From an optimization exercise on the open Yosys and OpenROAD flow, aimed at a short achievable clock period and few clock cycles; shortcuts taken in it are not production practice. RTL that was checked went through simulation tests only; none was proved equivalent to the original. Not every run is shown, and edits may drop behaviour that the tests do not exercise. The RTL of runs 2 and 5 was laid out without a check of its function.

### Routed clock nets over the placement, run 1

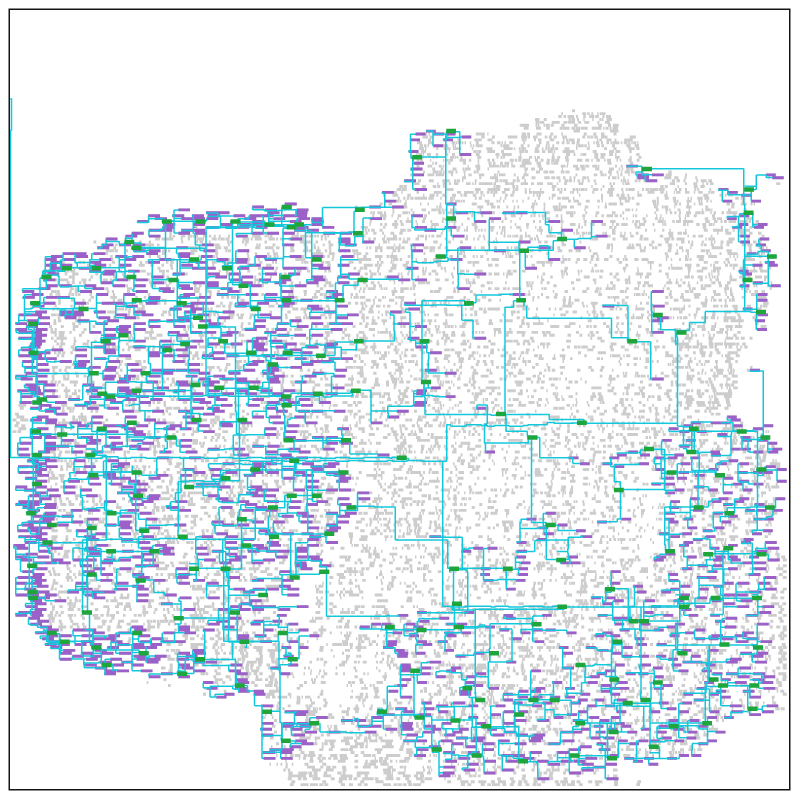
### The clock tree on the layout, run 1

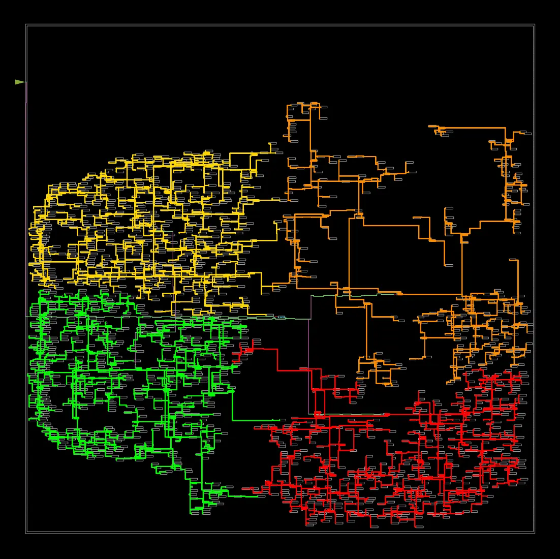
### Signal wires on met4, run 1

Bar = 200 µm. Supply wires on this layer in grey.
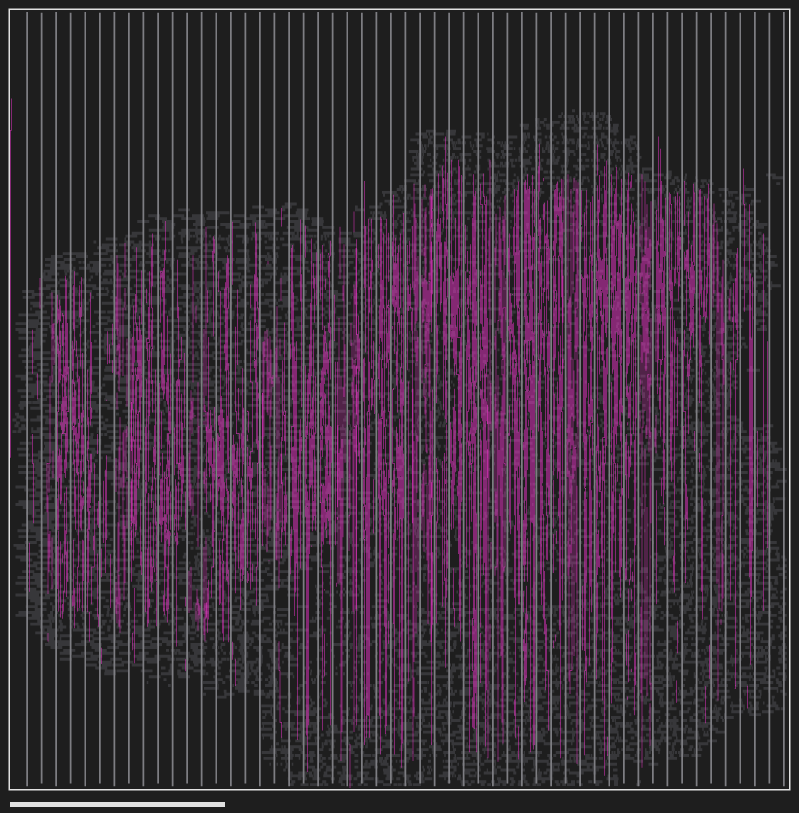
--- flow/design.v: outline only ---
// module e203_biu: 615 lines
// module e203_clk_ctrl: 72 lines
// module e203_clkgate: 8 lines
// module e203_core: 593 lines
// module e203_cpu: 504 lines
// module e203_dtcm_ctrl: 209 lines
// module e203_exu: 640 lines
// module e203_exu_alu: 543 lines
// module e203_exu_alu_bjp: 64 lines
// module e203_exu_alu_csrctrl: 49 lines
// module e203_exu_alu_dpath: 339 lines
// module e203_exu_alu_lsuagu: 331 lines
// module e203_exu_alu_muldiv: 315 lines
// module e203_exu_alu_rglr: 59 lines
// module e203_exu_branchslv: 62 lines
// module e203_exu_commit: 218 lines
// module e203_exu_csr: 366 lines
// module e203_exu_decode: 811 lines
// module e203_exu_disp: 125 lines
// module e203_exu_excp: 282 lines
// module e203_exu_longpwbck: 89 lines
// module e203_exu_oitf: 105 lines
// module e203_exu_regfile: 32 lines
// module e203_exu_wbck: 42 lines
// module e203_ifu: 141 lines
// module e203_ifu_ifetch: 283 lines
// module e203_ifu_ift2icb: 287 lines
// module e203_ifu_litebpu: 44 lines
// module e203_ifu_minidec: 57 lines
// module e203_irq_sync: 61 lines
// module e203_itcm_ctrl: 364 lines
// module e203_lsu: 159 lines
// module e203_lsu_ctrl: 465 lines
// module e203_reset_ctrl: 42 lines
// module sirv_1cyc_sram_ctrl: 60 lines
// module sirv_gnrl_pipe_stage: 43 lines
// module sirv_gnrl_sync: 23 lines
// module sirv_gnrl_cdc_rx: 45 lines
// module sirv_gnrl_cdc_tx: 45 lines
// module sirv_gnrl_bypbuf: 41 lines
// module sirv_gnrl_fifo: 97 lines
// module sirv_gnrl_dfflrs: 19 lines
// module sirv_gnrl_dfflr: 19 lines
// module sirv_gnrl_dffl: 16 lines
// module sirv_gnrl_dffrs: 18 lines
// module sirv_gnrl_dffr: 18 lines
// module sirv_gnrl_ltch: 15 lines
// module sirv_gnrl_icb_arbt: 261 lines
// module sirv_gnrl_icb_buffer: 124 lines
// module sirv_gnrl_icb_n2w: 118 lines
// module sirv_gnrl_icb_splt: 284 lines
// module sirv_gnrl_icb2axi: 217 lines
// module sirv_gnrl_icb32towishb8: 54 lines
// module sirv_gnrl_icb2apb: 55 lines
// module sirv_gnrl_icb2ahbl: 76 lines
// module sirv_gnrl_axi_buffer: 221 lines
// module sirv_sram_icb_ctrl: 106 lines
// module e203_tcm_cpu: 174 lines
module e203_tcm_cpu (
  input                          clk,
  input                          rst_n,
  output                         itcm_ram_cs,
  output                         itcm_ram_we,
  output [(16-3)-1:0] itcm_ram_addr,
  output [8-1:0] itcm_ram_wem,
  output [64-1:0] itcm_ram_din,
  input  [64-1:0] itcm_ram_dout,
  output                         dtcm_ram_cs,
  output                         dtcm_ram_we,
  output [(16-2)-1:0] dtcm_ram_addr,
  output [4-1:0] dtcm_ram_wem,
  output [32-1:0] dtcm_ram_din,
  input  [32-1:0] dtcm_ram_dout
);
  // ...
==> flow/run.sh <==
#!/bin/bash
# synth_recipe.tcl (not shown) runs the flow's synth.tcl, then flattens the netlist and writes it again
# the make line also repeats each setting of config.mk as NAME=value (left out here)
make -C /OpenROAD-flow-scripts/flow DESIGN_CONFIG=/design/flow/config.mk WORK_HOME=/design/flow/orfs CLKGATE_MAP_FILE= SYNTH_SCRIPT=/design/flow/synth_recipe.tcl finish
==> flow/config.mk <==
export PLATFORM = sky130hd
export DESIGN_NAME = e203_tcm_cpu
export DESIGN_NICKNAME = e203_tcm_cpu
export VERILOG_FILES = /design/flow/design.v
export SDC_FILE = /design/flow/constraint.sdc
export NUM_CORES = 8
export LEC_CHECK = 0
export CAP_MARGIN = 20
export CORE_MARGIN = 2
export CORE_UTILIZATION = 22
export GPL_ROUTABILITY_DRIVEN = 1
export PLACE_DENSITY = 0.4
export SLEW_MARGIN = 20
==> flow/constraint.sdc <==
create_clock -name core_clock -period 22.0 [get_ports {clk}]
set_input_delay 4.4000 -clock core_clock [delete_from_list [all_inputs] [get_ports {clk}]]
set_output_delay 4.4000 -clock core_clock [all_outputs]
set_load 0.01 [all_outputs]
==> flow_summary.json, run 1 <==
{
  "nMultiInputCombCells": 9745,
  "postRouteAntennaNets": 0,
  "max_freq_ghz": 0.0462,
  "cpLargestDelayFamily": "compound AO/OA/AOI/OAI gates",
  "outcome": "timing/DRC/antenna clean",
  "syn_inst": 12784,
  "final_cells": 20178,
  "slew_headroom_pct": 3.91,
  "seq_cells": 1708,
  "fin_area_um2": 137000,
  "path_max_fanout": 16,
  "fin_nets": 13181,
  "critical_path_depth": 46,
  "cp.required_ps": 17600,
  "nonClkBufAreaFrac_pct": 6.67,
  "ys_seq_elements": 1708,
  "cpPeakStageDelay_ps": 900,
  "multiInputGateArea_um2": 62200,
  "port_buffers": 236,
  "critPathArrivalTime_ps": 17250,
  "seq_area_share_pct": 35.8,
  "gp_congestion": 1.06,
  "yosys.area.top_type": "edfxtp_1",
  "cts_tree": "built",
  "final_core_util_pct": 26.3,
  "hold_buffers": 0,
  "path_class": "register to primary output",
  "r2r_cells": 42,
  "drv_slew": 0,
  "finalHoldViolCount": 0,
  "cap_violations": 0,
  "min_path_cells": 0,
  "drive_gt1_share_pct": 13.5,
  "final-clk-cell-share_pct": 4.96,
  "grtUsageTotal_pct": 33.8,
  "path_clk_slew_ps": 60,
  "hold_slack_ps": 347,
  "grt_pass1_wl_um": 1200000,
  "ys_async_sr_fraction_pct": 27.4,
  "ys_top_cells_by_count": "nand2_1, edfxtp_1, nor2_1, clkbuf_1, o21ai_0",
  "layout_common_cells": "nand2_1, edfxtp_1, nor2_1, buf_4, o21ai_0",
  "mostFrequentLayoutCell": "nand2_1",
  "start_util_pct": 22.1,
  "report.final.setup_viol": 0,
  "clkbuf_count": 278,
  "ys_seq_area_share_pct": 42.7,
  "core-area_um2": 520000,
  "synth_edf_count": 1240,
  "slowest_stage": "a31oi_1",
  "grt_pass1_vias": 117206,
  "yosys_warnings": 36,
  "post-cts-setup-buffers": 0,
  "ctsResizeCount": 0,
  "via_per_inst": 6.37,
  "rows": 265,
  "die_w_um": 726,
  "taps": 6942,
  "synth_cell_types": 118,
  "placed_area_um2": 130000,
  "yosys-top-cells-area": "edfxtp_1, dfrtp_1, nand2_1, and3_1, o21ai_0",
  "finClkSkew_ps": 122,
  "syn_to_final_growth_pct": 19.1,
  "synth_nets": 12995,
  "synth.avg_cell_area_um2": 8.98
}
Testbench counts for the RTL of run 1, summed over its fixed seeds: cycles 423,880.
Back to the opening pictures, 'Routed clock nets over the placement':
[green] clock-net drivers | count: 212
[cyan] clock wires | length: 30.5 mm
[purple] flip-flops | count: 1708
routed clock nets: 213

Back to the opening pictures, 'The clock tree on the layout':
TritonCTS buffer count: 212
clock tree sinks: 1708
Clk Tree Root Cell: clkbuf_16
H-tree levels: 4

Back to the opening pictures, 'Signal wires on met4':
wire length on this layer: 94.6 mm
main direction: vertical
share of all routed wire: 10%
nets with wire on the layer: 847
longest straight run: 394 µm
routed wire length: 934000 µm
vias: 128519

==> run 1: per-layer routing <==
layer  GRT usage, %  part of all wire, %  routed length [µm]  vias up
met2           47.3                   40              374000    10857
met5         0.0363                0.052                 485        -
met1           40.8                   37              349000    65072
met4           28.2                   10               94600       56
li1               -                    -                   -    49421
met3           13.0                   12              115000     3113
==> run 1: kinds of logic (layout without fill, tap and decap cells) <==
family | count (synthesis) | in the layout | share of synthesized area [%]
compound gates | 4016 | 4016 | 23.7
other cells | 2 | 97 | 0.00654
simple gates | 4811 | 4811 | 20.9
fa+ha+maj | 114 | 114 | 1.28
mux | 408 | 408 | 3.68
buf+inv | 1331 | 1688 | 4.79
xor+xnor | 394 | 394 | 3.01
flops | 1708 | 1708 | 42.7
## Run 2: large edit since run 1, in outline
flow/design.v: 10525 -> 3108 lines; modules unchanged: 1
  hb_core: new, 744 lines
  hb_div: new, 99 lines
  hb_multree: new, 1261 lines
  hb_csr: new, 126 lines
  hb_regfile: new, 28 lines
  e203_tcm_cpu: edited, 174 -> 39 lines
  removed: e203_biu, e203_clk_ctrl, e203_clkgate, e203_core, e203_cpu, e203_dtcm_ctrl, e203_exu, e203_exu_alu, e203_exu_alu_bjp, e203_exu_alu_csrctrl, e203_exu_alu_dpath, e203_exu_alu_lsuagu, e203_exu_alu_muldiv, e203_exu_alu_rglr, e203_exu_branchslv, e203_exu_commit, e203_exu_csr, e203_exu_disp, e203_exu_excp, e203_exu_longpwbck, e203_exu_oitf, e203_exu_regfile, e203_exu_wbck, e203_ifu, e203_ifu_ifetch, e203_ifu_ift2icb, e203_ifu_litebpu, e203_ifu_minidec, e203_irq_sync, e203_itcm_ctrl and 26 more
==> module hb_regfile as of run 2 <==
module hb_regfile (
  input         clk,
  input  [4:0]  ra1,
  input  [4:0]  ra2,
  output [31:0] rd1,
  output [31:0] rd2,
  input         wea,
  input  [4:0]  waa,
  input  [31:0] wda,
  input         web,
  input  [4:0]  wab,
  input  [31:0] wdb
);
  reg [31:0] rf [1:31];
  genvar i;
  generate
    for (i = 1; i < 32; i = i + 1) begin : g_r
      always @(posedge clk) begin
        if (wea && (waa == i))      rf[i] <= wda;
        else if (web && (wab == i)) rf[i] <= wdb;
      end
    end
  endgenerate
  wire [31:0] r1 = (ra1 == 5'd0) ? 32'b0 : rf[ra1];
  wire [31:0] r2 = (ra2 == 5'd0) ? 32'b0 : rf[ra2];
  assign rd1 = (ra1 != 5'd0 && wea && waa == ra1) ? wda : (ra1 != 5'd0 && web && wab == ra1) ? wdb : r1;
  assign rd2 = (ra2 != 5'd0 && wea && waa == ra2) ? wda : (ra2 != 5'd0 && web && wab == ra2) ? wdb : r2;
endmodule
==> module hb_csr as of run 2 <==
module hb_csr (
  input         clk,
  input         rst_n,
  input         csr_ena,
  input  [11:0] idx,
  input         csrrw,
  input         csrrs,
  input         csrrc,
  input         rs1is0,
  input         rdwen,
  input  [31:0] op1,
  output [31:0] rdata,
  input         trap,
  input  [31:0] trap_epc,
  input  [4:0]  trap_cause,
  input  [31:0] trap_tval,
  input         mret,
  input         instret,
  output [31:0] mtvec_r,
  output [31:0] mepc_r
);
  wire rd_en = csrrw ? rdwen : (csrrs | csrrc);
  wire wen   = csr_ena & (csrrw | ((csrrs | csrrc) & ~rs1is0));
  wire sel_mstatus  = (idx == 12'h300);
  wire sel_misa     = (idx == 12'h301);
  wire sel_mie      = (idx == 12'h304);
  wire sel_mtvec    = (idx == 12'h305);
  wire sel_mscratch = (idx == 12'h340);
  wire sel_mepc     = (idx == 12'h341);
  wire sel_mcause   = (idx == 12'h342);
  wire sel_mtval    = (idx == 12'h343);
  wire sel_mip      = (idx == 12'h344);
  wire sel_mcycle   = (idx == 12'hB00);
  wire sel_minstret = (idx == 12'hB02);
  wire sel_mcycleh  = (idx == 12'hB80);
  wire sel_minstreth= (idx == 12'hB82);
  wire sel_cntstop  = (idx == 12'hBFF);
  wire sel_mcgstop  = (idx == 12'hBFE);
  wire sel_itcmnoh  = (idx == 12'hBFD);
  wire sel_mdvnob2b = (idx == 12'hBF0);
  wire sel_mvendor  = (idx == 12'hF11);
  wire sel_marchid  = (idx == 12'hF12);
  wire sel_mimpid   = (idx == 12'hF13);
  wire sel_mhartid  = (idx == 12'hF14);
  reg        mpie_r, mie_r;
  reg [2:0]  mie_bits;       
  reg [31:0] mtvec, mscratch, mtval;
  reg [31:1] mepc;
  reg        mcause31;
  reg [3:0]  mcause_lo;
  reg [31:0] mcycle, mcycleh, minstret, minstreth;
  reg [2:0]  cntstop;
  reg [1:0]  mcgstop;
  reg        itcmnoh, mdvnob2b;
  wire [31:0] v_mstatus = {19'b0, 2'b11, 3'b0, mpie_r, 3'b0, mie_r, 3'b0};
  wire [31:0] v_mie     = {20'b0, mie_bits[2], 3'b0, mie_bits[1], 3'b0, mie_bits[0], 3'b0};
  wire [31:0] v_mepc    = {mepc, 1'b0};
  wire [31:0] v_mcause  = {mcause31, 27'b0, mcause_lo};
  wire [31:0] rv =
      ({32{sel_mstatus }} & v_mstatus)
    | ({32{sel_mie     }} & v_mie)
    | ({32{sel_mtvec   }} & mtvec)
    | ({32{sel_mepc    }} & v_mepc)
    | ({32{sel_mscratch}} & mscratch)
    | ({32{sel_mcause  }} & v_mcause)
    | ({32{sel_mtval   }} & mtval)
    | ({32{sel_misa    }} & 32'h4000_1105)
    | ({32{sel_mvendor }} & 32'h0000_0536)
    | ({32{sel_marchid }} & 32'h0000_E203)
    | ({32{sel_mimpid  }} & 32'h0000_0001)
    | ({32{sel_mcycle  }} & mcycle)
    | ({32{sel_mcycleh }} & mcycleh)
    | ({32{sel_minstret}} & minstret)
    | ({32{sel_minstreth}} & minstreth)
    | ({32{sel_cntstop }} & {29'b0, cntstop})
    | ({32{sel_mcgstop }} & {30'b0, mcgstop})
    | ({32{sel_itcmnoh }} & {31'b0, itcmnoh})
    | ({32{sel_mdvnob2b}} & {31'b0, mdvnob2b});
  assign rdata = {32{rd_en}} & rv;
  wire [31:0] wdat = ({32{csrrw}} & op1)
                   | ({32{csrrs}} & (op1 | rdata))
                   | ({32{csrrc}} & (~op1 & rdata));
  assign mtvec_r = mtvec;
  assign mepc_r  = v_mepc;
  wire w_mstatus = wen & sel_mstatus;
  wire cy_stop = cntstop[0];
  wire ir_stop = cntstop[2];
  always @(posedge clk or negedge rst_n) begin
    if (!rst_n) begin
      mpie_r <= 1'b0; mie_r <= 1'b0; mie_bits <= 3'b0;
      mtvec <= 32'b0; mscratch <= 32'b0; mtval <= 32'b0; mepc <= 31'b0;
      mcause31 <= 1'b0; mcause_lo <= 4'b0;
      mcycle <= 32'b0; mcycleh <= 32'b0; minstret <= 32'b0; minstreth <= 32'b0;
      cntstop <= 3'b0; mcgstop <= 2'b0; itcmnoh <= 1'b0; mdvnob2b <= 1'b0;
    end else begin
      if (trap) begin
        mpie_r <= mie_r; mie_r <= 1'b0;
      end else if (mret) begin
        mpie_r <= 1'b1; mie_r <= mpie_r;
      end else if (w_mstatus) begin
        mpie_r <= wdat[7]; mie_r <= wdat[3];
      end
      if (wen & sel_mie) mie_bits <= {wdat[11], wdat[7], wdat[3]};
      if (wen & sel_mtvec) mtvec <= wdat;
      if (wen & sel_mscratch) mscratch <= wdat;
      if (trap) mepc <= trap_epc[31:1];
      else if (wen & sel_mepc) mepc <= wdat[31:1];
      if (trap) begin mcause31 <= 1'b0; mcause_lo <= trap_cause[3:0]; end
      else if (wen & sel_mcause) begin mcause31 <= wdat[31]; mcause_lo <= wdat[3:0]; end
      if (trap) mtval <= trap_tval;
      else if (wen & sel_mtval) mtval <= wdat;
      if (wen & sel_mcycle) mcycle <= wdat;
      else if (~cy_stop) mcycle <= mcycle + 32'd1;
      if (wen & sel_mcycleh) mcycleh <= wdat;
      else if (~cy_stop & (mcycle == 32'hFFFF_FFFF)) mcycleh <= mcycleh + 32'd1;
      if (wen & sel_minstret) minstret <= wdat;
      else if (~ir_stop & instret) minstret <= minstret + 32'd1;
      if (wen & sel_minstreth) minstreth <= wdat;
      else if (~ir_stop & instret & (minstret == 32'hFFFF_FFFF)) minstreth <= minstreth + 32'd1;
      if (wen & sel_cntstop) cntstop <= wdat[2:0];
      if (wen & sel_mcgstop) mcgstop <= wdat[1:0];
      if (wen & sel_itcmnoh) itcmnoh <= wdat[0];
      if (wen & sel_mdvnob2b) mdvnob2b <= wdat[0];
    end
  end
endmodule
==> module e203_tcm_cpu as of run 2 <==
module e203_tcm_cpu (
  input                          clk,
  input                          rst_n,
  output                         itcm_ram_cs,
  output                         itcm_ram_we,
  output [(16-3)-1:0] itcm_ram_addr,
  output [8-1:0] itcm_ram_wem,
  output [64-1:0] itcm_ram_din,
  input  [64-1:0] itcm_ram_dout,
  output                         dtcm_ram_cs,
  output                         dtcm_ram_we,
  output [(16-2)-1:0] dtcm_ram_addr,
  output [4-1:0] dtcm_ram_wem,
  output [32-1:0] dtcm_ram_din,
  input  [32-1:0] dtcm_ram_dout
);
  reg [1:0] rst_sync_r;
  always @(posedge clk or negedge rst_n) begin
    if (rst_n == 1'b0) rst_sync_r <= 2'b00;
    else               rst_sync_r <= {rst_sync_r[0], 1'b1};
  end
  wire rst_core_n = rst_sync_r[1];
  hb_core u_core (
    .clk     (clk),
    .rst_n   (rst_core_n),
    .ic_cs   (itcm_ram_cs),
    .ic_we   (itcm_ram_we),
    .ic_addr (itcm_ram_addr),
    .ic_wem  (itcm_ram_wem),
    .ic_din  (itcm_ram_din),
    .ic_dout (itcm_ram_dout),
    .dc_cs   (dtcm_ram_cs),
    .dc_we   (dtcm_ram_we),
    .dc_addr (dtcm_ram_addr),
    .dc_wem  (dtcm_ram_wem),
    .dc_din  (dtcm_ram_din),
    .dc_dout (dtcm_ram_dout)
  );
endmodule
==> module hb_div as of run 2 <==
module hb_div (
  input         clk,
  input         rst_n,
  input         start,       
  input  [31:0] a,
  input  [31:0] b,
  input         sgn,
  output        done,        
  output [31:0] q,
  output [31:0] r
);
  localparam S_IDLE = 2'd0, S_NORM = 2'd1, S_ITER = 2'd2, S_FIX = 2'd3;
  reg [1:0]  st;
  reg [31:0] ua, ub;
  reg        qneg, rneg;
  reg [32:0] R;
  reg [31:0] A, Q;
  reg [5:0]  cnt;
  reg        c_v;
  reg [31:0] c_a, c_b, c_q, c_r;
  reg        c_sgn;
  reg [31:0] o_a, o_b;
  reg        o_sgn;
  wire a_neg = sgn & a[31];
  wire b_neg = sgn & b[31];
  wire hit   = c_v & (c_a == a) & (c_b == b) & (c_sgn == sgn);
  wire bz    = (b == 32'b0);
  reg  hit_r, bz_r;
  wire quick = (st == S_NORM) & (hit_r | bz_r);
  function [5:0] clz32(input [31:0] x);
    integer k;
    reg found;
    begin
      clz32 = 6'd32;
      found = 1'b0;
      for (k = 31; k >= 0; k = k - 1) begin
        if (!found && x[k]) begin clz32 = 6'd31 - k[5:0]; found = 1'b1; end
      end
    end
  endfunction
  wire [5:0] za = clz32(ua);
  wire [5:0] zb = clz32(ub);
  wire [6:0] kq = {1'b0, zb} - {1'b0, za} + 7'd1;    
  wire       kpos = ~kq[6] & (kq != 7'd0);
  wire [63:0] lsh = {ua, 32'b0} >> kq[5:0];    
  wire [32:0] R2  = {R[31:0], A[31]};
  wire [33:0] sub = {1'b0, R2} - {2'b0, ub};
  wire        ge  = ~sub[33];
  wire [31:0] qf = qneg ? (32'b0 - Q) : Q;
  wire [31:0] rf = rneg ? (32'b0 - R[31:0]) : R[31:0];
  assign done = quick | (st == S_FIX);
  assign q = (st == S_FIX) ? qf : (hit_r ? c_q : 32'hFFFF_FFFF);
  assign r = (st == S_FIX) ? rf : (hit_r ? c_r : o_a);
  always @(posedge clk or negedge rst_n) begin
    if (!rst_n) begin
      st <= S_IDLE;
      c_v <= 1'b0;
    end else begin
      case (st)
        S_IDLE: if (start) st <= S_NORM;
        S_NORM: st <= (hit_r | bz_r) ? S_IDLE : kpos ? S_ITER : S_FIX;
        S_ITER: if (cnt == 6'd1) st <= S_FIX;
        S_FIX:  begin st <= S_IDLE; c_v <= 1'b1; end
      endcase
    end
  end
  always @(posedge clk) begin
    case (st)
      S_IDLE: begin
        ua <= a_neg ? (32'b0 - a) : a;
        ub <= b_neg ? (32'b0 - b) : b;
        qneg <= a_neg ^ b_neg;
        rneg <= a_neg;
        o_a <= a; o_b <= b; o_sgn <= sgn;
        hit_r <= hit; bz_r <= bz;
      end
      S_NORM: begin
        Q <= 32'b0;
        if (kpos) begin
          R <= {1'b0, lsh[63:32]};
          A <= lsh[31:0];
          cnt <= kq[5:0];
        end else begin
          R <= {1'b0, ua};
        end
      end
      S_ITER: begin
        R <= ge ? sub[32:0] : R2;
        A <= {A[30:0], 1'b0};
        Q <= {Q[30:0], ge};
        cnt <= cnt - 6'd1;
      end
      S_FIX: begin
        c_q <= qf; c_r <= rf;
        c_a <= o_a; c_b <= o_b; c_sgn <= o_sgn;
      end
    endcase
  end
endmodule
==> flow/flow/run.sh (new file) <==
#!/bin/bash
set -euo pipefail
MARGIN=${MARGIN:-15}
bash ./standard.sh SETUP_SLACK_MARGIN=$MARGIN finish > standard_make.log 2>&1
==> flow/standard.sh (new file) <==
#!/bin/bash
# synth_recipe.tcl (not shown) runs the flow's synth.tcl, then flattens the netlist and writes it again
# the make line also repeats each setting of config.mk as NAME=value (left out here)
make -C /OpenROAD-flow-scripts/flow DESIGN_CONFIG=/design/flow/config.mk WORK_HOME=/design/flow/orfs CLKGATE_MAP_FILE= SYNTH_SCRIPT=/design/flow/synth_recipe.tcl "${@:-finish}"
removed: flow/run.sh
==> run 2 against run 1 <==
Compared with the run above:
- flip-flop and latch count is 1701 higher
- area after synthesis is 90% higher
- sequential share of layout area is 0.94 points higher
==> flow_summary.json, run 2 <==
{
  "via_per_inst": 5.63,
  "largest_register_ffs": 992,
  "yosys_warnings": 57,
  "nonClkBufAreaFrac_pct": 5.79,
  "final-clk-cell-share_pct": 5.35,
  "num-nonclk-inverters": 1000,
  "cts-root-buf": "clkbuf_16",
  "finClkSkew_ps": 218,
  "top_usage_layer": "met2",
  "die_w_um": 1000,
  "syn_inst": 21702,
  "cpLargestDelayFamily": "simple AND/OR/NAND/NOR gates",
  "synth_top_family_by_area": "compound AO/OA/AOI/OAI gates",
  "final_core_util_pct": 26.5,
  "drive_gt1_share_pct": 14.9,
  "path_max_fanout": 41,
  "synth_nets": 22815,
  "layout_common_cells": "edfxtp_1, nand2_1, nor2_1, a21oi_1, a22oi_1",
  "ys_async_sr_fraction_pct": 10.1,
  "critPathArrivalTime_ps": 8030,
  "ys_seq_area_share_pct": 44.1,
  "die_area_um2": 1000000,
  "synth_edf_count": 2614,
  "taps": 13212,
  "top_layer_used": "met5",
  "grt_pass1_wl_um": 1690000,
  "placed_area_um2": 239000,
  "synth_mux_area_share_pct": 6.42,
  "syn_area_um2": 218000,
  "grtUsageTotal_pct": 24.3,
  "outcome": "timing/DRC/antenna clean",
  "report.final.setup_viol": 0,
  "fin_area_um2": 262000,
  "synth.most_common_cell": "edfxtp_1",
  "use_met1_pct": 32.5,
  "dp_hpwl_um": 847000,
  "critPathBufInv": 7,
  "cts_tree": "built",
  "ys_seq_elements": 3409,
  "yosys-top-cells-area": "edfxtp_1, a22oi_1, fa_1, dfxtp_1, dfrtp_1",
  "cpPeakStageDelay_ps": 1000,
  "routedLengthMet1_um": 529000,
  "hold_buffers": 0,
  "slew_headroom_pct": 12.2,
  "wirelength_um": 1290000,
  "critical_path_depth": 19,
  "synthAdderAreaFrac_pct": 7.44,
  "final_cells": 35498,
  "path_clk_slew_ps": 60,
  "gp_congestion": 0.976,
  "fp.dieH_um": 1000,
  "seq_area_share_pct": 36.8,
  "netlist.area_leader.share_pct": 36.0,
  "cp.required_ps": 22830,
  "wl_met3_um": 136000,
  "use_met2_pct": 35.6,
  "synth_xor_area_share_pct": 6.36,
  "grt-ovfl-total": 0,
  "multiInputGateArea_um2": 116000,
  "hp-class": "register to async pin",
  "final.min_clock_period_ps": 7200,
  "cap_violations": 0,
  "start_util_pct": 22.1,
  "wl_met2_um": 540000,
  "synth.avg_cell_area_um2": 10.1,
  "port_buffers": 236,
  "nMultiInputCombCells": 15484,
  "postRouteAntennaNets": 0,
  "fin_nets": 22961,
  "largestClassByArea": "multi-input gates",
  "max_freq_ghz": 0.139,
  "hold_slack_ps": 305,
  "r2r_cells": 19,
  "slowest_stage": "nor3_1",
  "clkbuf_count": 591,
  "rows": 365,
  "core-area_um2": 988000,
  "drv_slew": 0,
  "synth_cell_types": 112,
  "met3_usage_pct": 6.80,
  "mostFrequentLayoutCell": "edfxtp_1",
  "yosys.area.top_type": "edfxtp_1",
  "vias": 199929,
  "syn_to_final_growth_pct": 19.9,
  "finalHoldViolCount": 0,
  "path_class": "register to register",
  "grt_pass1_vias": 186821,
  "synth_compound_area_share_pct": 19.4,
  "wl_per_cell_um": 36.3,
  "synth_simple_gate_area_share_pct": 11.3,
  "ys_top_cells_by_count": "edfxtp_1, nand2_1, nor2_1, clkbuf_1, o21ai_0",
  "rsz0062_at_grt": "true"
}
[run 2: cell types whose count changed in the layout (fill, tap and decap cells not counted), moves of 441 or more]
cell      change
fa_1        +456
a22oi_1     +735
xnor2_1     +612
edfxtp_1   +1374
inv_1       +750
nand2_1     +446
xor2_1      +544
a21oi_1     +538
nor2_1      +586
and3_1      -692
o21ai_0     +441
[run 2: what timing repair did]
item                       in CTS  in global routing
buffers inserted              124                160
cloned                         45                 37
setup endpoints to repair    2006               1080
pin swaps                      32                 84
gates resized for setup       442                384
[run 2: logic make-up (layout without fill, tap and decap cells)]
group                      Yosys count  count (layout)
AOI/OAI and AO/OA                 6273            6275
xor gates and xnor gates          1572            1572
adders and majority gates         1015            1015
buffers and inverters             2830            3293
DFF                               3409            3409
muxes                             1227            1229
other                                1             101
and+or+nand+nor                   5375            5392
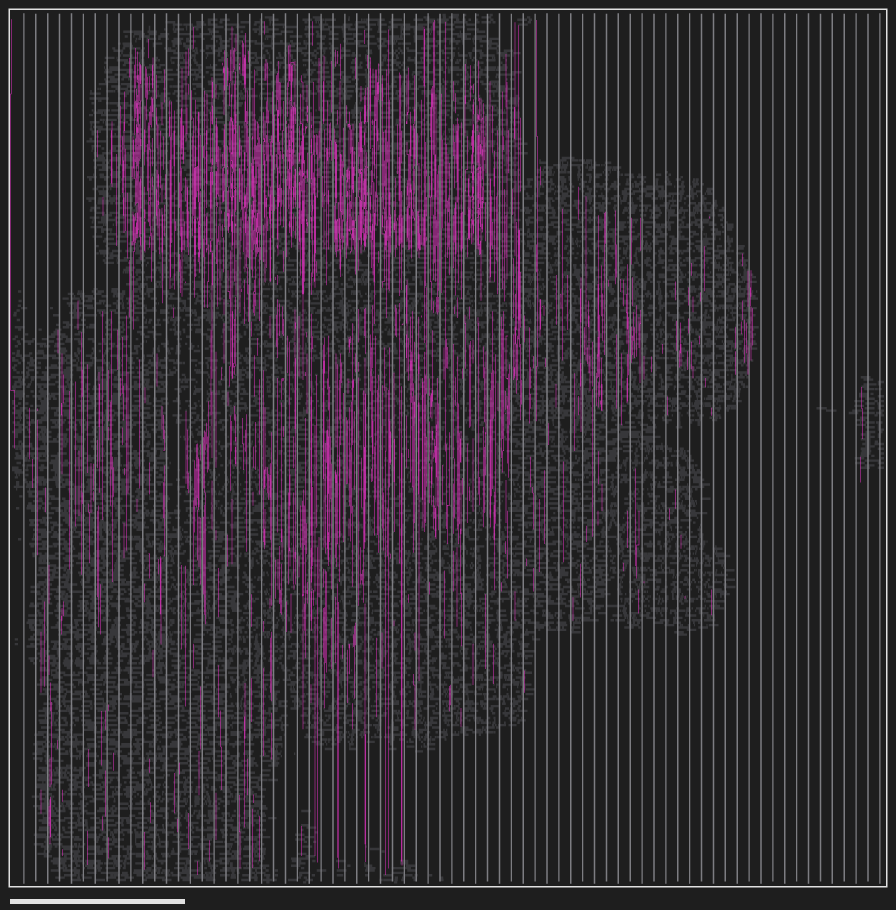
*Signal wires on met4, run 2*
Bar = 200 µm. Supply wires on this layer in grey.
main direction: vertical
wire length on this layer: 82.5 mm
longest straight run: 546 µm
share of all routed wire: 6.4%

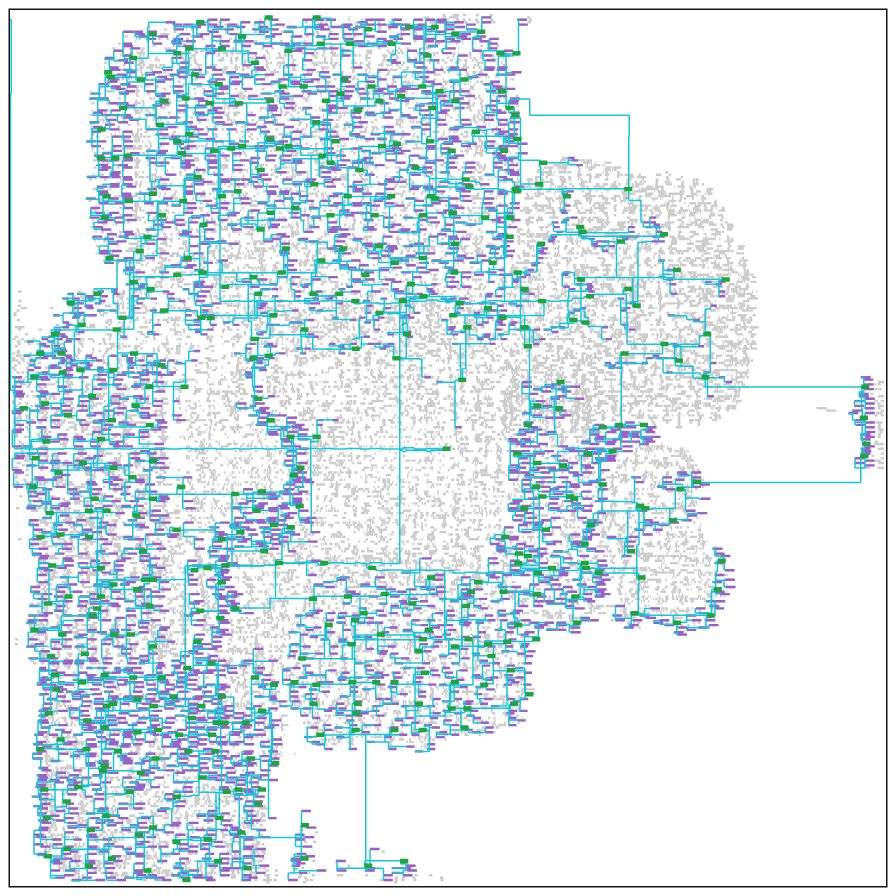
*Routed clock nets over the placement, run 2*
[cyan] clock wires | length: 57.6 mm
[green] clock-net drivers | count: 438
[purple] flip-flops | count: 3409
routed clock nets: 439

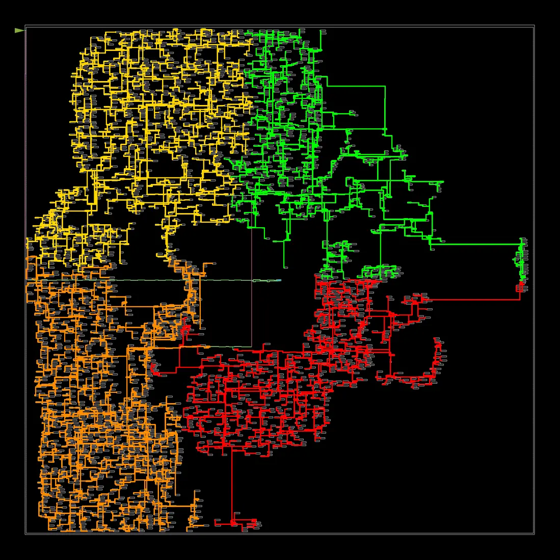
*The clock tree on the layout, run 2*
number of sequential cells: 3409
TritonCTS buffer count: 438
clock tree sinks: 3409
H-tree levels: 5

--- run 3 (diff from run 2) ---
--- a/flow/design.v
+++ b/flow/design.v
@@ -269,12 +269,12 @@
   wire        d_pis_s  = (d_npc == d_seq);
   wire        d_wr     = dec_rdwen & ~d_ilg;
   wire [31:0] rf_rd1, rf_rd2;
-  wire        rf_wea, rf_web;
-  wire [4:0]  rf_waa, rf_wab;
-  wire [31:0] rf_wda, rf_wdb;
+  wire        rf_we;
+  wire [4:0]  rf_wa;
+  wire [31:0] rf_wd;
   hb_regfile u_rf (
     .clk(clk), .ra1(dec_rs1idx), .ra2(dec_rs2idx), .rd1(rf_rd1), .rd2(rf_rd2),
-    .wea(rf_wea), .waa(rf_waa), .wda(rf_wda), .web(rf_web), .wab(rf_wab), .wdb(rf_wdb)
+    .we(rf_we), .wa(rf_wa), .wd(rf_wd)
   );
   reg         e_v;
   reg  [14:0] e_pc;
@@ -310,31 +310,23 @@
   reg  [31:0] w_res;
   reg  [2:0]  w_la;
   reg  [1:0]  w_size;
-  reg         x_ldv;
+  reg         x_wr;
   reg  [4:0]  x_rd;
-  reg  [11:0] x_b0s;       
-  reg  [5:0]  x_b1s;       
-  reg  [3:0]  x_hws;       
-  reg  [1:0]  x_ext;       
-  reg         x_b1v;       
-  reg  [63:0] xr_ic;
-  reg  [31:0] xr_dc;
-  wire [31:0] x_ldval;
+  reg  [31:0] x_res;
   wire rs1u = dec_rs1en;
   wire rs2u = dec_rs2en;
   wire e1 = rs1u & e_v & e_wr & (e_rd == dec_rs1idx);
   wire m1 = rs1u & m_v & m_wr & (m_rd == dec_rs1idx);
-  wire w1 = rs1u & w_v & w_wr & w_ld & (w_rd == dec_rs1idx);
+  wire w1 = rs1u & w_v & w_wr & (w_rd == dec_rs1idx);
   wire e2 = rs2u & e_v & e_wr & (e_rd == dec_rs2idx);
   wire m2 = rs2u & m_v & m_wr & (m_rd == dec_rs2idx);
-  wire w2 = rs2u & w_v & w_wr & w_ld & (w_rd == dec_rs2idx);
+  wire w2 = rs2u & w_v & w_wr & (w_rd == dec_rs2idx);
   wire e_slow = (e_agu & eg_load) | e_mul;
   wire d_stall = ((e1 | e2) & e_slow) | ((m1 & ~e1 | m2 & ~e2) & m_ld);
   wire [2:0] d_fs1 = e1 ? 3'b001 : m1 ? 3'b010 : w1 ? 3'b100 : 3'b000;
   wire [2:0] d_fs2 = e2 ? 3'b001 : m2 ? 3'b010 : w2 ? 3'b100 : 3'b000;
-  wire d_gnf = d_present & (d_bad | ~d_stall) & ~e_hold;    
-  wire d_go  = d_gnf & ~flush;
-  wire       d_cons = d_gnf & ~d_bad;
+  wire d_go = d_present & (d_bad | ~d_stall) & ~e_hold & ~flush;
+  wire       d_cons = d_go & ~d_bad;
   wire       pop1   = d_cons & (d_endlast | d_strad);
   wire       pop2   = d_cons & d_strad & d_last1z;
   wire [1:0] popn   = pop2 ? 2'd2 : pop1 ? 2'd1 : 2'd0;
@@ -412,7 +404,7 @@
       e_rf2 <= op2;
       e_fs1 <= 3'b000;
       e_fs2 <= 3'b000;
-    end else begin
+    end else if (d_go) begin
       e_pc <= d_pc;
       e_inst <= d_inst;
       e_rv32 <= d_is32;
@@ -448,10 +440,8 @@
       e_bneg <= dec_bjp_imm[31];
     end
   end
-  wire e_fr1 = ~(|e_fs1);
-  wire e_fr2 = ~(|e_fs2);
-  assign op1 = ({32{e_fs1[0]}} & m_res) | ({32{e_fs1[1]}} & w_res) | ({32{e_fs1[2]}} & x_ldval) | ({32{e_fr1}} & e_rf1);
-  assign op2 = ({32{e_fs2[0]}} & m_res) | ({32{e_fs2[1]}} & w_res) | ({32{e_fs2[2]}} & x_ldval) | ({32{e_fr2}} & e_rf2);
+  assign op1 = e_fs1[0] ? m_res : e_fs1[1] ? w_res : e_fs1[2] ? x_res : e_rf1;
+  assign op2 = e_fs2[0] ? m_res : e_fs2[1] ? w_res : e_fs2[2] ? x_res : e_rf2;
   wire [31:0] e_pcfull = {16'h8000, e_pc, 1'b0};
   wire [31:0] e_link   = {16'h8000, e_seq, 1'b0};
   wire [31:0] a1 = ea_pc ? e_pcfull : op1;
@@ -509,21 +499,19 @@
   wire        sc_ok = rsv_v & (ag_a == rsv_a);
   localparam A_IDLE = 2'd0, A_RD = 2'd1, A_DAT = 2'd2, A_WR = 2'd3;
   reg  [1:0]  amo_st;
-  reg  [2:0]  amo_sel;     
-  wire [31:0] amo_old = ({32{amo_sel[0]}} & xr_ic[31:0]) | ({32{amo_sel[1]}} & xr_ic[63:32]) | ({32{amo_sel[2]}} & xr_dc);
-  wire        amo_mis = ((eg_size == 2'b01) & op1[0]) | ((eg_size == 2'b10) & (op1[1:0] != 2'b00));
-  wire        amo_go = e_v & e_agu & eg_amo & ~amo_mis;
-  wire [31:0] amo_b   = e_rf2;
-  wire [32:0] amo_dif = {~eg_amoop[1] & ~eg_amoop[0] & amo_old[31], amo_old} - {~eg_amoop[1] & ~eg_amoop[0] & amo_b[31], amo_b};
+  reg  [31:0] amo_old;
+  wire        amo_go = e_v & e_agu & eg_amo & ~ag_mis;
+  wire [32:0] amo_dif = {~eg_amoop[1] & ~eg_amoop[0] & amo_old[31], amo_old} - {~eg_amoop[1] & ~eg_amoop[0] & op2[31], op2};
   wire        amo_ge  = ~amo_dif[32];
   wire [31:0] amo_new =
-        ({32{eg_amoop[8]}} & amo_b)
-      | ({32{eg_amoop[7]}} & (amo_old + amo_b))
-      | ({32{eg_amoop[6]}} & (amo_old & amo_b))
-      | ({32{eg_amoop[5]}} & (amo_old | amo_b))
-      | ({32{eg_amoop[4]}} & (amo_old ^ amo_b))
-      | ({32{eg_amoop[3] | eg_amoop[1]}} & (amo_ge ? amo_old : amo_b))
-      | ({32{eg_amoop[2] | eg_amoop[0]}} & (amo_ge ? amo_b : amo_old));
+        ({32{eg_amoop[8]}} & op2)
+      | ({32{eg_amoop[7]}} & (amo_old + op2))
+      | ({32{eg_amoop[6]}} & (amo_old & op2))
+      | ({32{eg_amoop[5]}} & (amo_old | op2))
+      | ({32{eg_amoop[4]}} & (amo_old ^ op2))
+      | ({32{eg_amoop[3] | eg_amoop[1]}} & (amo_ge ? amo_old : op2))
+      | ({32{eg_amoop[2] | eg_amoop[0]}} & (amo_ge ? op2 : amo_old));
+  wire [31:0] amo_rdw = ~ag_dtcm ? (ag_a[2] ? ic_dout[63:32] : ic_dout[31:0]) : dc_dout;
   wire        dv_done;
   wire [31:0] dv_q, dv_r;
   hb_div u_div (
@@ -544,7 +532,7 @@
   wire [31:0] e_tval = t_ilg ? (e_rv32 ? e_inst : {ir_hi, e_inst[15:0]})
                      : t_ebrk ? e_pcfull
                      : t_mis ? ag_a : 32'b0;
-  wire e_busy = ~e_refetch & ((e_div & ~dv_done) | (e_agu & eg_amo & ~amo_mis & (amo_st != A_WR)));
+  wire e_busy = ~e_refetch & ~e_trap & ((e_div & ~dv_done) | (e_agu & eg_amo & (amo_st != A_WR)));
   assign e_hold = e_v & e_busy;
   wire e_done = e_v & ~e_busy;
   wire e_ok   = e_done & ~e_refetch & ~e_trap;       
@@ -597,7 +585,7 @@
   end
   always @(posedge clk) begin
     if (ld_iss & eg_excl) rsv_a <= ag_a;
-    amo_sel <= {ag_dtcm, ~ag_dtcm & ag_a[2], ~ag_dtcm & ~ag_a[2]};
+    if (amo_st == A_DAT) amo_old <= amo_rdw;
   end
   generate
     for (gi = 0; gi < NB; gi = gi + 1) begin : g_btu
@@ -689,58 +677,28 @@
     w_size <= m_size;
     w_usign<= m_usign;
   end
-  assign rf_wea = w_v & w_wr & ~w_ld;
-  assign rf_waa = w_rd;
-  assign rf_wda = w_res;
+  wire [31:0] ld_word = w_ldi ? (w_la[2] ? ic_dout[63:32] : ic_dout[31:0]) : dc_dout;
+  wire [31:0] ld_sh   = ld_word >> {w_la[1:0], 3'b000};
+  reg  [31:0] ld_val;
+  always @* begin
+    case (w_size)
+      2'b00: ld_val = {{24{~w_usign & ld_sh[7]}}, ld_sh[7:0]};
+      2'b01: ld_val = {{16{~w_usign & ld_sh[15]}}, ld_sh[15:0]};
+      2'b10: ld_val = ld_sh;
+      default: ld_val = 32'b0;
+    endcase
+  end
+  assign rf_wd = w_ld ? ld_val : w_res;
+  assign rf_we = w_v & w_wr;
+  assign rf_wa = w_rd;
   always @(posedge clk or negedge rst_n) begin
-    if (!rst_n) x_ldv <= 1'b0;
-    else        x_ldv <= w_v & w_wr & w_ld;
+    if (!rst_n) x_wr <= 1'b0;
+    else        x_wr <= w_v & w_wr;
   end
-  wire [3:0] w_off = {w_ldi & w_la[2], w_la[1:0]} ;      
-  wire       w_sb = (w_size == 2'b00), w_sh = (w_size == 2'b01), w_sw = (w_size == 2'b10);
-  wire [11:0] w_b0s;
-  wire [5:0]  w_b1s;
-  genvar li;
-  generate
-    for (li = 0; li < 8; li = li + 1) begin : g_b0i
-      assign w_b0s[li] = w_ldi & (w_size != 2'b11) & ({w_la[2], w_la[1:0]} == li);
-    end
-    for (li = 0; li < 4; li = li + 1) begin : g_b0d
-      assign w_b0s[8 + li] = ~w_ldi & (w_size != 2'b11) & (w_la[1:0] == li);
-    end
-    for (li = 0; li < 4; li = li + 1) begin : g_b1i
-      assign w_b1s[li] = w_ldi & (w_sh | w_sw) & ({w_la[2], w_la[1:0]} == 2 * li);
-    end
-    for (li = 0; li < 2; li = li + 1) begin : g_b1d
-      assign w_b1s[4 + li] = ~w_ldi & (w_sh | w_sw) & (w_la[1:0] == 2 * li);
-    end
-  endgenerate
   always @(posedge clk) begin
-    x_rd    <= w_rd;
-    x_b0s   <= w_b0s;
-    x_b1s   <= w_b1s;
-    x_hws   <= {w_sw, ~w_ldi & w_sw, w_ldi & w_sw & w_la[2], w_ldi & w_sw & ~w_la[2]};
-    x_ext   <= {w_sh & ~w_usign, w_sb & ~w_usign};
-    xr_ic   <= ic_dout;
-    xr_dc   <= dc_dout;
+    x_rd  <= w_rd;
+    x_res <= rf_wd;
   end
-  reg [7:0] ldb0, ldb1;
-  integer lk;
-  always @* begin
-    ldb0 = 8'b0;
-    for (lk = 0; lk < 8; lk = lk + 1) ldb0 = ldb0 | ({8{x_b0s[lk]}} & xr_ic[8*lk +: 8]);
-    for (lk = 0; lk < 4; lk = lk + 1) ldb0 = ldb0 | ({8{x_b0s[8 + lk]}} & xr_dc[8*lk +: 8]);
-    ldb1 = 8'b0;
-    for (lk = 0; lk < 4; lk = lk + 1) ldb1 = ldb1 | ({8{x_b1s[lk]}} & xr_ic[16*lk + 8 +: 8]);
-    for (lk = 0; lk < 2; lk = lk + 1) ldb1 = ldb1 | ({8{x_b1s[4 + lk]}} & xr_dc[16*lk + 8 +: 8]);
-  end
-  wire [15:0] ldhw = ({16{x_hws[0]}} & xr_ic[31:16]) | ({16{x_hws[1]}} & xr_ic[63:48]) | ({16{x_hws[2]}} & xr_dc[31:16]);
-  wire        lsgn = (x_ext[0] & ldb0[7]) | (x_ext[1] & ldb1[7]);
-  assign x_ldval = {x_hws[3] ? ldhw : {16{lsgn}}, (|x_b1s) ? ldb1 : {8{lsgn}}, ldb0};
-  wire [31:0] ld_val = x_ldval;
-  assign rf_web = x_ldv;
-  assign rf_wab = x_rd;
-  assign rf_wdb = ld_val;
 endmodule
 module hb_div (
   input         clk,
@@ -769,8 +727,7 @@
   wire b_neg = sgn & b[31];
   wire hit   = c_v & (c_a == a) & (c_b == b) & (c_sgn == sgn);
   wire bz    = (b == 32'b0);
-  reg  hit_r, bz_r;
-  wire quick = (st == S_NORM) & (hit_r | bz_r);
+  wire idle_done = (st == S_IDLE) & start & (hit | bz);
   function [5:0] clz32(input [31:0] x);
     integer k;
     reg found;
@@ -792,17 +749,17 @@
   wire        ge  = ~sub[33];
   wire [31:0] qf = qneg ? (32'b0 - Q) : Q;
   wire [31:0] rf = rneg ? (32'b0 - R[31:0]) : R[31:0];
-  assign done = quick | (st == S_FIX);
-  assign q = (st == S_FIX) ? qf : (hit_r ? c_q : 32'hFFFF_FFFF);
-  assign r = (st == S_FIX) ? rf : (hit_r ? c_r : o_a);
+  assign done = idle_done | (st == S_FIX);
+  assign q = (st == S_FIX) ? qf : (hit ? c_q : 32'hFFFF_FFFF);
+  assign r = (st == S_FIX) ? rf : (hit ? c_r : a);
   always @(posedge clk or negedge rst_n) begin
     if (!rst_n) begin
       st <= S_IDLE;
       c_v <= 1'b0;
     end else begin
       case (st)
-        S_IDLE: if (start) st <= S_NORM;
-        S_NORM: st <= (hit_r | bz_r) ? S_IDLE : kpos ? S_ITER : S_FIX;
+        S_IDLE: if (start & ~hit & ~bz) st <= S_NORM;
+        S_NORM: st <= kpos ? S_ITER : S_FIX;
         S_ITER: if (cnt == 6'd1) st <= S_FIX;
         S_FIX:  begin st <= S_IDLE; c_v <= 1'b1; end
       endcase
@@ -816,7 +773,6 @@
         qneg <= a_neg ^ b_neg;
         rneg <= a_neg;
         o_a <= a; o_b <= b; o_sgn <= sgn;
-        hit_r <= hit; bz_r <= bz;
       end
       S_NORM: begin
         Q <= 32'b0;
@@ -3045,27 +3001,21 @@
   input  [4:0]  ra2,
   output [31:0] rd1,
   output [31:0] rd2,
-  input         wea,
-  input  [4:0]  waa,
-  input  [31:0] wda,
-  input         web,
-  input  [4:0]  wab,
-  input  [31:0] wdb
+  input         we,
+  input  [4:0]  wa,
+  input  [31:0] wd
 );
   reg [31:0] rf [1:31];
   genvar i;
   generate
     for (i = 1; i < 32; i = i + 1) begin : g_r
       always @(posedge clk) begin
-        if (wea && (waa == i))      rf[i] <= wda;
-        else if (web && (wab == i)) rf[i] <= wdb;
+        if (we && (wa == i)) rf[i] <= wd;
       end
     end
   endgenerate
-  wire [31:0] r1 = (ra1 == 5'd0) ? 32'b0 : rf[ra1];
-  wire [31:0] r2 = (ra2 == 5'd0) ? 32'b0 : rf[ra2];
-  assign rd1 = (ra1 != 5'd0 && wea && waa == ra1) ? wda : (ra1 != 5'd0 && web && wab == ra1) ? wdb : r1;
-  assign rd2 = (ra2 != 5'd0 && wea && waa == ra2) ? wda : (ra2 != 5'd0 && web && wab == ra2) ? wdb : r2;
+  assign rd1 = (ra1 == 5'd0) ? 32'b0 : rf[ra1];
+  assign rd2 = (ra2 == 5'd0) ? 32'b0 : rf[ra2];
 endmodule
 module e203_tcm_cpu (
   input                          clk,
==> flow/run.sh (new file) <==
#!/bin/bash
# synth_recipe.tcl (not shown) runs the flow's synth.tcl, then flattens the netlist and writes it again
# the make line also repeats each setting of config.mk as NAME=value (left out here)
make -C /OpenROAD-flow-scripts/flow DESIGN_CONFIG=/design/flow/config.mk WORK_HOME=/design/flow/orfs CLKGATE_MAP_FILE= SYNTH_SCRIPT=/design/flow/synth_recipe.tcl finish
removed: flow/flow/run.sh
removed: flow/standard.sh
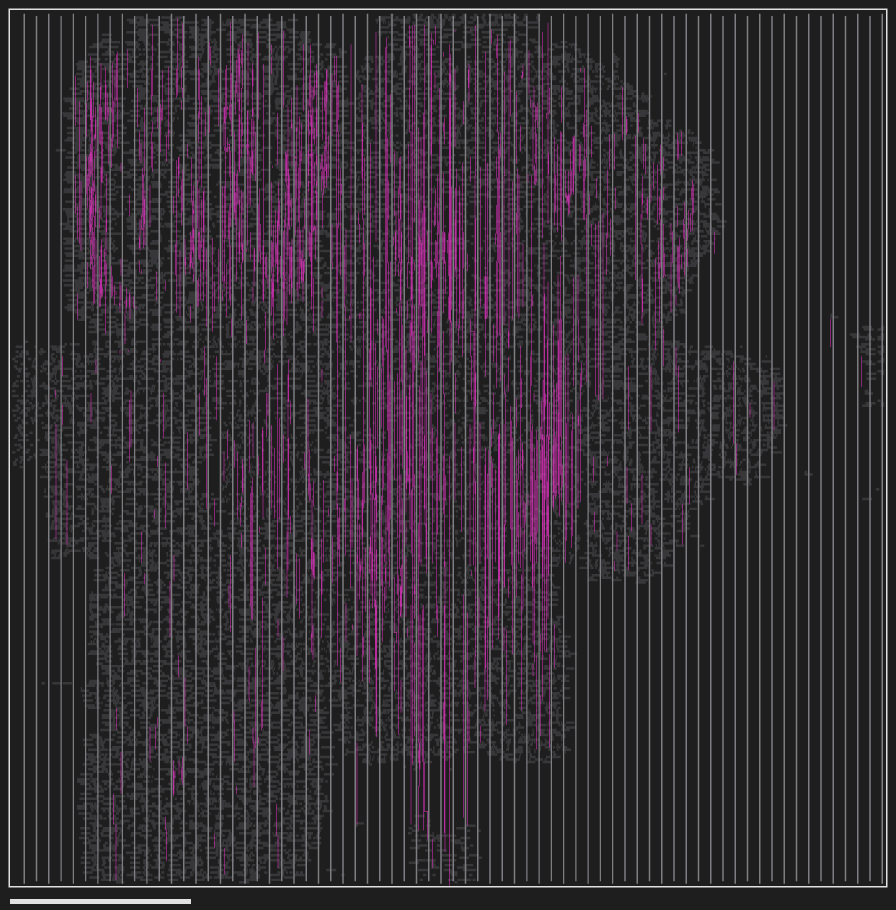
*Signal wires on met4, run 3*
Bar = 200 µm. Supply wires on this layer in grey.
share of all routed wire: 6.1%
longest straight run: 817 µm
main direction: vertical
wire length on this layer: 69.2 mm
vias: 173887
routed wire length: 1140000 µm

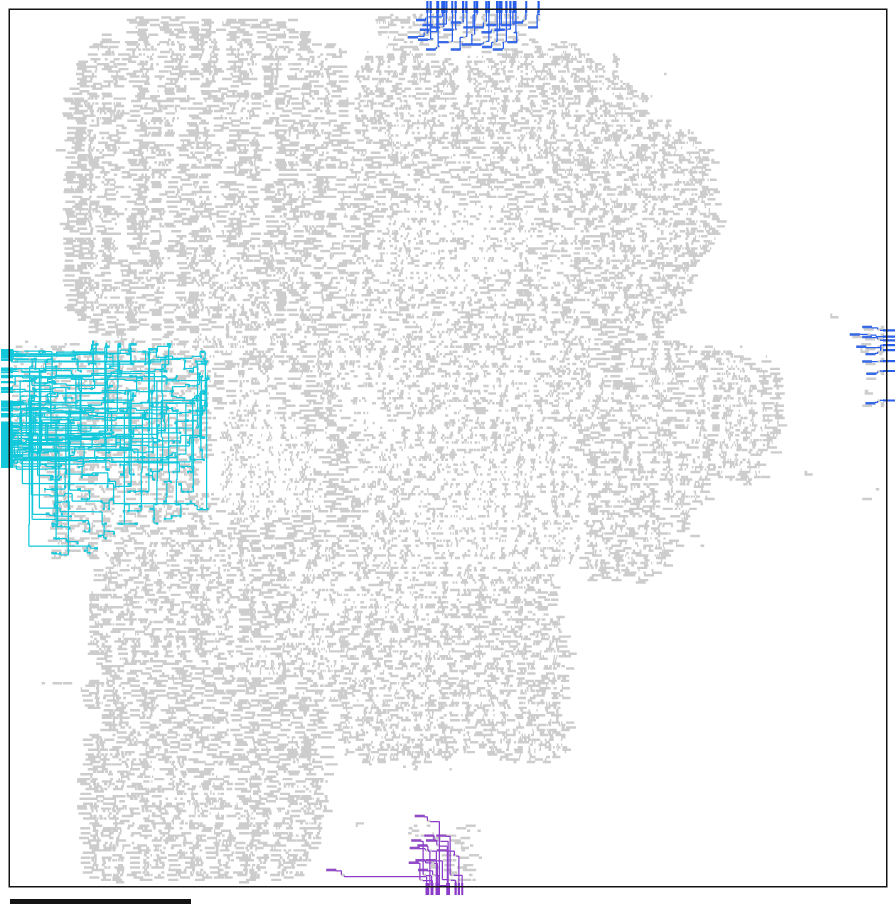
*Nets reached from selected ports, run 3*
Bar = 200 µm.
[purple] itcm_ram_addr | bits: 13 | direction: output | end cells: 13 | buffers: 13 | wire: 755 µm
[blue] dtcm_ram_din | bits: 32 | direction: output | end cells: 32 | buffers: 32 | wire: 839 µm
[cyan] itcm_ram_dout | bits: 64 | direction: input | end cells: 352 | buffers: 68 | wire: 15500 µm

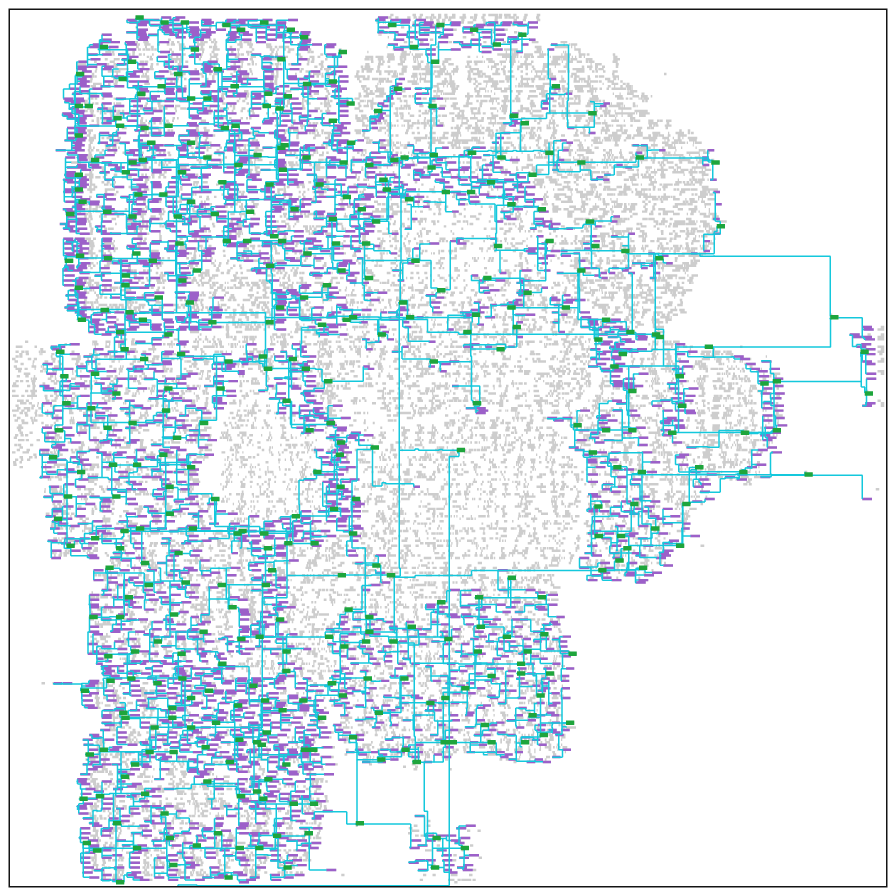
*Routed clock nets over the placement, run 3*
[purple] flip-flops | count: 3342
[green] clock-net drivers | count: 404
[cyan] clock wires | length: 54.2 mm
routed clock nets: 405

==> run 3 against run 2 <==
Compared with the run above:
- wire length shrank 11%
- clock-buffer cell count shrank 62
- global-route usage shrank 1.2 points
- die area shrank 5.9%
- setup slack lost 5400 ps
- register-to-register slack lost 5400 ps
- maximum frequency shrank 43%
- area after synthesis shrank 5.9%
- utilization shrank 0.71 points
==> flow_summary.json, run 3 <==
{
  "largestClassByArea": "multi-input gates",
  "start_util_pct": 22.1,
  "ys_seq_elements": 3342,
  "post-cts-setup-buffers": 0,
  "hold_slack_ps": 328,
  "largest_register_ffs": 992,
  "nMultiInputCombCells": 13583,
  "cpLargestDelayFamily": "buffers and inverters",
  "clkbuf_count": 529,
  "synth.most_common_cell": "edfxtp_1",
  "placed_area_um2": 225000,
  "synth_nets": 20430,
  "finClkSkew_ps": 167,
  "htree_levels": 5,
  "drive_gt1_share_pct": 11.6,
  "r2r_cells": 29,
  "port_buffers": 236,
  "syn_area_um2": 205000,
  "grt_pass1_wl_um": 1520000,
  "drv_slew": 0,
  "cts_tree": "built",
  "layout_common_cells": "edfxtp_1, nand2_1, a22oi_1, nor2_1, a21oi_1",
  "dp_slack_ps": 9680,
  "critPathBufInv": 8,
  "wl_per_cell_um": 35.7,
  "regToRegSetupSlack_ps": 9410,
  "cts-buffers-inserted": 404,
  "core-area_um2": 930000,
  "antenna_found_initial": 109,
  "outcome": "timing/DRC/antenna clean",
  "multiInputGateArea_um2": 103000,
  "final.min_clock_period_ps": 12590,
  "fin_area_um2": 240000,
  "ctsResizeCount": 0,
  "path_clk_slew_ps": 60,
  "ys_seq_area_share_pct": 46.6,
  "synth_edf_count": 2708,
  "grt-ovfl-total": 0,
  "final-clk-cell-share_pct": 5.74,
  "slew_headroom_pct": 5.87,
  "die_w_um": 970,
  "yosys-top-cells-area": "edfxtp_1, fa_1, a22oi_1, dfrtp_1, xnor2_1",
  "yosys_warnings": 57,
  "max_freq_ghz": 0.0794,
  "fp.dieH_um": 970,
  "netlist.area_leader.share_pct": 39.6,
  "seq_cells": 3342,
  "cp.required_ps": 22830,
  "cts-root-buf": "clkbuf_16",
  "slowest_stage": "nor4_1",
  "hold_buffers": 0,
  "synth_cell_types": 116,
  "drcViolationCount": 0,
  "die_area_um2": 941000,
  "grt_pass1_vias": 166477,
  "synth.avg_cell_area_um2": 10.6,
  "syn_inst": 19291,
  "nonClkBufAreaFrac_pct": 3.48,
  "num-nonclk-inverters": 947,
  "postRouteAntennaNets": 0,
  "report.final.setup_viol": 0,
  "path_class": "register to register",
  "ys_async_sr_fraction_pct": 10.2,
  "critPathArrivalTime_ps": 13430,
  "via_per_inst": 5.44,
  "mostFrequentLayoutCell": "edfxtp_1",
  "path_max_fanout": 73,
  "yosys.area.top_type": "edfxtp_1",
  "seq_area_share_pct": 40.0,
  "gp_congestion": 0.974,
  "cts.sinks": 3342,
  "final_core_util_pct": 25.8,
  "ys_top_cells_by_count": "edfxtp_1, nand2_1, nor2_1, a22oi_1, a21oi_1",
  "cap_violations": 0,
  "taps": 12282
}
Testbench counts for the RTL of run 3, summed over its fixed seeds: cycles 290,520.
==> run 3: cell count changes after synthesis, moves of 197 or more <==
cell and change:
mux2i_1 +280, mux2_1 -259, nor2_1 -322, o21ai_0 -503, nand2_1 -440, a21oi_1 -212
clkbuf_1 -416, mux2_2 -197
==> run 3: cell families (layout without fill, tap and decap cells) <==
logic type / Yosys count / count (layout) / synth area share, %
buffers and inverters: 2366 / 2701 / 4.53
muxes: 1046 / 1046 / 5.63
AOI/OAI and AO/OA: 5366 / 5366 / 17.9
xor gates and xnor gates: 1581 / 1581 / 6.79
DFF: 3342 / 3342 / 46.6
adders and majority gates: 1041 / 1041 / 8.07
other: 1 / 74 / 0.00183
and+or+nand+nor: 4548 / 4548 / 10.4
==> run 3: layer usage <==
layer	GRT usage [%]	share of wire (%)
met2	34.9	43
met3	4.89	8.8
met5	0	0.018
met4	11.8	6.1
met1	31.3	42
--- run 4 (diff from run 3) ---
--- a/flow/config.mk
+++ b/flow/config.mk
@@ -5,6 +5,7 @@
 export SDC_FILE = /design/flow/constraint.sdc
 export NUM_CORES = 8
 export LEC_CHECK = 0
+export ABC_CLOCK_PERIOD_IN_PS = 4000
 export CAP_MARGIN = 20
 export CORE_MARGIN = 2
 export CORE_UTILIZATION = 22
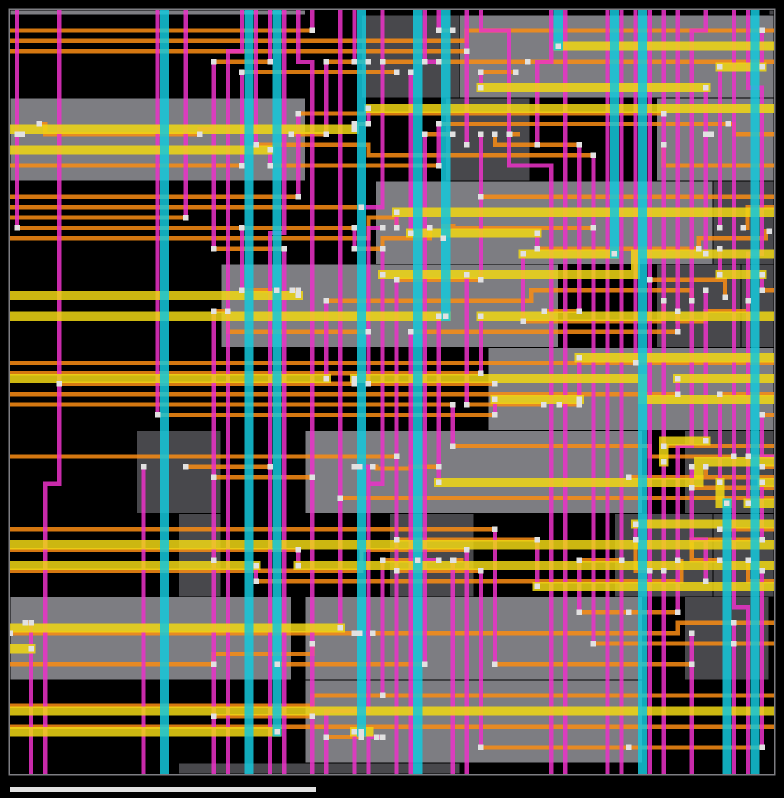
*Layout detail, run 4*
Bar = 10 µm. Region (230, 715) to (255, 740) µm. Cells in grey, sequential cells in the stronger grey; small squares are vias.
[yellow] M3
[magenta] M2
[cyan] M4
[orange] M1
most frequent: edfxtp_1 (9), a22oi_1 (4)
sequential cells in the window: 9
cells with their middle in the window: 21

==> run 4 against run 3 <==
Compared with the run above:
- clock-buffer cell count unchanged
- register-to-register slack about the same
- final area unchanged
- area after synthesis unchanged
- global-route usage unchanged
- worst hold slack unchanged
- utilization unchanged
- first-iteration DRC count unchanged
==> flow_summary.json, run 4 <==
{
  "outcome": "timing/DRC/antenna clean",
  "cts_tree": "built",
  "layout_common_cells": "edfxtp_1, nand2_1, a22oi_1, nor2_1, a21oi_1",
  "final_core_util_pct": 25.8,
  "fp.dieH_um": 970,
  "drcViolationCount": 0,
  "drive_gt1_share_pct": 11.6,
  "finClkSkew_ps": 167,
  "largestClassByArea": "multi-input gates",
  "path_clk_slew_ps": 60,
  "postRouteAntennaNets": 0,
  "syn_area_um2": 205000,
  "die_area_um2": 941000,
  "die_w_um": 970,
  "regToRegSetupSlack_ps": 9410,
  "slew_headroom_pct": 5.87,
  "post-cts-setup-buffers": 0,
  "report.final.setup_viol": 0,
  "seq_area_share_pct": 40.0,
  "ctsResizeCount": 0,
  "grt_pass1_vias": 166477,
  "grt_pass1_wl_um": 1520000,
  "syn_inst": 19291,
  "synth.avg_cell_area_um2": 10.6,
  "antenna_found_initial": 109,
  "drv_slew": 0,
  "synth_nets": 20430,
  "path_max_fanout": 73,
  "multiInputGateArea_um2": 103000,
  "htree_levels": 5,
  "path_class": "register to register",
  "final-clk-cell-share_pct": 5.74,
  "max_freq_ghz": 0.0794,
  "synth.most_common_cell": "edfxtp_1",
  "wirelength_um": 1140000,
  "nMultiInputCombCells": 13583,
  "top_layer_used": "met5",
  "port_buffers": 236,
  "yosys_warnings": 57,
  "core-area_um2": 930000,
  "nonClkBufAreaFrac_pct": 3.48,
  "ys_async_sr_fraction_pct": 10.2,
  "ys_seq_area_share_pct": 46.6,
  "cp.required_ps": 22830,
  "cts-root-buf": "clkbuf_16",
  "ys_top_cells_by_count": "edfxtp_1, nand2_1, nor2_1, a22oi_1, a21oi_1",
  "r2r_cells": 29,
  "cap_violations": 0,
  "num-nonclk-inverters": 947,
  "wl_met3_um": 101000,
  "wl_met2_um": 489000,
  "synth_edf_count": 2708,
  "vias": 173887,
  "grt-ovfl-total": 0,
  "via_per_inst": 5.44,
  "critPathArrivalTime_ps": 13430,
  "gp_congestion": 0.974,
  "mostFrequentLayoutCell": "edfxtp_1",
  "wl_per_cell_um": 35.7,
  "yosys-top-cells-area": "edfxtp_1, fa_1, a22oi_1, dfrtp_1, xnor2_1"
}
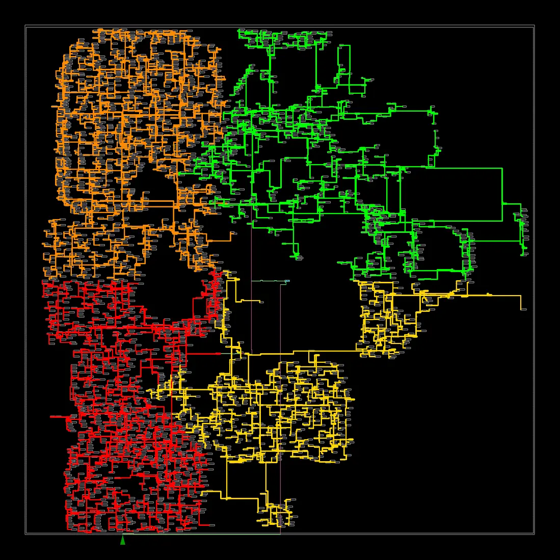
*The clock tree on the layout, run 4*
TritonCTS buffer count: 404
number of sequential cells: 3342
clock tree sinks: 3342

## run 4: cell counts after synthesis
Identical to the previous run, type by type.
## run 4: routing by layer
| metal | vias to the layer above | track usage, % |
|---|---|---|
| met5 | - | 0 |
| li1 | 72119 | - |
| met2 | 10146 | 34.9 |
| met4 | 28 | 11.8 |
| met3 | 2257 | 4.89 |
| met1 | 89337 | 31.3 |
## run 4: kinds of logic after synthesis
group                    after synthesis  synth area share (%)
multiplexers                        1046                  5.63
AND/OR/NAND/NOR                     4548                  10.4
adder cells (fa/ha/maj)             1041                  8.07
buffers and inverters               2366                  4.53
other                                  1               0.00183
XOR/XNOR                            1581                  6.79
flip-flops                          3342                  46.6
AO/OA/AOI/OAI                       5366                  17.9
## run 4: through the flow
step           hold WS [ps]  cell area [µm²]  cells
6_report                328           240000  31981
5_1_grt                 329           239000  31941
4_1_cts                 327           239000  31904
3_5_place_dp            313           225000  31158
3_3_place_gp            311           225000  31153
2_1_floorplan           310           205000  19291
## run 4: worst max-delay path: cells and delay by family, from the launching register on
family	cells	cell delay (ps)
compound gates	9	3190
fa+ha+maj	3	1000
buf+inv	8	4410
flops	1	520
simple gates	8	3030
xor+xnor	1	80
==> run 5: too many edits to list; what changed since run 4 <==
flow/design.v: 3058 -> 3017 lines; modules unchanged: 3
  hb_core: edited, 702 -> 765 lines
  hb_div: edited, 97 -> 99 lines
  hb_multree: edited, 1261 -> 1149 lines
  hb_regfile: edited, 22 -> 28 lines
==> module hb_div as of run 5 <==
module hb_div (
  input         clk,
  input         rst_n,
  input         start,       
  input  [31:0] a,
  input  [31:0] b,
  input         sgn,
  output        done,        
  output [31:0] q,
  output [31:0] r
);
  localparam S_IDLE = 2'd0, S_NORM = 2'd1, S_ITER = 2'd2, S_FIX = 2'd3;
  reg [1:0]  st;
  reg [31:0] ua, ub;
  reg        qneg, rneg;
  reg [32:0] R;
  reg [31:0] A, Q;
  reg [5:0]  cnt;
  reg        c_v;
  reg [31:0] c_a, c_b, c_q, c_r;
  reg        c_sgn;
  reg [31:0] o_a, o_b;
  reg        o_sgn;
  wire a_neg = sgn & a[31];
  wire b_neg = sgn & b[31];
  wire hit   = c_v & (c_a == a) & (c_b == b) & (c_sgn == sgn);
  wire bz    = (b == 32'b0);
  reg  hit_r, bz_r;
  wire quick = (st == S_NORM) & (hit_r | bz_r);
  function [5:0] clz32(input [31:0] x);
    integer k;
    reg found;
    begin
      clz32 = 6'd32;
      found = 1'b0;
      for (k = 31; k >= 0; k = k - 1) begin
        if (!found && x[k]) begin clz32 = 6'd31 - k[5:0]; found = 1'b1; end
      end
    end
  endfunction
  wire [5:0] za = clz32(ua);
  wire [5:0] zb = clz32(ub);
  wire [6:0] kq = {1'b0, zb} - {1'b0, za} + 7'd1;    
  wire       kpos = ~kq[6] & (kq != 7'd0);
  wire [63:0] lsh = {ua, 32'b0} >> kq[5:0];    
  wire [32:0] R2  = {R[31:0], A[31]};
  wire [33:0] sub = {1'b0, R2} - {2'b0, ub};
  wire        ge  = ~sub[33];
  wire [31:0] qf = qneg ? (32'b0 - Q) : Q;
  wire [31:0] rf = rneg ? (32'b0 - R[31:0]) : R[31:0];
  assign done = quick | (st == S_FIX);
  assign q = (st == S_FIX) ? qf : (hit_r ? c_q : 32'hFFFF_FFFF);
  assign r = (st == S_FIX) ? rf : (hit_r ? c_r : o_a);
  always @(posedge clk or negedge rst_n) begin
    if (!rst_n) begin
      st <= S_IDLE;
      c_v <= 1'b0;
    end else begin
      case (st)
        S_IDLE: if (start) st <= S_NORM;
        S_NORM: st <= (hit_r | bz_r) ? S_IDLE : kpos ? S_ITER : S_FIX;
        S_ITER: if (cnt == 6'd1) st <= S_FIX;
        S_FIX:  begin st <= S_IDLE; c_v <= 1'b1; end
      endcase
    end
  end
  always @(posedge clk) begin
    case (st)
      S_IDLE: begin
        ua <= a_neg ? (32'b0 - a) : a;
        ub <= b_neg ? (32'b0 - b) : b;
        qneg <= a_neg ^ b_neg;
        rneg <= a_neg;
        o_a <= a; o_b <= b; o_sgn <= sgn;
        hit_r <= hit; bz_r <= bz;
      end
      S_NORM: begin
        Q <= 32'b0;
        if (kpos) begin
          R <= {1'b0, lsh[63:32]};
          A <= lsh[31:0];
          cnt <= kq[5:0];
        end else begin
          R <= {1'b0, ua};
        end
      end
      S_ITER: begin
        R <= ge ? sub[32:0] : R2;
        A <= {A[30:0], 1'b0};
        Q <= {Q[30:0], ge};
        cnt <= cnt - 6'd1;
      end
      S_FIX: begin
        c_q <= qf; c_r <= rf;
        c_a <= o_a; c_b <= o_b; c_sgn <= o_sgn;
      end
    endcase
  end
endmodule
==> module hb_regfile as of run 5 <==
module hb_regfile (
  input         clk,
  input  [4:0]  ra1,
  input  [4:0]  ra2,
  output [31:0] rd1,
  output [31:0] rd2,
  input         wea,
  input  [4:0]  waa,
  input  [31:0] wda,
  input         web,
  input  [4:0]  wab,
  input  [31:0] wdb
);
  reg [31:0] rf [1:31];
  genvar i;
  generate
    for (i = 1; i < 32; i = i + 1) begin : g_r
      always @(posedge clk) begin
        if (wea && (waa == i))      rf[i] <= wda;
        else if (web && (wab == i)) rf[i] <= wdb;
      end
    end
  endgenerate
  wire [31:0] r1 = (ra1 == 5'd0) ? 32'b0 : rf[ra1];
  wire [31:0] r2 = (ra2 == 5'd0) ? 32'b0 : rf[ra2];
  assign rd1 = (ra1 != 5'd0 && wea && waa == ra1) ? wda : (ra1 != 5'd0 && web && wab == ra1) ? wdb : r1;
  assign rd2 = (ra2 != 5'd0 && wea && waa == ra2) ? wda : (ra2 != 5'd0 && web && wab == ra2) ? wdb : r2;
endmodule
==> flow/flow/run.sh (new file) <==
#!/bin/bash
set -euo pipefail
MARGIN=16
bash ./standard.sh SETUP_SLACK_MARGIN=$MARGIN finish > standard_make.log 2>&1
==> flow/standard.sh (new file) <==
#!/bin/bash
# synth_recipe.tcl (not shown) runs the flow's synth.tcl, then flattens the netlist and writes it again
# the make line also repeats each setting of config.mk as NAME=value (left out here)
make -C /OpenROAD-flow-scripts/flow DESIGN_CONFIG=/design/flow/config.mk WORK_HOME=/design/flow/orfs CLKGATE_MAP_FILE= SYNTH_SCRIPT=/design/flow/synth_recipe.tcl "${@:-finish}"
--- a/flow/config.mk
+++ b/flow/config.mk
@@ -6,5 +6,4 @@
 export NUM_CORES = 8
 export LEC_CHECK = 0
-export ABC_CLOCK_PERIOD_IN_PS = 4000
 export CAP_MARGIN = 20
 export CORE_MARGIN = 2
removed: flow/run.sh
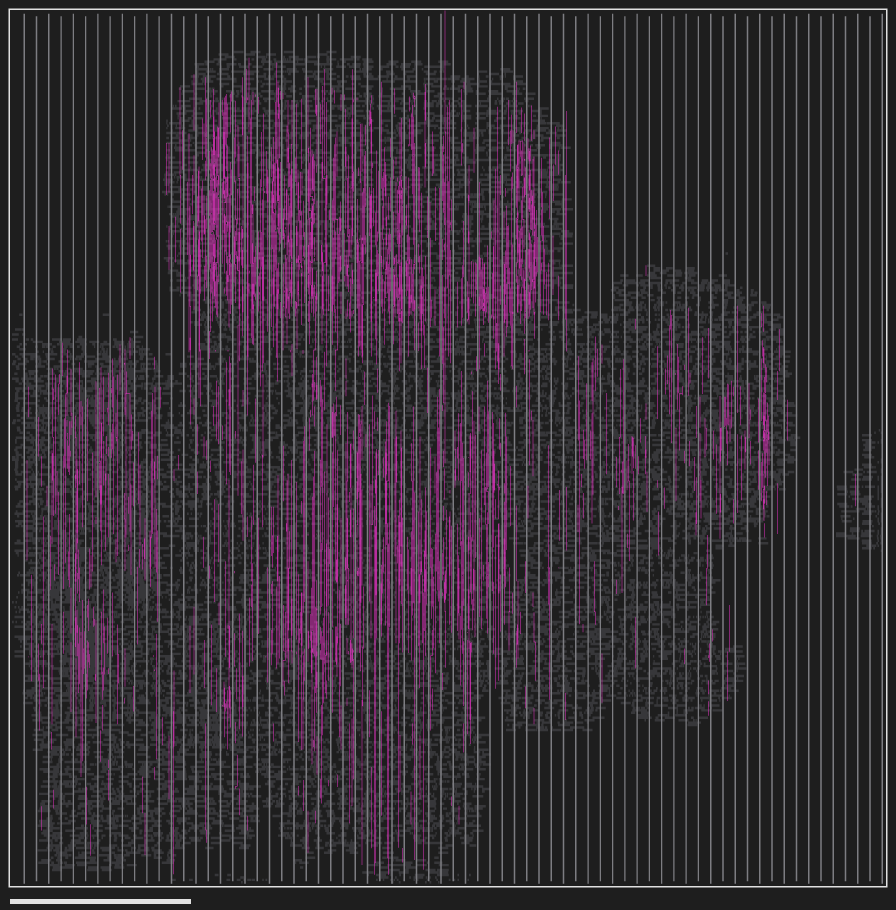
*Signal wires on met4, run 5*
Bar = 200 µm. Supply wires on this layer in grey.
main direction: vertical
nets with wire on the layer: 778
vias: 195270
routed wire length: 1240000 µm

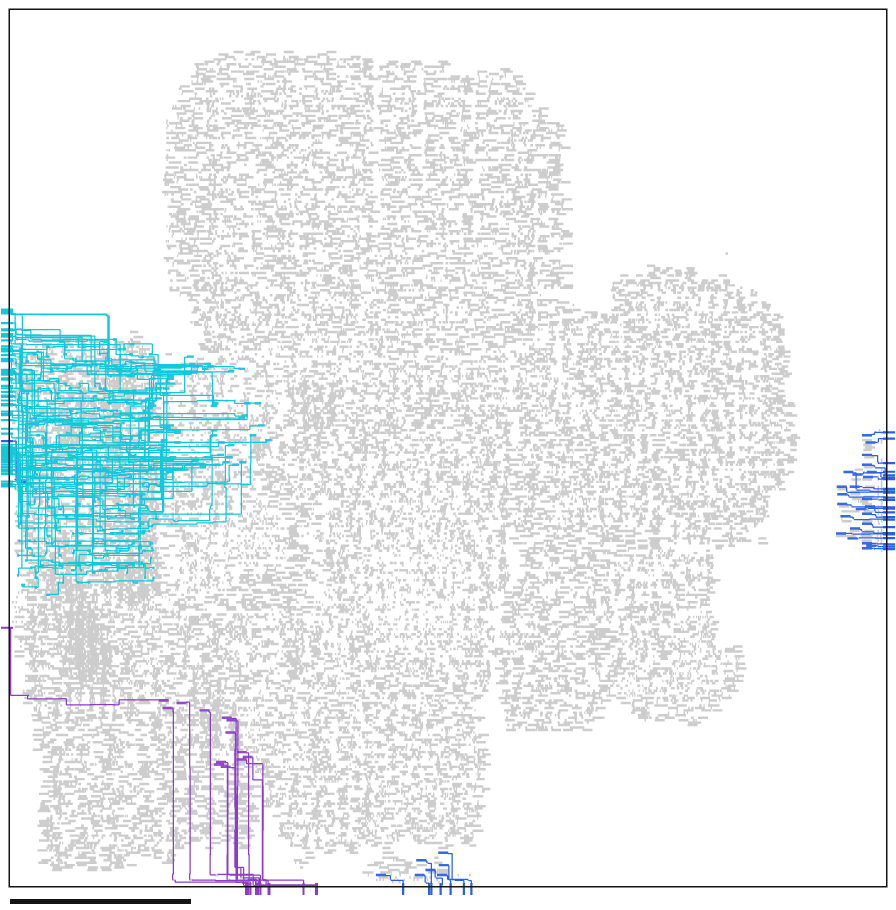
*Nets reached from selected ports, run 5*
Bar = 200 µm.
[blue] dtcm_ram_din | bits: 32 | direction: output | end cells: 32 | buffers: 32 | wire: 898 µm
[cyan] itcm_ram_dout | bits: 64 | direction: input | end cells: 384 | buffers: 82 | wire: 22.0 mm
[purple] itcm_ram_addr | bits: 13 | direction: output | end cells: 13 | buffers: 13 | wire: 2830 µm

==> run 5 against run 4 <==
Compared with the run above:
- still clean
- utilization rose by 1.9 points
- die area about the same
- critical path type unchanged
- critical endpoint is now u_core.fq_tgt[2][4]$_DFFE_PP_
- largest cell class unchanged
==> flow_summary.json, run 5 <==
{
  "r2r_cells": 25,
  "grtUsageTotal_pct": 24.9,
  "cts-buffers-inserted": 410,
  "fin_nets": 23105,
  "critPathBufInv": 7,
  "cp_common_cell": "buf_12",
  "ys_top_cells_by_count": "nand2_1, edfxtp_1, nor2_1, clkbuf_1, a21oi_1",
  "final_core_util_pct": 27.7,
  "cp.required_ps": 22940,
  "dp.cells": 33125,
  "fp.dieH_um": 970,
  "outcome": "timing/DRC/antenna clean",
  "synth_mux_area_share_pct": 3.05,
  "synth_simple_gate_area_share_pct": 13.2,
  "finalCritPeriodShare_pct": 30.3,
  "hold_slack_ps": 330,
  "worstSetupEndpointType": "register",
  "critPathArrivalTime_ps": 7620,
  "worst_slew_pin_slew_ps": 1330,
  "synth_edf_count": 2276,
  "port_buffers": 236,
  "synth_nets": 22773,
  "synth.most_common_cell": "nand2_1",
  "synth_xor_area_share_pct": 6.33,
  "fin_area_um2": 258000,
  "hold_buffers": 0,
  "dp_slack_ps": 12180,
  "wl_per_cell_um": 35.7,
  "cap_violations": 0,
  "synth_top_family_by_area": "compound AO/OA/AOI/OAI gates",
  "drt_iter0_drc": 31880,
  "dp_hpwl_um": 780000,
  "largest_register_ffs": 992,
  "report.final.setup_viol": 0,
  "core-area_um2": 930000,
  "final.min_clock_period_ps": 6680,
  "netlist.area_leader.share_pct": 33.3,
  "slew_headroom_pct": 11.6,
  "cts_buffer_depth": 4,
  "yosys_warnings": 57,
  "synthFlopType": "edfxtp_1",
  "syn_inst": 21677,
  "grt_pass1_wl_um": 1640000,
  "rows": 354,
  "path_clk_slew_ps": 70,
  "synth_compound_area_share_pct": 20.6,
  "critical_path_depth": 25,
  "synth.avg_cell_area_um2": 9.47,
  "placed_area_um2": 225000,
  "via_per_inst": 5.63,
  "final_cells": 34712,
  "cts_tree": "built",
  "synthAdderAreaFrac_pct": 7.81,
  "gp_congestion": 0.973,
  "grt_pass1_vias": 182132,
  "die_w_um": 970,
  "max_freq_ghz": 0.150,
  "yosys-top-cells-area": "edfxtp_1, dfxtp_1, nand2_1, fa_1, a22oi_1",
  "worst_slack_ps": 15330,
  "dr.pass1.iters": 13,
  "start_util_pct": 22.1,
  "layout_common_cells": "nand2_1, edfxtp_1, a21oi_1, nor2_1",
  "finClkSkew_ps": 151,
  "drcViolationCount": 0,
  "io_pins": 237,
  "ys_seq_elements": 3291,
  "die_area_um2": 941000,
  "clock_latency_ps": 1120,
  "cts-root-buf": "clkbuf_16",
  "htree_levels": 5,
  "regToRegSetupSlack_ps": 15330,
  "drive_gt1_share_pct": 17.8,
  "cpLargestDelayFamily": "simple AND/OR/NAND/NOR gates",
  "crit_path_start_kind": "register",
  "ys_async_sr_fraction_pct": 10.1,
  "syn_area_um2": 205000,
  "hp-class": "register to register",
  "nFillCells": 97330,
  "path_max_fanout": 16,
  "cts.sinks": 3291,
  "mostFrequentLayoutCell": "nand2_1",
  "grt-ovfl-total": 0,
  "postRouteAntennaNets": 0,
  "cpPeakStageDelay_ps": 590,
  "yosys.area.top_type": "edfxtp_1",
  "ys_seq_area_share_pct": 44.0,
  "antenna_found_initial": 139,
  "slowest_stage": "or4b_4",
  "path_class": "register to register",
  "drv_slew": 0,
  "finalHoldViolCount": 0,
  "syn_to_final_growth_pct": 25.5
}
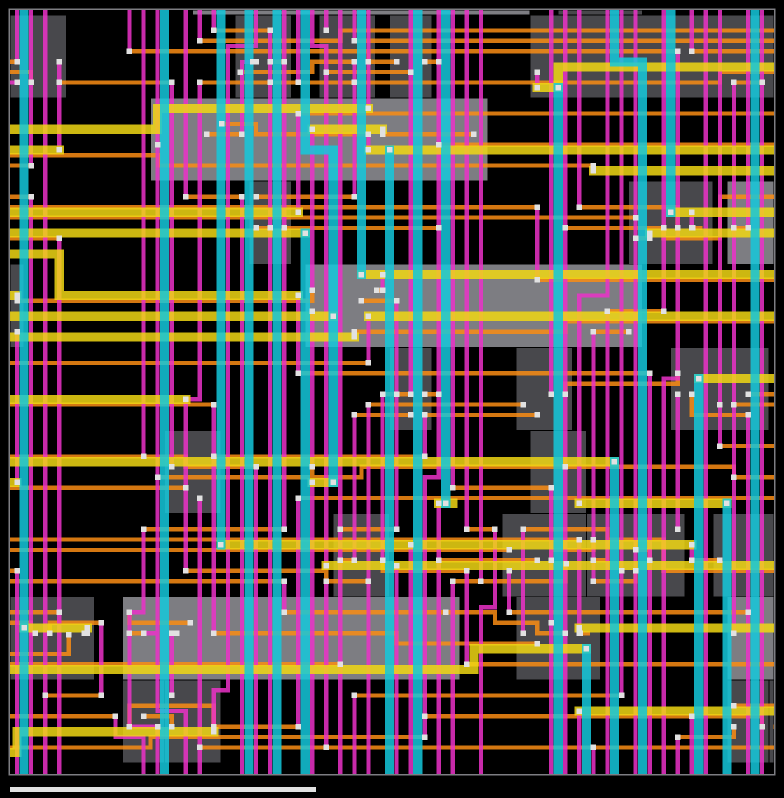
*Layout detail, run 5*
Bar = 10 µm. Region (230, 715) to (255, 740) µm. Cells in grey, sequential cells in the stronger grey; small squares are vias.
[orange] M1
[yellow] M3
[magenta] M2
[cyan] M4
most frequent: nor2_1 (5), a21oi_1 (4)
cells with their middle in the window: 23
sequential cells in the window: 3

run 5: layout make-up:
type | instances | area [µm²] | area share (%)
clock inverters | 239 | 2720 | 1.05
diodes | 67 | 168 | 0.0651
well taps | 12282 | 15400 | 5.97
repair buffers | 1750 | 19800 | 7.69
clock buffers | 527 | 11200 | 4.33
inverters | 768 | 3030 | 1.18
repair inverters | 2 | 25.0 | 0.00972
multi-input cells | 15786 | 115000 | 44.6
flip-flops and latches | 3291 | 90400 | 35.1
run 5: metal layers:
layer | up-vias | share of wire [%] | GRT usage [%]
li1 | 80042 | - | -
met1 | 98220 | 41 | 33.4
met2 | 13779 | 42 | 36.4
met3 | 3171 | 11 | 6.76
met4 | 58 | 6.8 | 13.5
met5 | - | 0.032 | 0
run 5: cell families (layout without fill, tap and decap cells):
family          after synthesis  after routing
simple gates               6198           6255
buf+inv                    2660           3286
xor+xnor                   1480           1480
mux                         576            576
fa+ha+maj                   998            998
compound gates             6473           6476
flops                      3291           3291
other cells                   1             68
run 5: repair_timing:
item | in CTS | in global routing
buffers inserted | 390 | 132
pin swaps | 264 | 225
setup endpoints to repair | 2160 | 1590
cloned | 186 | 38
gates resized for setup | 1951 | 984
## Run 6: large edit since run 5, in outline
flow/design.v: 3017 -> 3675 lines; modules unchanged: 3
  hb_core: edited, 765 -> 1273 lines
  hb_predec: new, 53 lines
  hb_ksa: new, 39 lines
  hb_adec: new, 26 lines
  hb_div: edited, 99 -> 107 lines
  hb_csr: edited, 126 -> 133 lines
  hb_regfile: edited, 28 -> 45 lines
==> module hb_ksa as of run 6 <==
module hb_ksa #(
  parameter W = 32
) (
  input  [W-1:0] a,
  input  [W-1:0] b,
  input          ci,
  output [W-1:0] s,
  output         co
);
  function integer clg2(input integer v);
    integer k;
    begin
      clg2 = 0;
      for (k = v - 1; k > 0; k = k >> 1) clg2 = clg2 + 1;
    end
  endfunction
  localparam L = clg2(W);
  wire [W-1:0] gg [0:L];
  wire [W-1:0] pp [0:L];
  assign gg[0] = a & b;
  assign pp[0] = a ^ b;
  genvar l, i;
  generate
    for (l = 0; l < L; l = l + 1) begin : g_lvl
      for (i = 0; i < W; i = i + 1) begin : g_bit
        if (i >= (1 << l)) begin : g_c
          assign gg[l + 1][i] = gg[l][i] | (pp[l][i] & gg[l][i - (1 << l)]);
          assign pp[l + 1][i] = pp[l][i] & pp[l][i - (1 << l)];
        end else begin : g_p
          assign gg[l + 1][i] = gg[l][i];
          assign pp[l + 1][i] = pp[l][i];
        end
      end
    end
  endgenerate
  wire [W:0] c = {gg[L] | (pp[L] & {W{ci}}), ci};
  assign s  = pp[0] ^ c[W-1:0];
  assign co = c[W];
endmodule
==> module hb_predec as of run 6 <==
module hb_predec (
  input  [31:0] inst,
  output [19:0] pd
);
  wire is32 = (inst[1:0] == 2'b11) & (inst[4:2] != 3'b111);
  wire [6:0] o = inst[6:0];
  wire [2:0] f3 = inst[14:12];
  wire [6:0] f7 = inst[31:25];
  wire [2:0] cf = inst[15:13];
  wire [1:0] cq = inst[1:0];
  wire [4:0] rdf = inst[11:7], r2f = inst[6:2];
  wire [4:0] p9 = {2'b01, inst[9:7]}, p4 = {2'b01, inst[4:2]};
  wire e0_32 = is32 & ((o == 7'b0000011) | (o == 7'b0100011) | (o == 7'b0010011) | (o == 7'b0110111)
             | (o == 7'b0010111) | ((o == 7'b0110011) & ~((f7 == 7'b0000001) & f3[2])));
  wire e0_16 = ~is32 & (((cq == 2'b00) & ((cf == 3'b000) | (cf == 3'b010) | (cf == 3'b110)))
             | ((cq == 2'b01) & ((cf == 3'b000) | (cf == 3'b010) | (cf == 3'b011) | (cf == 3'b100)))
             | ((cq == 2'b10) & ((cf == 3'b000) | (cf == 3'b010) | (cf == 3'b110) | ((cf == 3'b100) & (r2f != 5'd0)))));
  wire s1_lui   = is32 & ((o == 7'b0110111) | (o == 7'b0010111));
  wire s1_opi   = is32 & (o == 7'b0010011) & ((f3 == 3'b000) | (f3 == 3'b010) | (f3 == 3'b011) | (f3 == 3'b100)
                | (f3 == 3'b110) | (f3 == 3'b111) | ((f3 == 3'b001) & (f7 == 7'b0))
                | ((f3 == 3'b101) & ((f7 == 7'b0) | (f7 == 7'b0100000))));
  wire s1_op    = is32 & (o == 7'b0110011) & ((f7 == 7'b0) | ((f7 == 7'b0100000) & ((f3 == 3'b000) | (f3 == 3'b101))));
  wire s1_br    = is32 & (o == 7'b1100011) & (f3[2:1] != 2'b01);
  wire c_a4spn  = ~is32 & (cq == 2'b00) & (cf == 3'b000) & (inst[12:5] != 8'd0);
  wire c_addi   = ~is32 & (cq == 2'b01) & (cf == 3'b000);
  wire c_li     = ~is32 & (cq == 2'b01) & (cf == 3'b010) & (rdf != 5'd0);
  wire c_lui    = ~is32 & (cq == 2'b01) & (cf == 3'b011) & (rdf != 5'd0) & ~(~inst[12] & (r2f == 5'd0));
  wire c_a16sp  = c_lui & (rdf == 5'd2);
  wire c_sh     = ~is32 & (cq == 2'b01) & (cf == 3'b100) & ~inst[11] & ~inst[12] & (r2f != 5'd0);
  wire c_andi   = ~is32 & (cq == 2'b01) & (cf == 3'b100) & (inst[11:10] == 2'b10);
  wire c_arith  = ~is32 & (cq == 2'b01) & (cf == 3'b100) & (inst[11:10] == 2'b11) & ~inst[12];
  wire c_bz     = ~is32 & (cq == 2'b01) & (cf[2:1] == 2'b11);
  wire c_slli   = ~is32 & (cq == 2'b10) & (cf == 3'b000) & ~inst[12] & (r2f != 5'd0);
  wire c_mvadd  = ~is32 & (cq == 2'b10) & (cf == 3'b100) & (rdf != 5'd0) & (r2f != 5'd0);
  wire e1 = s1_lui | s1_opi | s1_op | s1_br | c_a4spn | c_addi | c_li | c_lui | c_sh | c_andi
          | c_arith | c_bz | c_slli | c_mvadd;
  wire hasrd = e1 ? (~s1_br & ~c_bz)
             : is32 ? (o != 7'b0100011)
             : ~(((cq == 2'b00) & (cf == 3'b110)) | ((cq == 2'b10) & (cf == 3'b110)));
  wire [4:0] rd = is32 ? rdf
                : (cq == 2'b00) ? p4
                : ((cq == 2'b01) & (cf == 3'b100)) ? p9
                : rdf;
  wire [4:0] sa = is32 ? inst[19:15]
                : (c_a4spn | c_a16sp) ? 5'd2
                : (c_sh | c_andi | c_arith | c_bz) ? p9
                : (c_addi | c_slli | (c_mvadd & inst[12])) ? rdf
                : 5'd0;
  wire       sau = ~s1_lui;
  wire [4:0] sb = is32 ? inst[24:20] : c_arith ? p4 : c_mvadd ? r2f : 5'd0;
  wire       sbu = s1_op | s1_br | ~is32;
  assign pd = {e0_32 | e0_16, e1, hasrd, rd, sa, sau, sb, sbu};
endmodule
==> module hb_regfile as of run 6 <==
module hb_regfile (
  input         clk,
  input  [4:0]  ra1,
  input  [4:0]  ra2,
  input  [4:0]  ra3,
  input  [4:0]  ra4,
  output [31:0] rd1,
  output [31:0] rd2,
  output [31:0] rd3,
  output [31:0] rd4,
  output [31:0] rd1_raw,     
  input         wea,
  input  [4:0]  waa,
  input  [31:0] wda,
  input         web,
  input  [4:0]  wab,
  input  [31:0] wdb,
  input         wec,
  input  [4:0]  wac,
  input  [31:0] wdc
);
  reg [31:0] rf [1:31];
  genvar i;
  generate
    for (i = 1; i < 32; i = i + 1) begin : g_r
      always @(posedge clk) begin
        if (wec && (wac == i))      rf[i] <= wdc;
        else if (wea && (waa == i)) rf[i] <= wda;
        else if (web && (wab == i)) rf[i] <= wdb;
      end
    end
  endgenerate
  function [31:0] rdp(input [4:0] ra, input [31:0] r, input usb);
    rdp = (ra == 5'd0) ? 32'b0
        : (wec && wac == ra) ? wdc
        : (wea && waa == ra) ? wda
        : (usb && web && wab == ra) ? wdb
        : r;
  endfunction
  assign rd1 = rdp(ra1, rf[ra1], 1'b1);
  assign rd2 = rdp(ra2, rf[ra2], 1'b1);
  assign rd3 = rdp(ra3, rf[ra3], 1'b1);
  assign rd4 = rdp(ra4, rf[ra4], 1'b1);
  assign rd1_raw = rdp(ra1, rf[ra1], 1'b0);
endmodule
==> module hb_adec as of run 6 <==
module hb_adec (
  input  [31:0] inst,
  output [51:0] pd
);
  wire [19:0] p;
  hb_predec u_p (.inst(inst), .pd(p));
  wire        rs1x0, rs2x0, rs1en, rs2en, rdwen;
  wire [4:0]  rs1idx, rs2idx, rdidx;
  wire [(((((((0+3-1)+1)+1-1)+1)+27-1)+1)+1)-1:0] info;
  wire [31:0] imm, pc_unused, bjp_imm;
  wire        misalgn, buserr, ilegl, mulhsu, mul, div, rem, divu, remu, rv32, bjp, jal, jalr, bxx;
  wire [4:0]  jalr_rs1idx;
  e203_exu_decode u_dec (
    .i_instr(inst), .i_pc(32'h8000_0000), .i_prdt_taken(1'b0), .i_misalgn(1'b0), .i_buserr(1'b0),
    .i_muldiv_b2b(1'b0), .dbg_mode(1'b0),
    .dec_rs1x0(rs1x0), .dec_rs2x0(rs2x0), .dec_rs1en(rs1en), .dec_rs2en(rs2en), .dec_rdwen(rdwen),
    .dec_rs1idx(rs1idx), .dec_rs2idx(rs2idx), .dec_rdidx(rdidx), .dec_info(info), .dec_imm(imm),
    .dec_pc(pc_unused), .dec_misalgn(misalgn), .dec_buserr(buserr), .dec_ilegl(ilegl),
    .dec_mulhsu(mulhsu), .dec_mul(mul), .dec_div(div), .dec_rem(rem), .dec_divu(divu), .dec_remu(remu),
    .dec_rv32(rv32), .dec_bjp(bjp), .dec_jal(jal), .dec_jalr(jalr), .dec_bxx(bxx),
    .dec_jalr_rs1idx(jalr_rs1idx), .dec_bjp_imm(bjp_imm)
  );
  wire agu = ~ilegl & (info[(0+3-1):0] == 3'd1);
  wire pld = agu & info[(((((0+3-1)+1)+1-1)+1)+1-1)   :((((0+3-1)+1)+1-1)+1)] & ~info[(((((((((((((0+3-1)+1)+1-1)+1)+1-1)+1)+1-1)+1)+2-1)+1)+1-1)+1)+1-1)   :((((((((((((0+3-1)+1)+1-1)+1)+1-1)+1)+1-1)+1)+2-1)+1)+1-1)+1)];
  assign pd = {rs1idx, rs2idx, rs1en, rs2en, pld, info[(((((((((0+3-1)+1)+1-1)+1)+1-1)+1)+1-1)+1)+2-1)   :((((((((0+3-1)+1)+1-1)+1)+1-1)+1)+1-1)+1)], imm[15:0], imm[31], p};
endmodule
--- a/flow/config.mk
+++ b/flow/config.mk
@@ -6,8 +6,8 @@
 export NUM_CORES = 8
 export LEC_CHECK = 0
-export CAP_MARGIN = 20
+export CAP_MARGIN = 40
 export CORE_MARGIN = 2
 export CORE_UTILIZATION = 22
 export GPL_ROUTABILITY_DRIVEN = 1
 export PLACE_DENSITY = 0.4
-export SLEW_MARGIN = 20
+export SLEW_MARGIN = 40
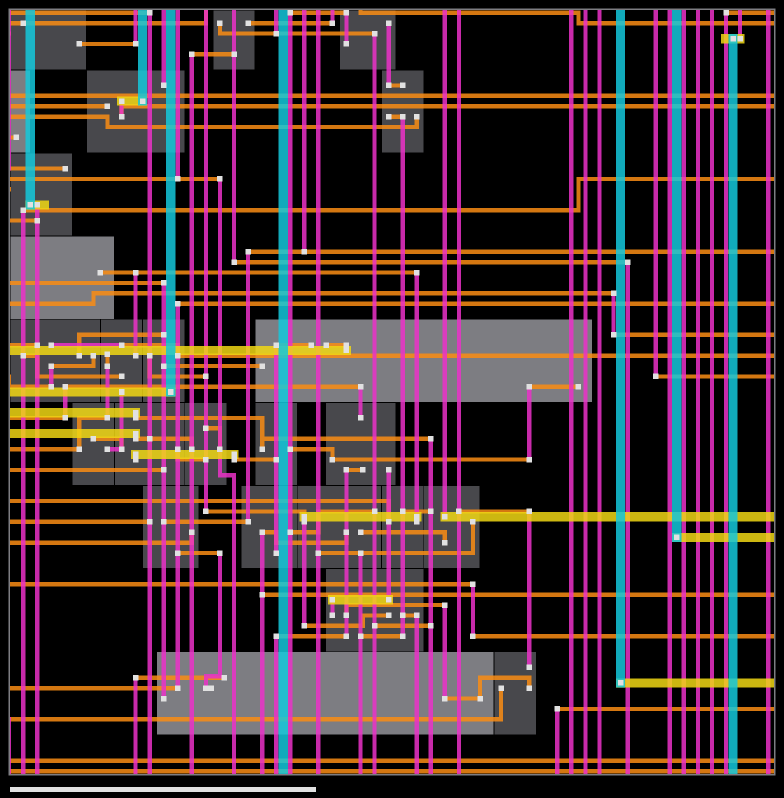
*Layout detail, run 6*
Bar = 10 µm. Region (285, 880) to (310, 905) µm. Cells in grey, sequential cells in the stronger grey; small squares are vias.
[yellow] M3
[orange] M1
[cyan] M4
[magenta] M2
sequential cells in the window: 2
cells with their middle in the window: 23
most frequent: nand2_1 (7)

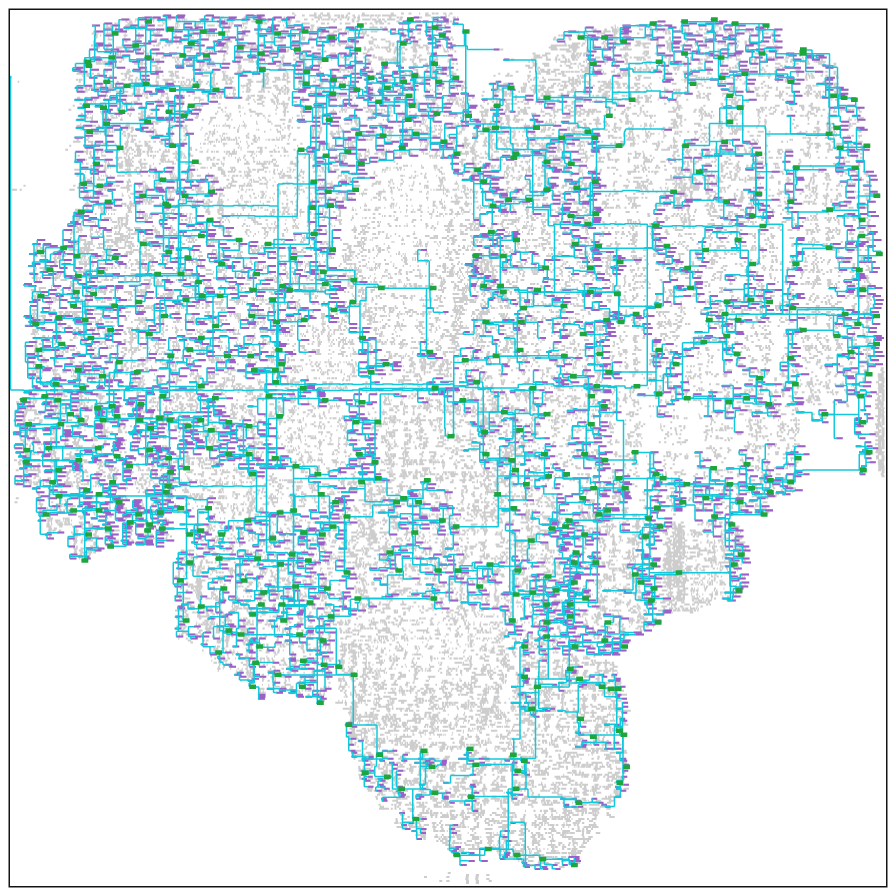
*Routed clock nets over the placement, run 6*
[cyan] clock wires | length: 81.3 mm
[purple] flip-flops | count: 4279
[green] clock-net drivers | count: 585
flops lie: spread over the die
Clock Latency Late Sink: 1320 ps
final setup skew: 170 ps

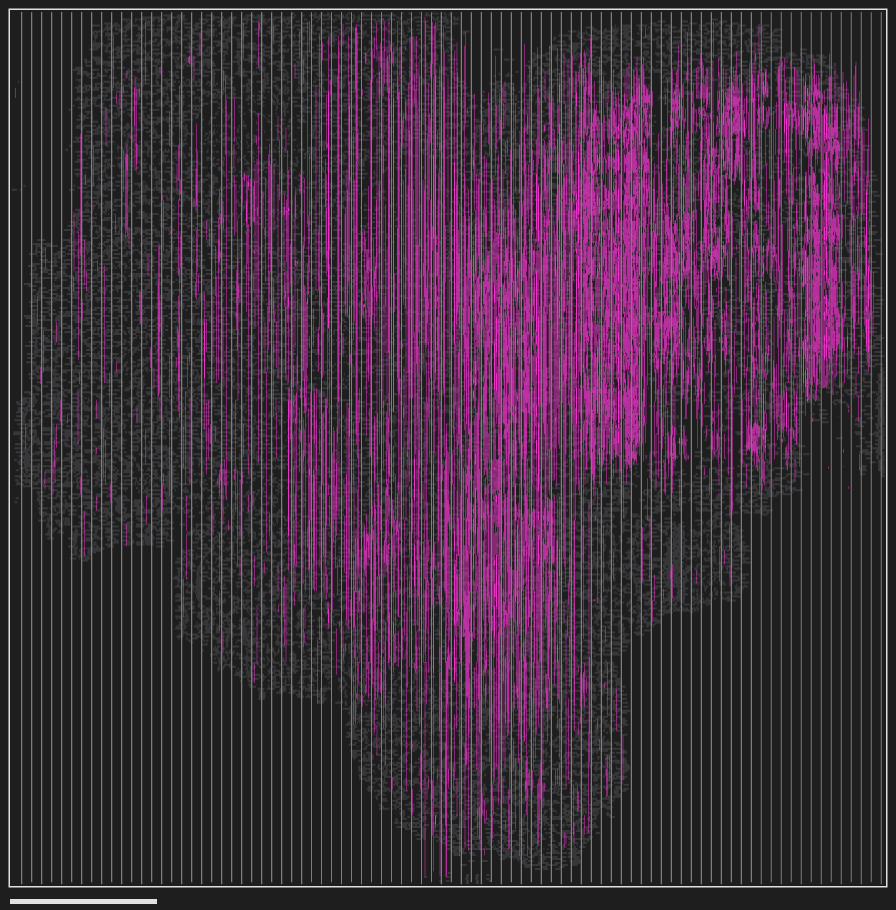
*Signal wires on met4, run 6*
Bar = 200 µm. Supply wires on this layer in grey.
share of all routed wire: 10%
main direction: vertical
wire length on this layer: 235 mm
nets with wire on the layer: 1897

==> run 6 against run 5 <==
Compared with the run above:
- wire length increased by 91%
- sequential share of layout area is 3.5 points lower
- maximum frequency rose by 0.16%
- worst hold slack got worse by 140 ps
- critical path type unchanged
- highest routed layer unchanged
- still clean on timing, DRC and antenna
==> flow_summary.json, run 6 <==
{
  "synth.avg_cell_area_um2": 8.91,
  "fp.dieH_um": 1190,
  "path_clk_slew_ps": 60,
  "cp_common_cell": "buf_6",
  "hp-class": "register to async pin",
  "syn_inst": 34693,
  "synth_edf_count": 3143,
  "yosys-top-cells-area": "edfxtp_1, nand2_1, mux2i_1, dfxtp_1, a22oi_1",
  "slowest_stage": "o21ai_0",
  "die_w_um": 1190,
  "outcome": "timing/DRC/antenna clean",
  "regToRegSetupSlack_ps": 15340,
  "gp_congestion": 1.06,
  "final_core_util_pct": 26.9,
  "cts-buffers-inserted": 585,
  "path_max_fanout": 17,
  "placed_area_um2": 340000,
  "grtUsageTotal_pct": 31.6,
  "routedLengthMet1_um": 890000,
  "use_met2_pct": 44.6,
  "setup_tns_ps": 0,
  "synthFlopType": "edfxtp_1",
  "rows": 435,
  "cp.required_ps": 23190,
  "post-cts-setup-buffers": 400,
  "drv_slew": 0,
  "fin_nets": 35810,
  "port_buffers": 236,
  "die_area_um2": 1410000,
  "io_pins": 237,
  "finalCritPeriodShare_pct": 30.3,
  "report.final.setup_viol": 0,
  "wl_met2_um": 952000,
  "netlist.area_leader.share_pct": 30.5,
  "layout_common_cells": "nand2_1, edfxtp_1, nor2_1, a21oi_1, a22oi_1",
  "synth_cell_types": 104,
  "start_util_pct": 22.0,
  "top_usage_layer": "met2",
  "seq_area_um2": 119000,
  "cpLargestDelayFamily": "compound AO/OA/AOI/OAI gates",
  "wl_per_cell_um": 43.6,
  "core-area_um2": 1400000,
  "nFillCells": 148537,
  "wl_met3_um": 280000,
  "met3_usage_pct": 11.7,
  "mostFrequentLayoutCell": "nand2_1",
  "yosys.area.top_type": "edfxtp_1",
  "cap_violations": 0,
  "dr.pass1.iters": 15,
  "htree_levels": 6,
  "max_freq_ghz": 0.150,
  "r2r_cells": 25,
  "yosys_warnings": 78,
  "cts_buffer_depth": 5,
  "antenna_found_initial": 364,
  "synth_nets": 36044,
  "drcViolationCount": 0,
  "ys_seq_elements": 4279,
  "crit_path_start_kind": "register",
  "top_layer_used": "met5",
  "syn_area_um2": 309000,
  "drive_gt1_share_pct": 15.6,
  "worst_slew_pin_slew_ps": 1210,
  "cts-root-buf": "clkbuf_16",
  "dp_hpwl_um": 1580000,
  "ctsResizeCount": 2087,
  "critPathArrivalTime_ps": 7860,
  "cts.sinks": 4279,
  "cts_tree": "built",
  "wirelength_um": 2360000,
  "grt_pass1_vias": 297550,
  "synth.most_common_cell": "nand2_1",
  "hold_buffers": 0,
  "drt_iter0_drc": 61177,
  "final_cells": 54169,
  "largest_register_ffs": 992,
  "critPathBufInv": 6,
  "worstSetupEndpointType": "register",
  "via_per_inst": 6.15,
  "grt_pass1_wl_um": 3030000,
  "cpPeakStageDelay_ps": 670,
  "ys_seq_area_share_pct": 38.5,
  "slew_headroom_pct": 17.4,
  "multiInputGateArea_um2": 184000,
  "syn_to_final_growth_pct": 22.1,
  "use_met1_pct": 38.5,
  "dp.cells": 51749,
  "grt-ovfl-total": 0,
  "fin_area_um2": 377000,
  "finalHoldViolCount": 0,
  "path_class": "register to register",
  "vias": 332968
}
Testbench counts for the RTL of run 6, summed over its fixed seeds: cycles 190,352.
==> run 6: cell type report <==
class | instances | share of cell area [%]
Antenna cell | 666 | 0.442
Clock buffer | 784 | 4.33
Clock inverter | 275 | 0.767
Inverter | 994 | 1.07
Multi-Input combinational cell | 26116 | 48.8
Sequential cell | 4279 | 31.6
Tap cell | 18572 | 6.16
Timing Repair Buffer | 2482 | 6.84
Timing Repair inverter | 1 | 0.00199
==> run 6: stage by stage <==
| stage | hold WS, ps | setup WS [ps] |
|---|---|---|
| 6_report | 191 | 15340 |
| 5_1_grt | 225 | 15360 |
| 4_1_cts | 312 | 15490 |
| 3_5_place_dp | 338 | 12830 |
| 3_3_place_gp | 338 | 12560 |
| 2_1_floorplan | 323 | 15740 |
==> run 6: cells by family (layout without fill, tap and decap cells) <==
family / after synthesis / count (layout) / share of synthesized area (%)
AOI/OAI and AO/OA: 10560 / 10562 / 23.0
xor gates and xnor gates: 1828 / 1828 / 5.18
adders and majority gates: 1254 / 1254 / 6.30
buffers and inverters: 4314 / 4536 / 5.39
DFF: 4279 / 4279 / 38.5
muxes: 1969 / 1970 / 6.62
other: 1 / 667 / 0.00121
and+or+nand+nor: 10488 / 10501 / 15.0
--- run 7: outline of the changes from run 6 ---
flow/design.v: 3675 -> 4024 lines; modules unchanged: 4
  hb_core: edited, 1273 -> 1578 lines
  hb_predec: edited, 53 -> 59 lines
  hb_add3: new, 12 lines
  hb_adec: edited, 26 -> 27 lines
  hb_div: edited, 107 -> 115 lines
  hb_csr: edited, 133 -> 148 lines
  hb_regfile: edited, 45 -> 47 lines
==> module hb_add3 as of run 7 <==
module hb_add3 #(
  parameter W = 16
) (
  input  [W-1:0] a,
  input  [W-1:0] b,
  input  [W-1:0] c,
  output [W-1:0] s
);
  wire co;
  hb_ksa #(W) u_add (.a(a ^ b ^ c), .b({(a[W-2:0] & b[W-2:0]) | (a[W-2:0] & c[W-2:0]) | (b[W-2:0] & c[W-2:0]), 1'b0}),
                     .ci(1'b0), .s(s), .co(co));
endmodule
==> module hb_regfile as of run 7 <==
module hb_regfile (
  input         clk,
  input  [4:0]  ra1,
  input  [4:0]  ra2,
  input  [4:0]  ra3,
  input  [4:0]  ra4,
  output [31:0] rd1,
  output [31:0] rd2,
  output [31:0] rd3,
  output [31:0] rd4,
  output [31:0] rd1_raw,     
  output [31:0] rd3_raw,     
  input         wea,
  input  [4:0]  waa,
  input  [31:0] wda,
  input         web,
  input  [4:0]  wab,
  input  [31:0] wdb,
  input         wec,
  input  [4:0]  wac,
  input  [31:0] wdc
);
  reg [31:0] rf [1:31];
  genvar i;
  generate
    for (i = 1; i < 32; i = i + 1) begin : g_r
      always @(posedge clk) begin
        if (wec && (wac == i))      rf[i] <= wdc;
        else if (wea && (waa == i)) rf[i] <= wda;
        else if (web && (wab == i)) rf[i] <= wdb;
      end
    end
  endgenerate
  function [31:0] rdp(input [4:0] ra, input [31:0] r, input usb);
    rdp = (ra == 5'd0) ? 32'b0
        : (wec && wac == ra) ? wdc
        : (wea && waa == ra) ? wda
        : (usb && web && wab == ra) ? wdb
        : r;
  endfunction
  assign rd1 = rdp(ra1, rf[ra1], 1'b1);
  assign rd2 = rdp(ra2, rf[ra2], 1'b1);
  assign rd3 = rdp(ra3, rf[ra3], 1'b1);
  assign rd4 = rdp(ra4, rf[ra4], 1'b1);
  assign rd1_raw = rdp(ra1, rf[ra1], 1'b0);
  assign rd3_raw = rdp(ra3, rf[ra3], 1'b0);
endmodule
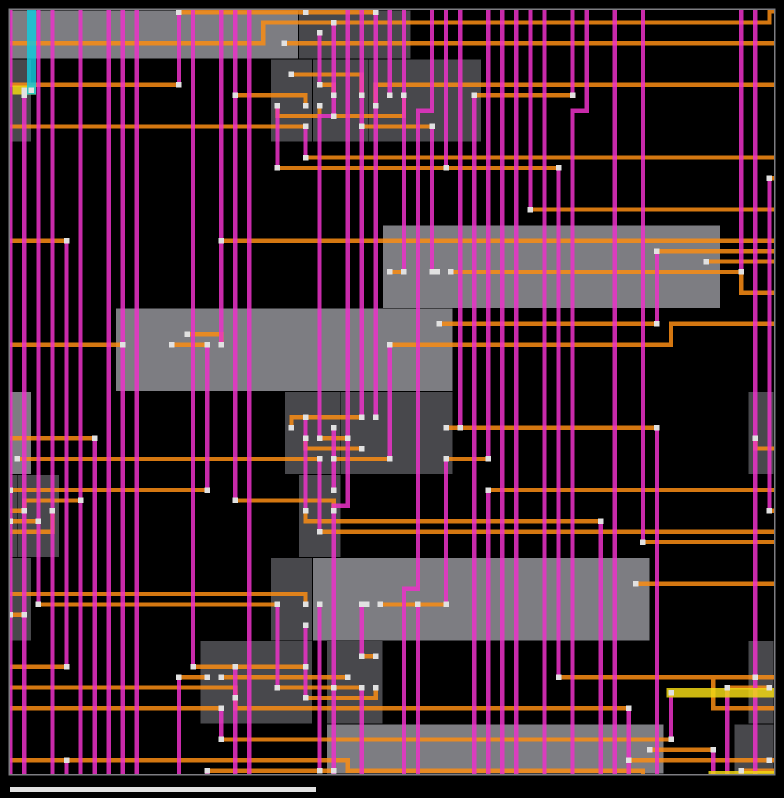
*Layout detail, run 7*
Bar = 10 µm. Region (319, 983) to (344, 1008) µm. Cells in grey, sequential cells in the stronger grey; small squares are vias.
[yellow] M3
[magenta] M2
[cyan] M4
[orange] M1
most frequent: nand2_1 (5), edfxtp_1 (5), mux2i_1 (4)
sequential cells in the window: 5
cells with their middle in the window: 17

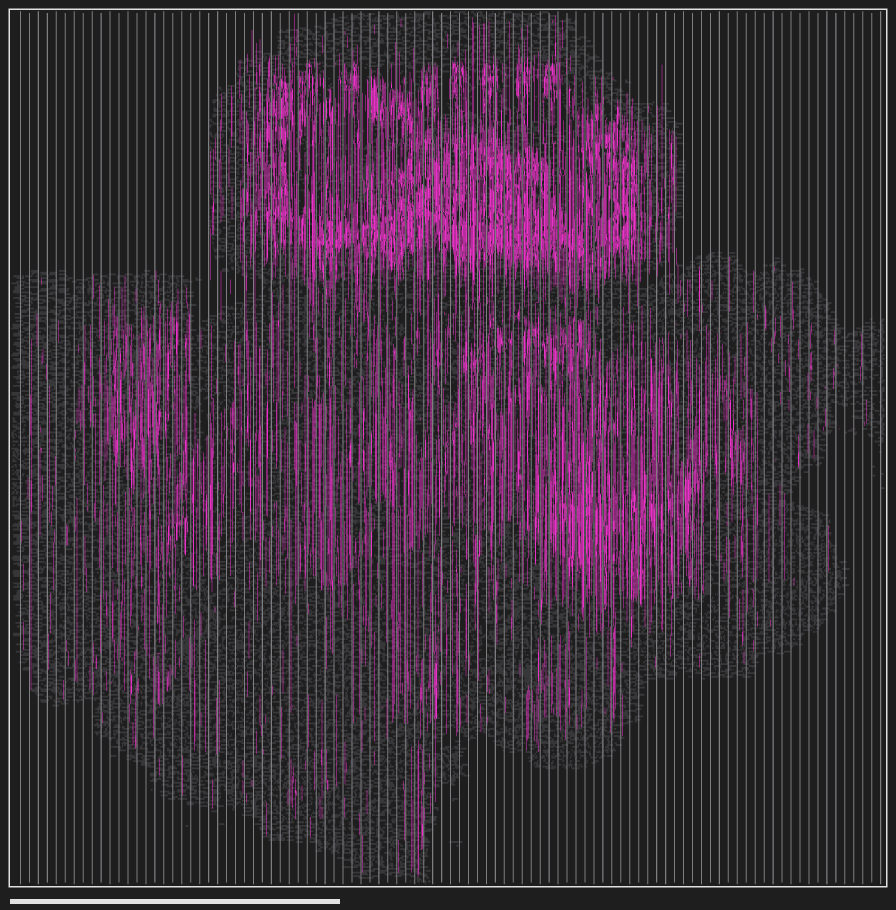
*Signal wires on met4, run 7*
Bar = 500 µm. Supply wires on this layer in grey.
longest straight run: 592 µm
nets with wire on the layer: 2143
main direction: vertical

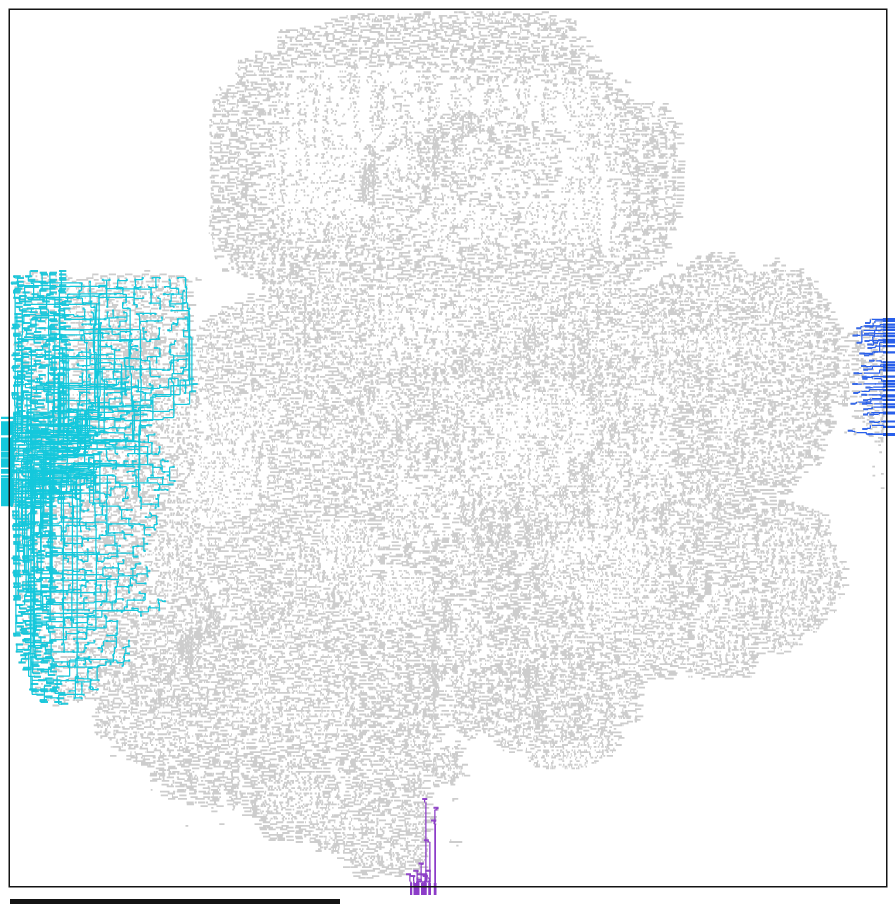
*Nets reached from selected ports, run 7*
Bar = 500 µm.
[cyan] itcm_ram_dout | bits: 64 | direction: input | end cells: 1171 | buffers: 121 | wire: 37.1 mm
[blue] dtcm_ram_din | bits: 32 | direction: output | end cells: 32 | buffers: 32 | wire: 1020 µm
[purple] itcm_ram_addr | bits: 13 | direction: output | end cells: 13 | buffers: 13 | wire: 650 µm

==> run 7 against run 6 <==
Compared with the run above:
- via count rose by 22%
- area after synthesis grew 25%
- highest routed layer unchanged
- largest cell class unchanged
- flip-flop and latch count up 1256
- critical endpoint is now u_core.m1_res[28]$_DFF_P_
==> flow_summary.json, run 7 <==
{
  "outcome": "timing/DRC/antenna clean",
  "wl_met2_um": 1120000,
  "synth_xor_area_share_pct": 5.31,
  "slew_headroom_pct": 25.6,
  "worst_slack_ps": 15270,
  "seq_area_um2": 154000,
  "use_met1_pct": 39.3,
  "routedLengthMet1_um": 1140000,
  "cts-root-buf": "clkbuf_16",
  "fin_nets": 44598,
  "grt-ovfl-total": 0,
  "hold_slack_ps": 301,
  "finClkSkew_ps": 152,
  "synth_compound_area_share_pct": 22.1,
  "gp_congestion": 1.09,
  "via_per_inst": 6.04,
  "wl_per_cell_um": 42.5,
  "synthAdderAreaFrac_pct": 6.18,
  "cpPeakStageDelay_ps": 860,
  "nFillCells": 186113,
  "synth_edf_count": 4052,
  "drv_slew": 0,
  "dr.pass1.iters": 17,
  "finalCritPeriodShare_pct": 30.6,
  "dp_hpwl_um": 1920000,
  "crit_path_start_kind": "register",
  "cts_buffer_depth": 5,
  "cts.sinks": 5535,
  "dp_slack_ps": 12340,
  "r2r_cells": 26,
  "yosys.area.top_type": "edfxtp_1",
  "synth_nets": 44069,
  "top_layer_used": "met5",
  "synth.avg_cell_area_um2": 9.07,
  "largest_register_ffs": 992,
  "cpLargestDelayFamily": "compound AO/OA/AOI/OAI gates",
  "synth_cell_types": 119,
  "synth.most_common_cell": "nand2_1",
  "htree_levels": 6,
  "hp-class": "register to async pin",
  "top_usage_layer": "met2",
  "drcViolationCount": 0,
  "port_buffers": 236,
  "die_w_um": 1330,
  "yosys_warnings": 81,
  "critPathArrivalTime_ps": 7910
}
Testbench counts for the RTL of run 7, summed over its fixed seeds: cycles 154,548.
[run 7: changes by cell type after synthesis, moves of 236 or more]
| cell | before | now |
|---|---|---|
| mux2i_1 | 1642 | 2134 |
| nand2_1 | 4427 | 5263 |
| clkbuf_1 | 2684 | 3292 |
| o21ai_0 | 2099 | 2883 |
| edfxtp_1 | 3143 | 4052 |
| a21oi_1 | 2312 | 2801 |
| ha_1 | 750 | 986 |
| dfxtp_1 | 772 | 1096 |
| xnor2_1 | 1011 | 1332 |
| nor2_1 | 2732 | 3051 |
| inv_1 | 974 | 1309 |
[run 7: cells by family (layout without fill, tap and decap cells)]
| family | after synthesis | in the layout |
|---|---|---|
| mux | 2597 | 2599 |
| fa+ha+maj | 1558 | 1558 |
| buf+inv | 5248 | 6327 |
| simple gates | 12377 | 12431 |
| other cells | 1 | 501 |
| flops | 5535 | 5535 |
| xor+xnor | 2326 | 2326 |
| compound gates | 12771 | 12776 |
[run 7: cell type report]
cell class	count	area share, %
timing repair inverter	1	0.00156
clock buffer	967	4.17
multi-input combinational	31691	47.0
tap	23180	6.03
timing repair buffer	3634	8.51
clock inverter	371	0.826
sequential	5535	32.0
antenna	500	0.260
inverter	1354	1.17

==> gallery <==
The clock tree on the layout.
shot_01.png
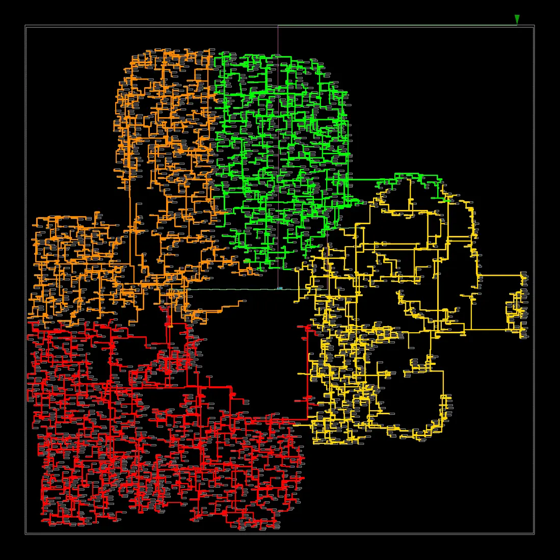
shot_02.png
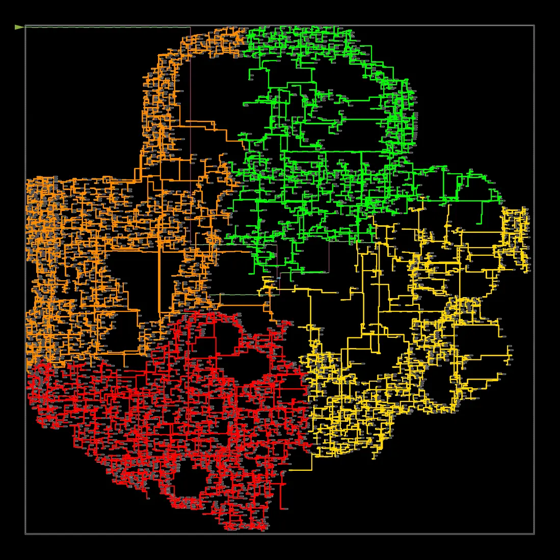
shot_03.png
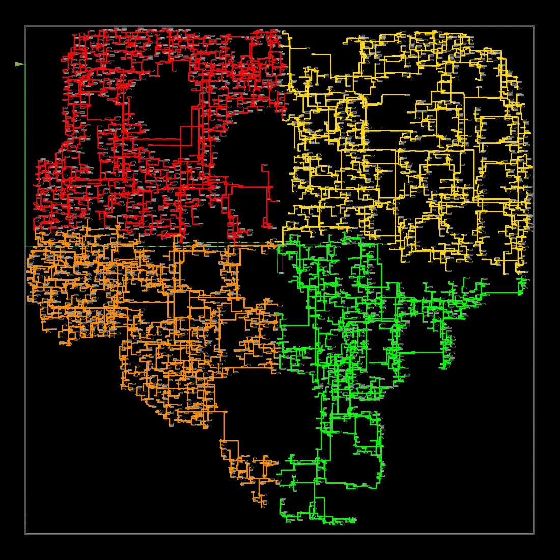
run 7 -> shot_02.png
run 5 -> shot_01.png
run 6 -> shot_03.png


==> layout pictures side by side <==
Nets reached from selected ports.
Bar = 200 µm.
Plate I
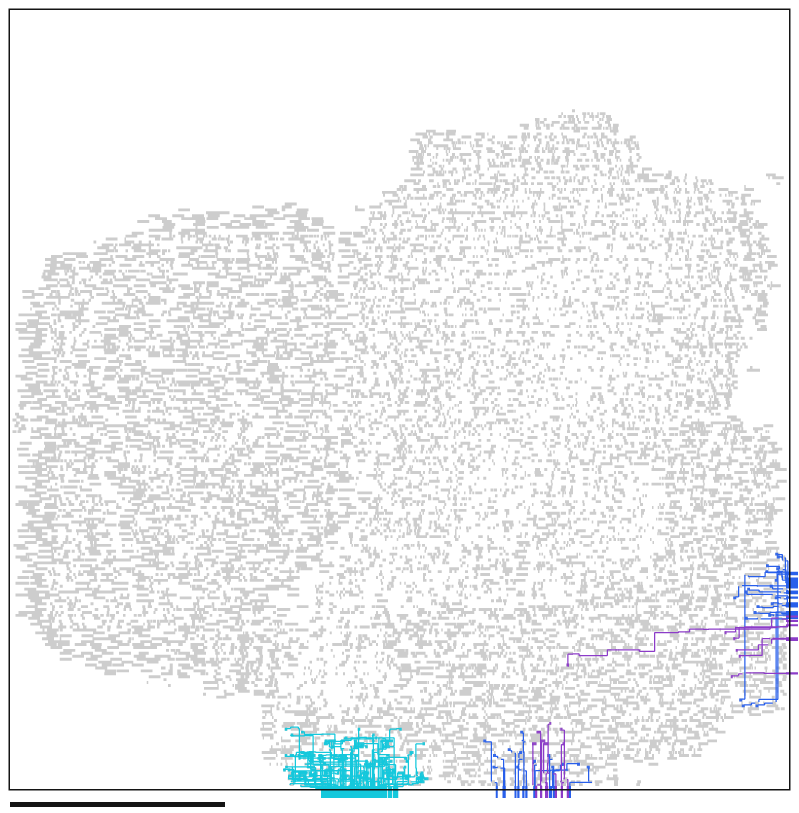
Plate II
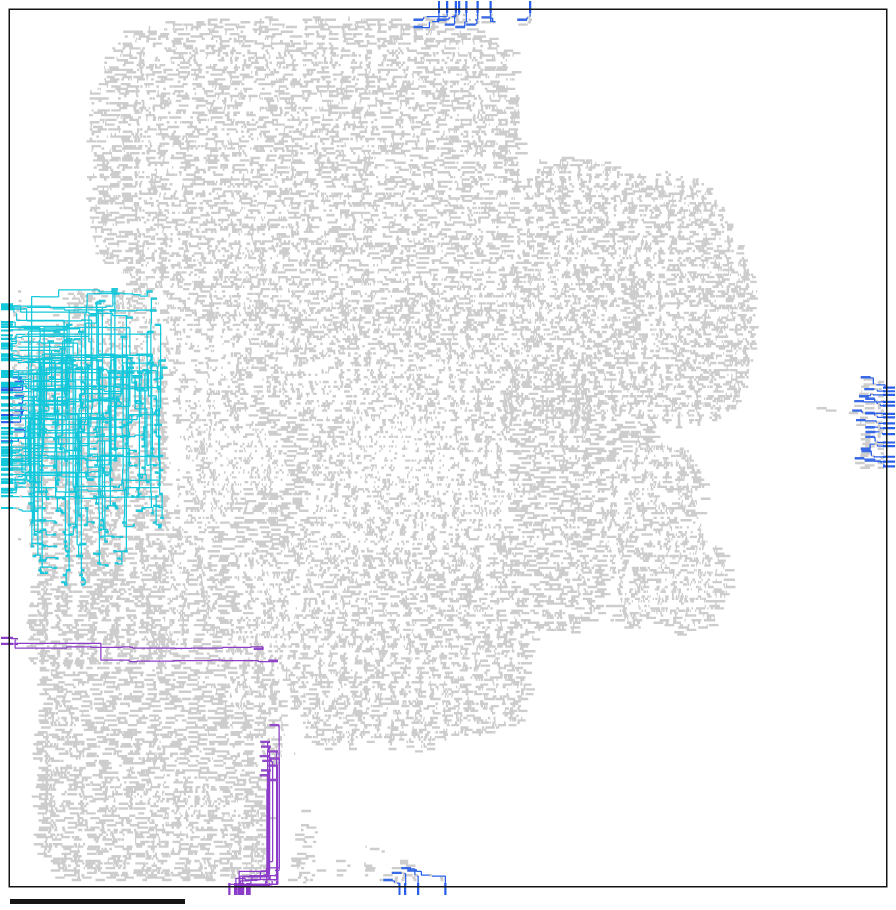
Plate III
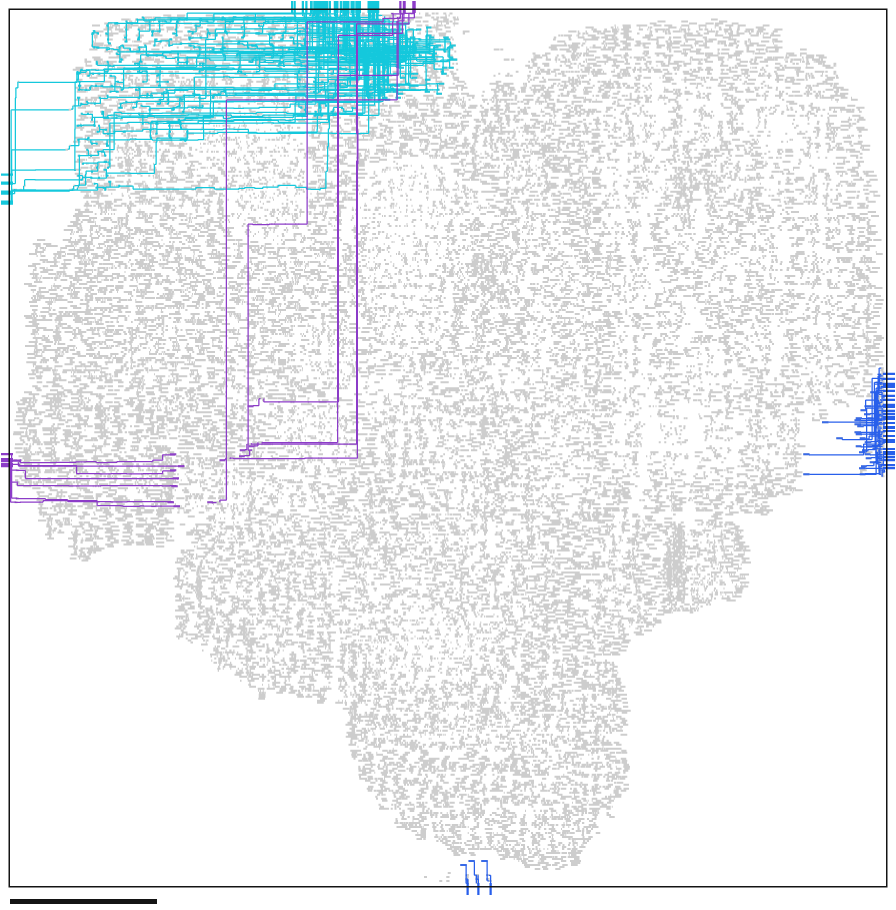
Plate III is run 6.
Plate II is run 2.
Plate I is run 1.
- largest die: Plate III

[static timing again, ports no longer ideal]
No port has a modelled driver above. Below, the same layouts with a new extraction and two added sets of constraints.
Step 1: set_driving_cell puts a clkbuf_16 on clk and a buf_2 on each other input, an assumption about the parent block.
Step 2 adds t to the input delays and takes it off the output delays; t is the mean of the earliest and latest rising clock arrival at the registers after step 1. Input paths then give back, and output paths get back, about the clock's delay inside the block.
Slacks: ideal / step 1 / step 2; pairs: ideal / step 1.
run	t, ns	slack for setup (ns)	hold slack, ns	worst data-port slew with drivers (ns)
run 1	1.126	0.350 / 0.222 / 0.635	0.347 / 0.347 / 0.347	0.07
run 2	1.208	14.800 / 14.800 / 14.800	0.305 / 0.305 / 0.305	0.11
run 3	1.121	9.407 / 9.407 / 9.407	0.328 / 0.328 / 0.328	0.22
run 4	1.121	9.407 / 9.407 / 9.407	0.328 / 0.328 / 0.328	0.22
run 5	1.191	15.325 / 15.325 / 15.325	0.330 / 0.330 / 0.330	0.12
run 6	1.361	15.336 / 15.336 / 14.675	0.191 / 0.191 / 0.191	0.11
run 7	1.471	15.271 / 15.271 / 14.834	0.301 / 0.301 / 0.301	0.10
After both steps setup and hold are still met in every run listed. For run 6, which loses most, drivers alone change the setup slack by 0.000 ns; drivers and shift together by -0.661 ns.
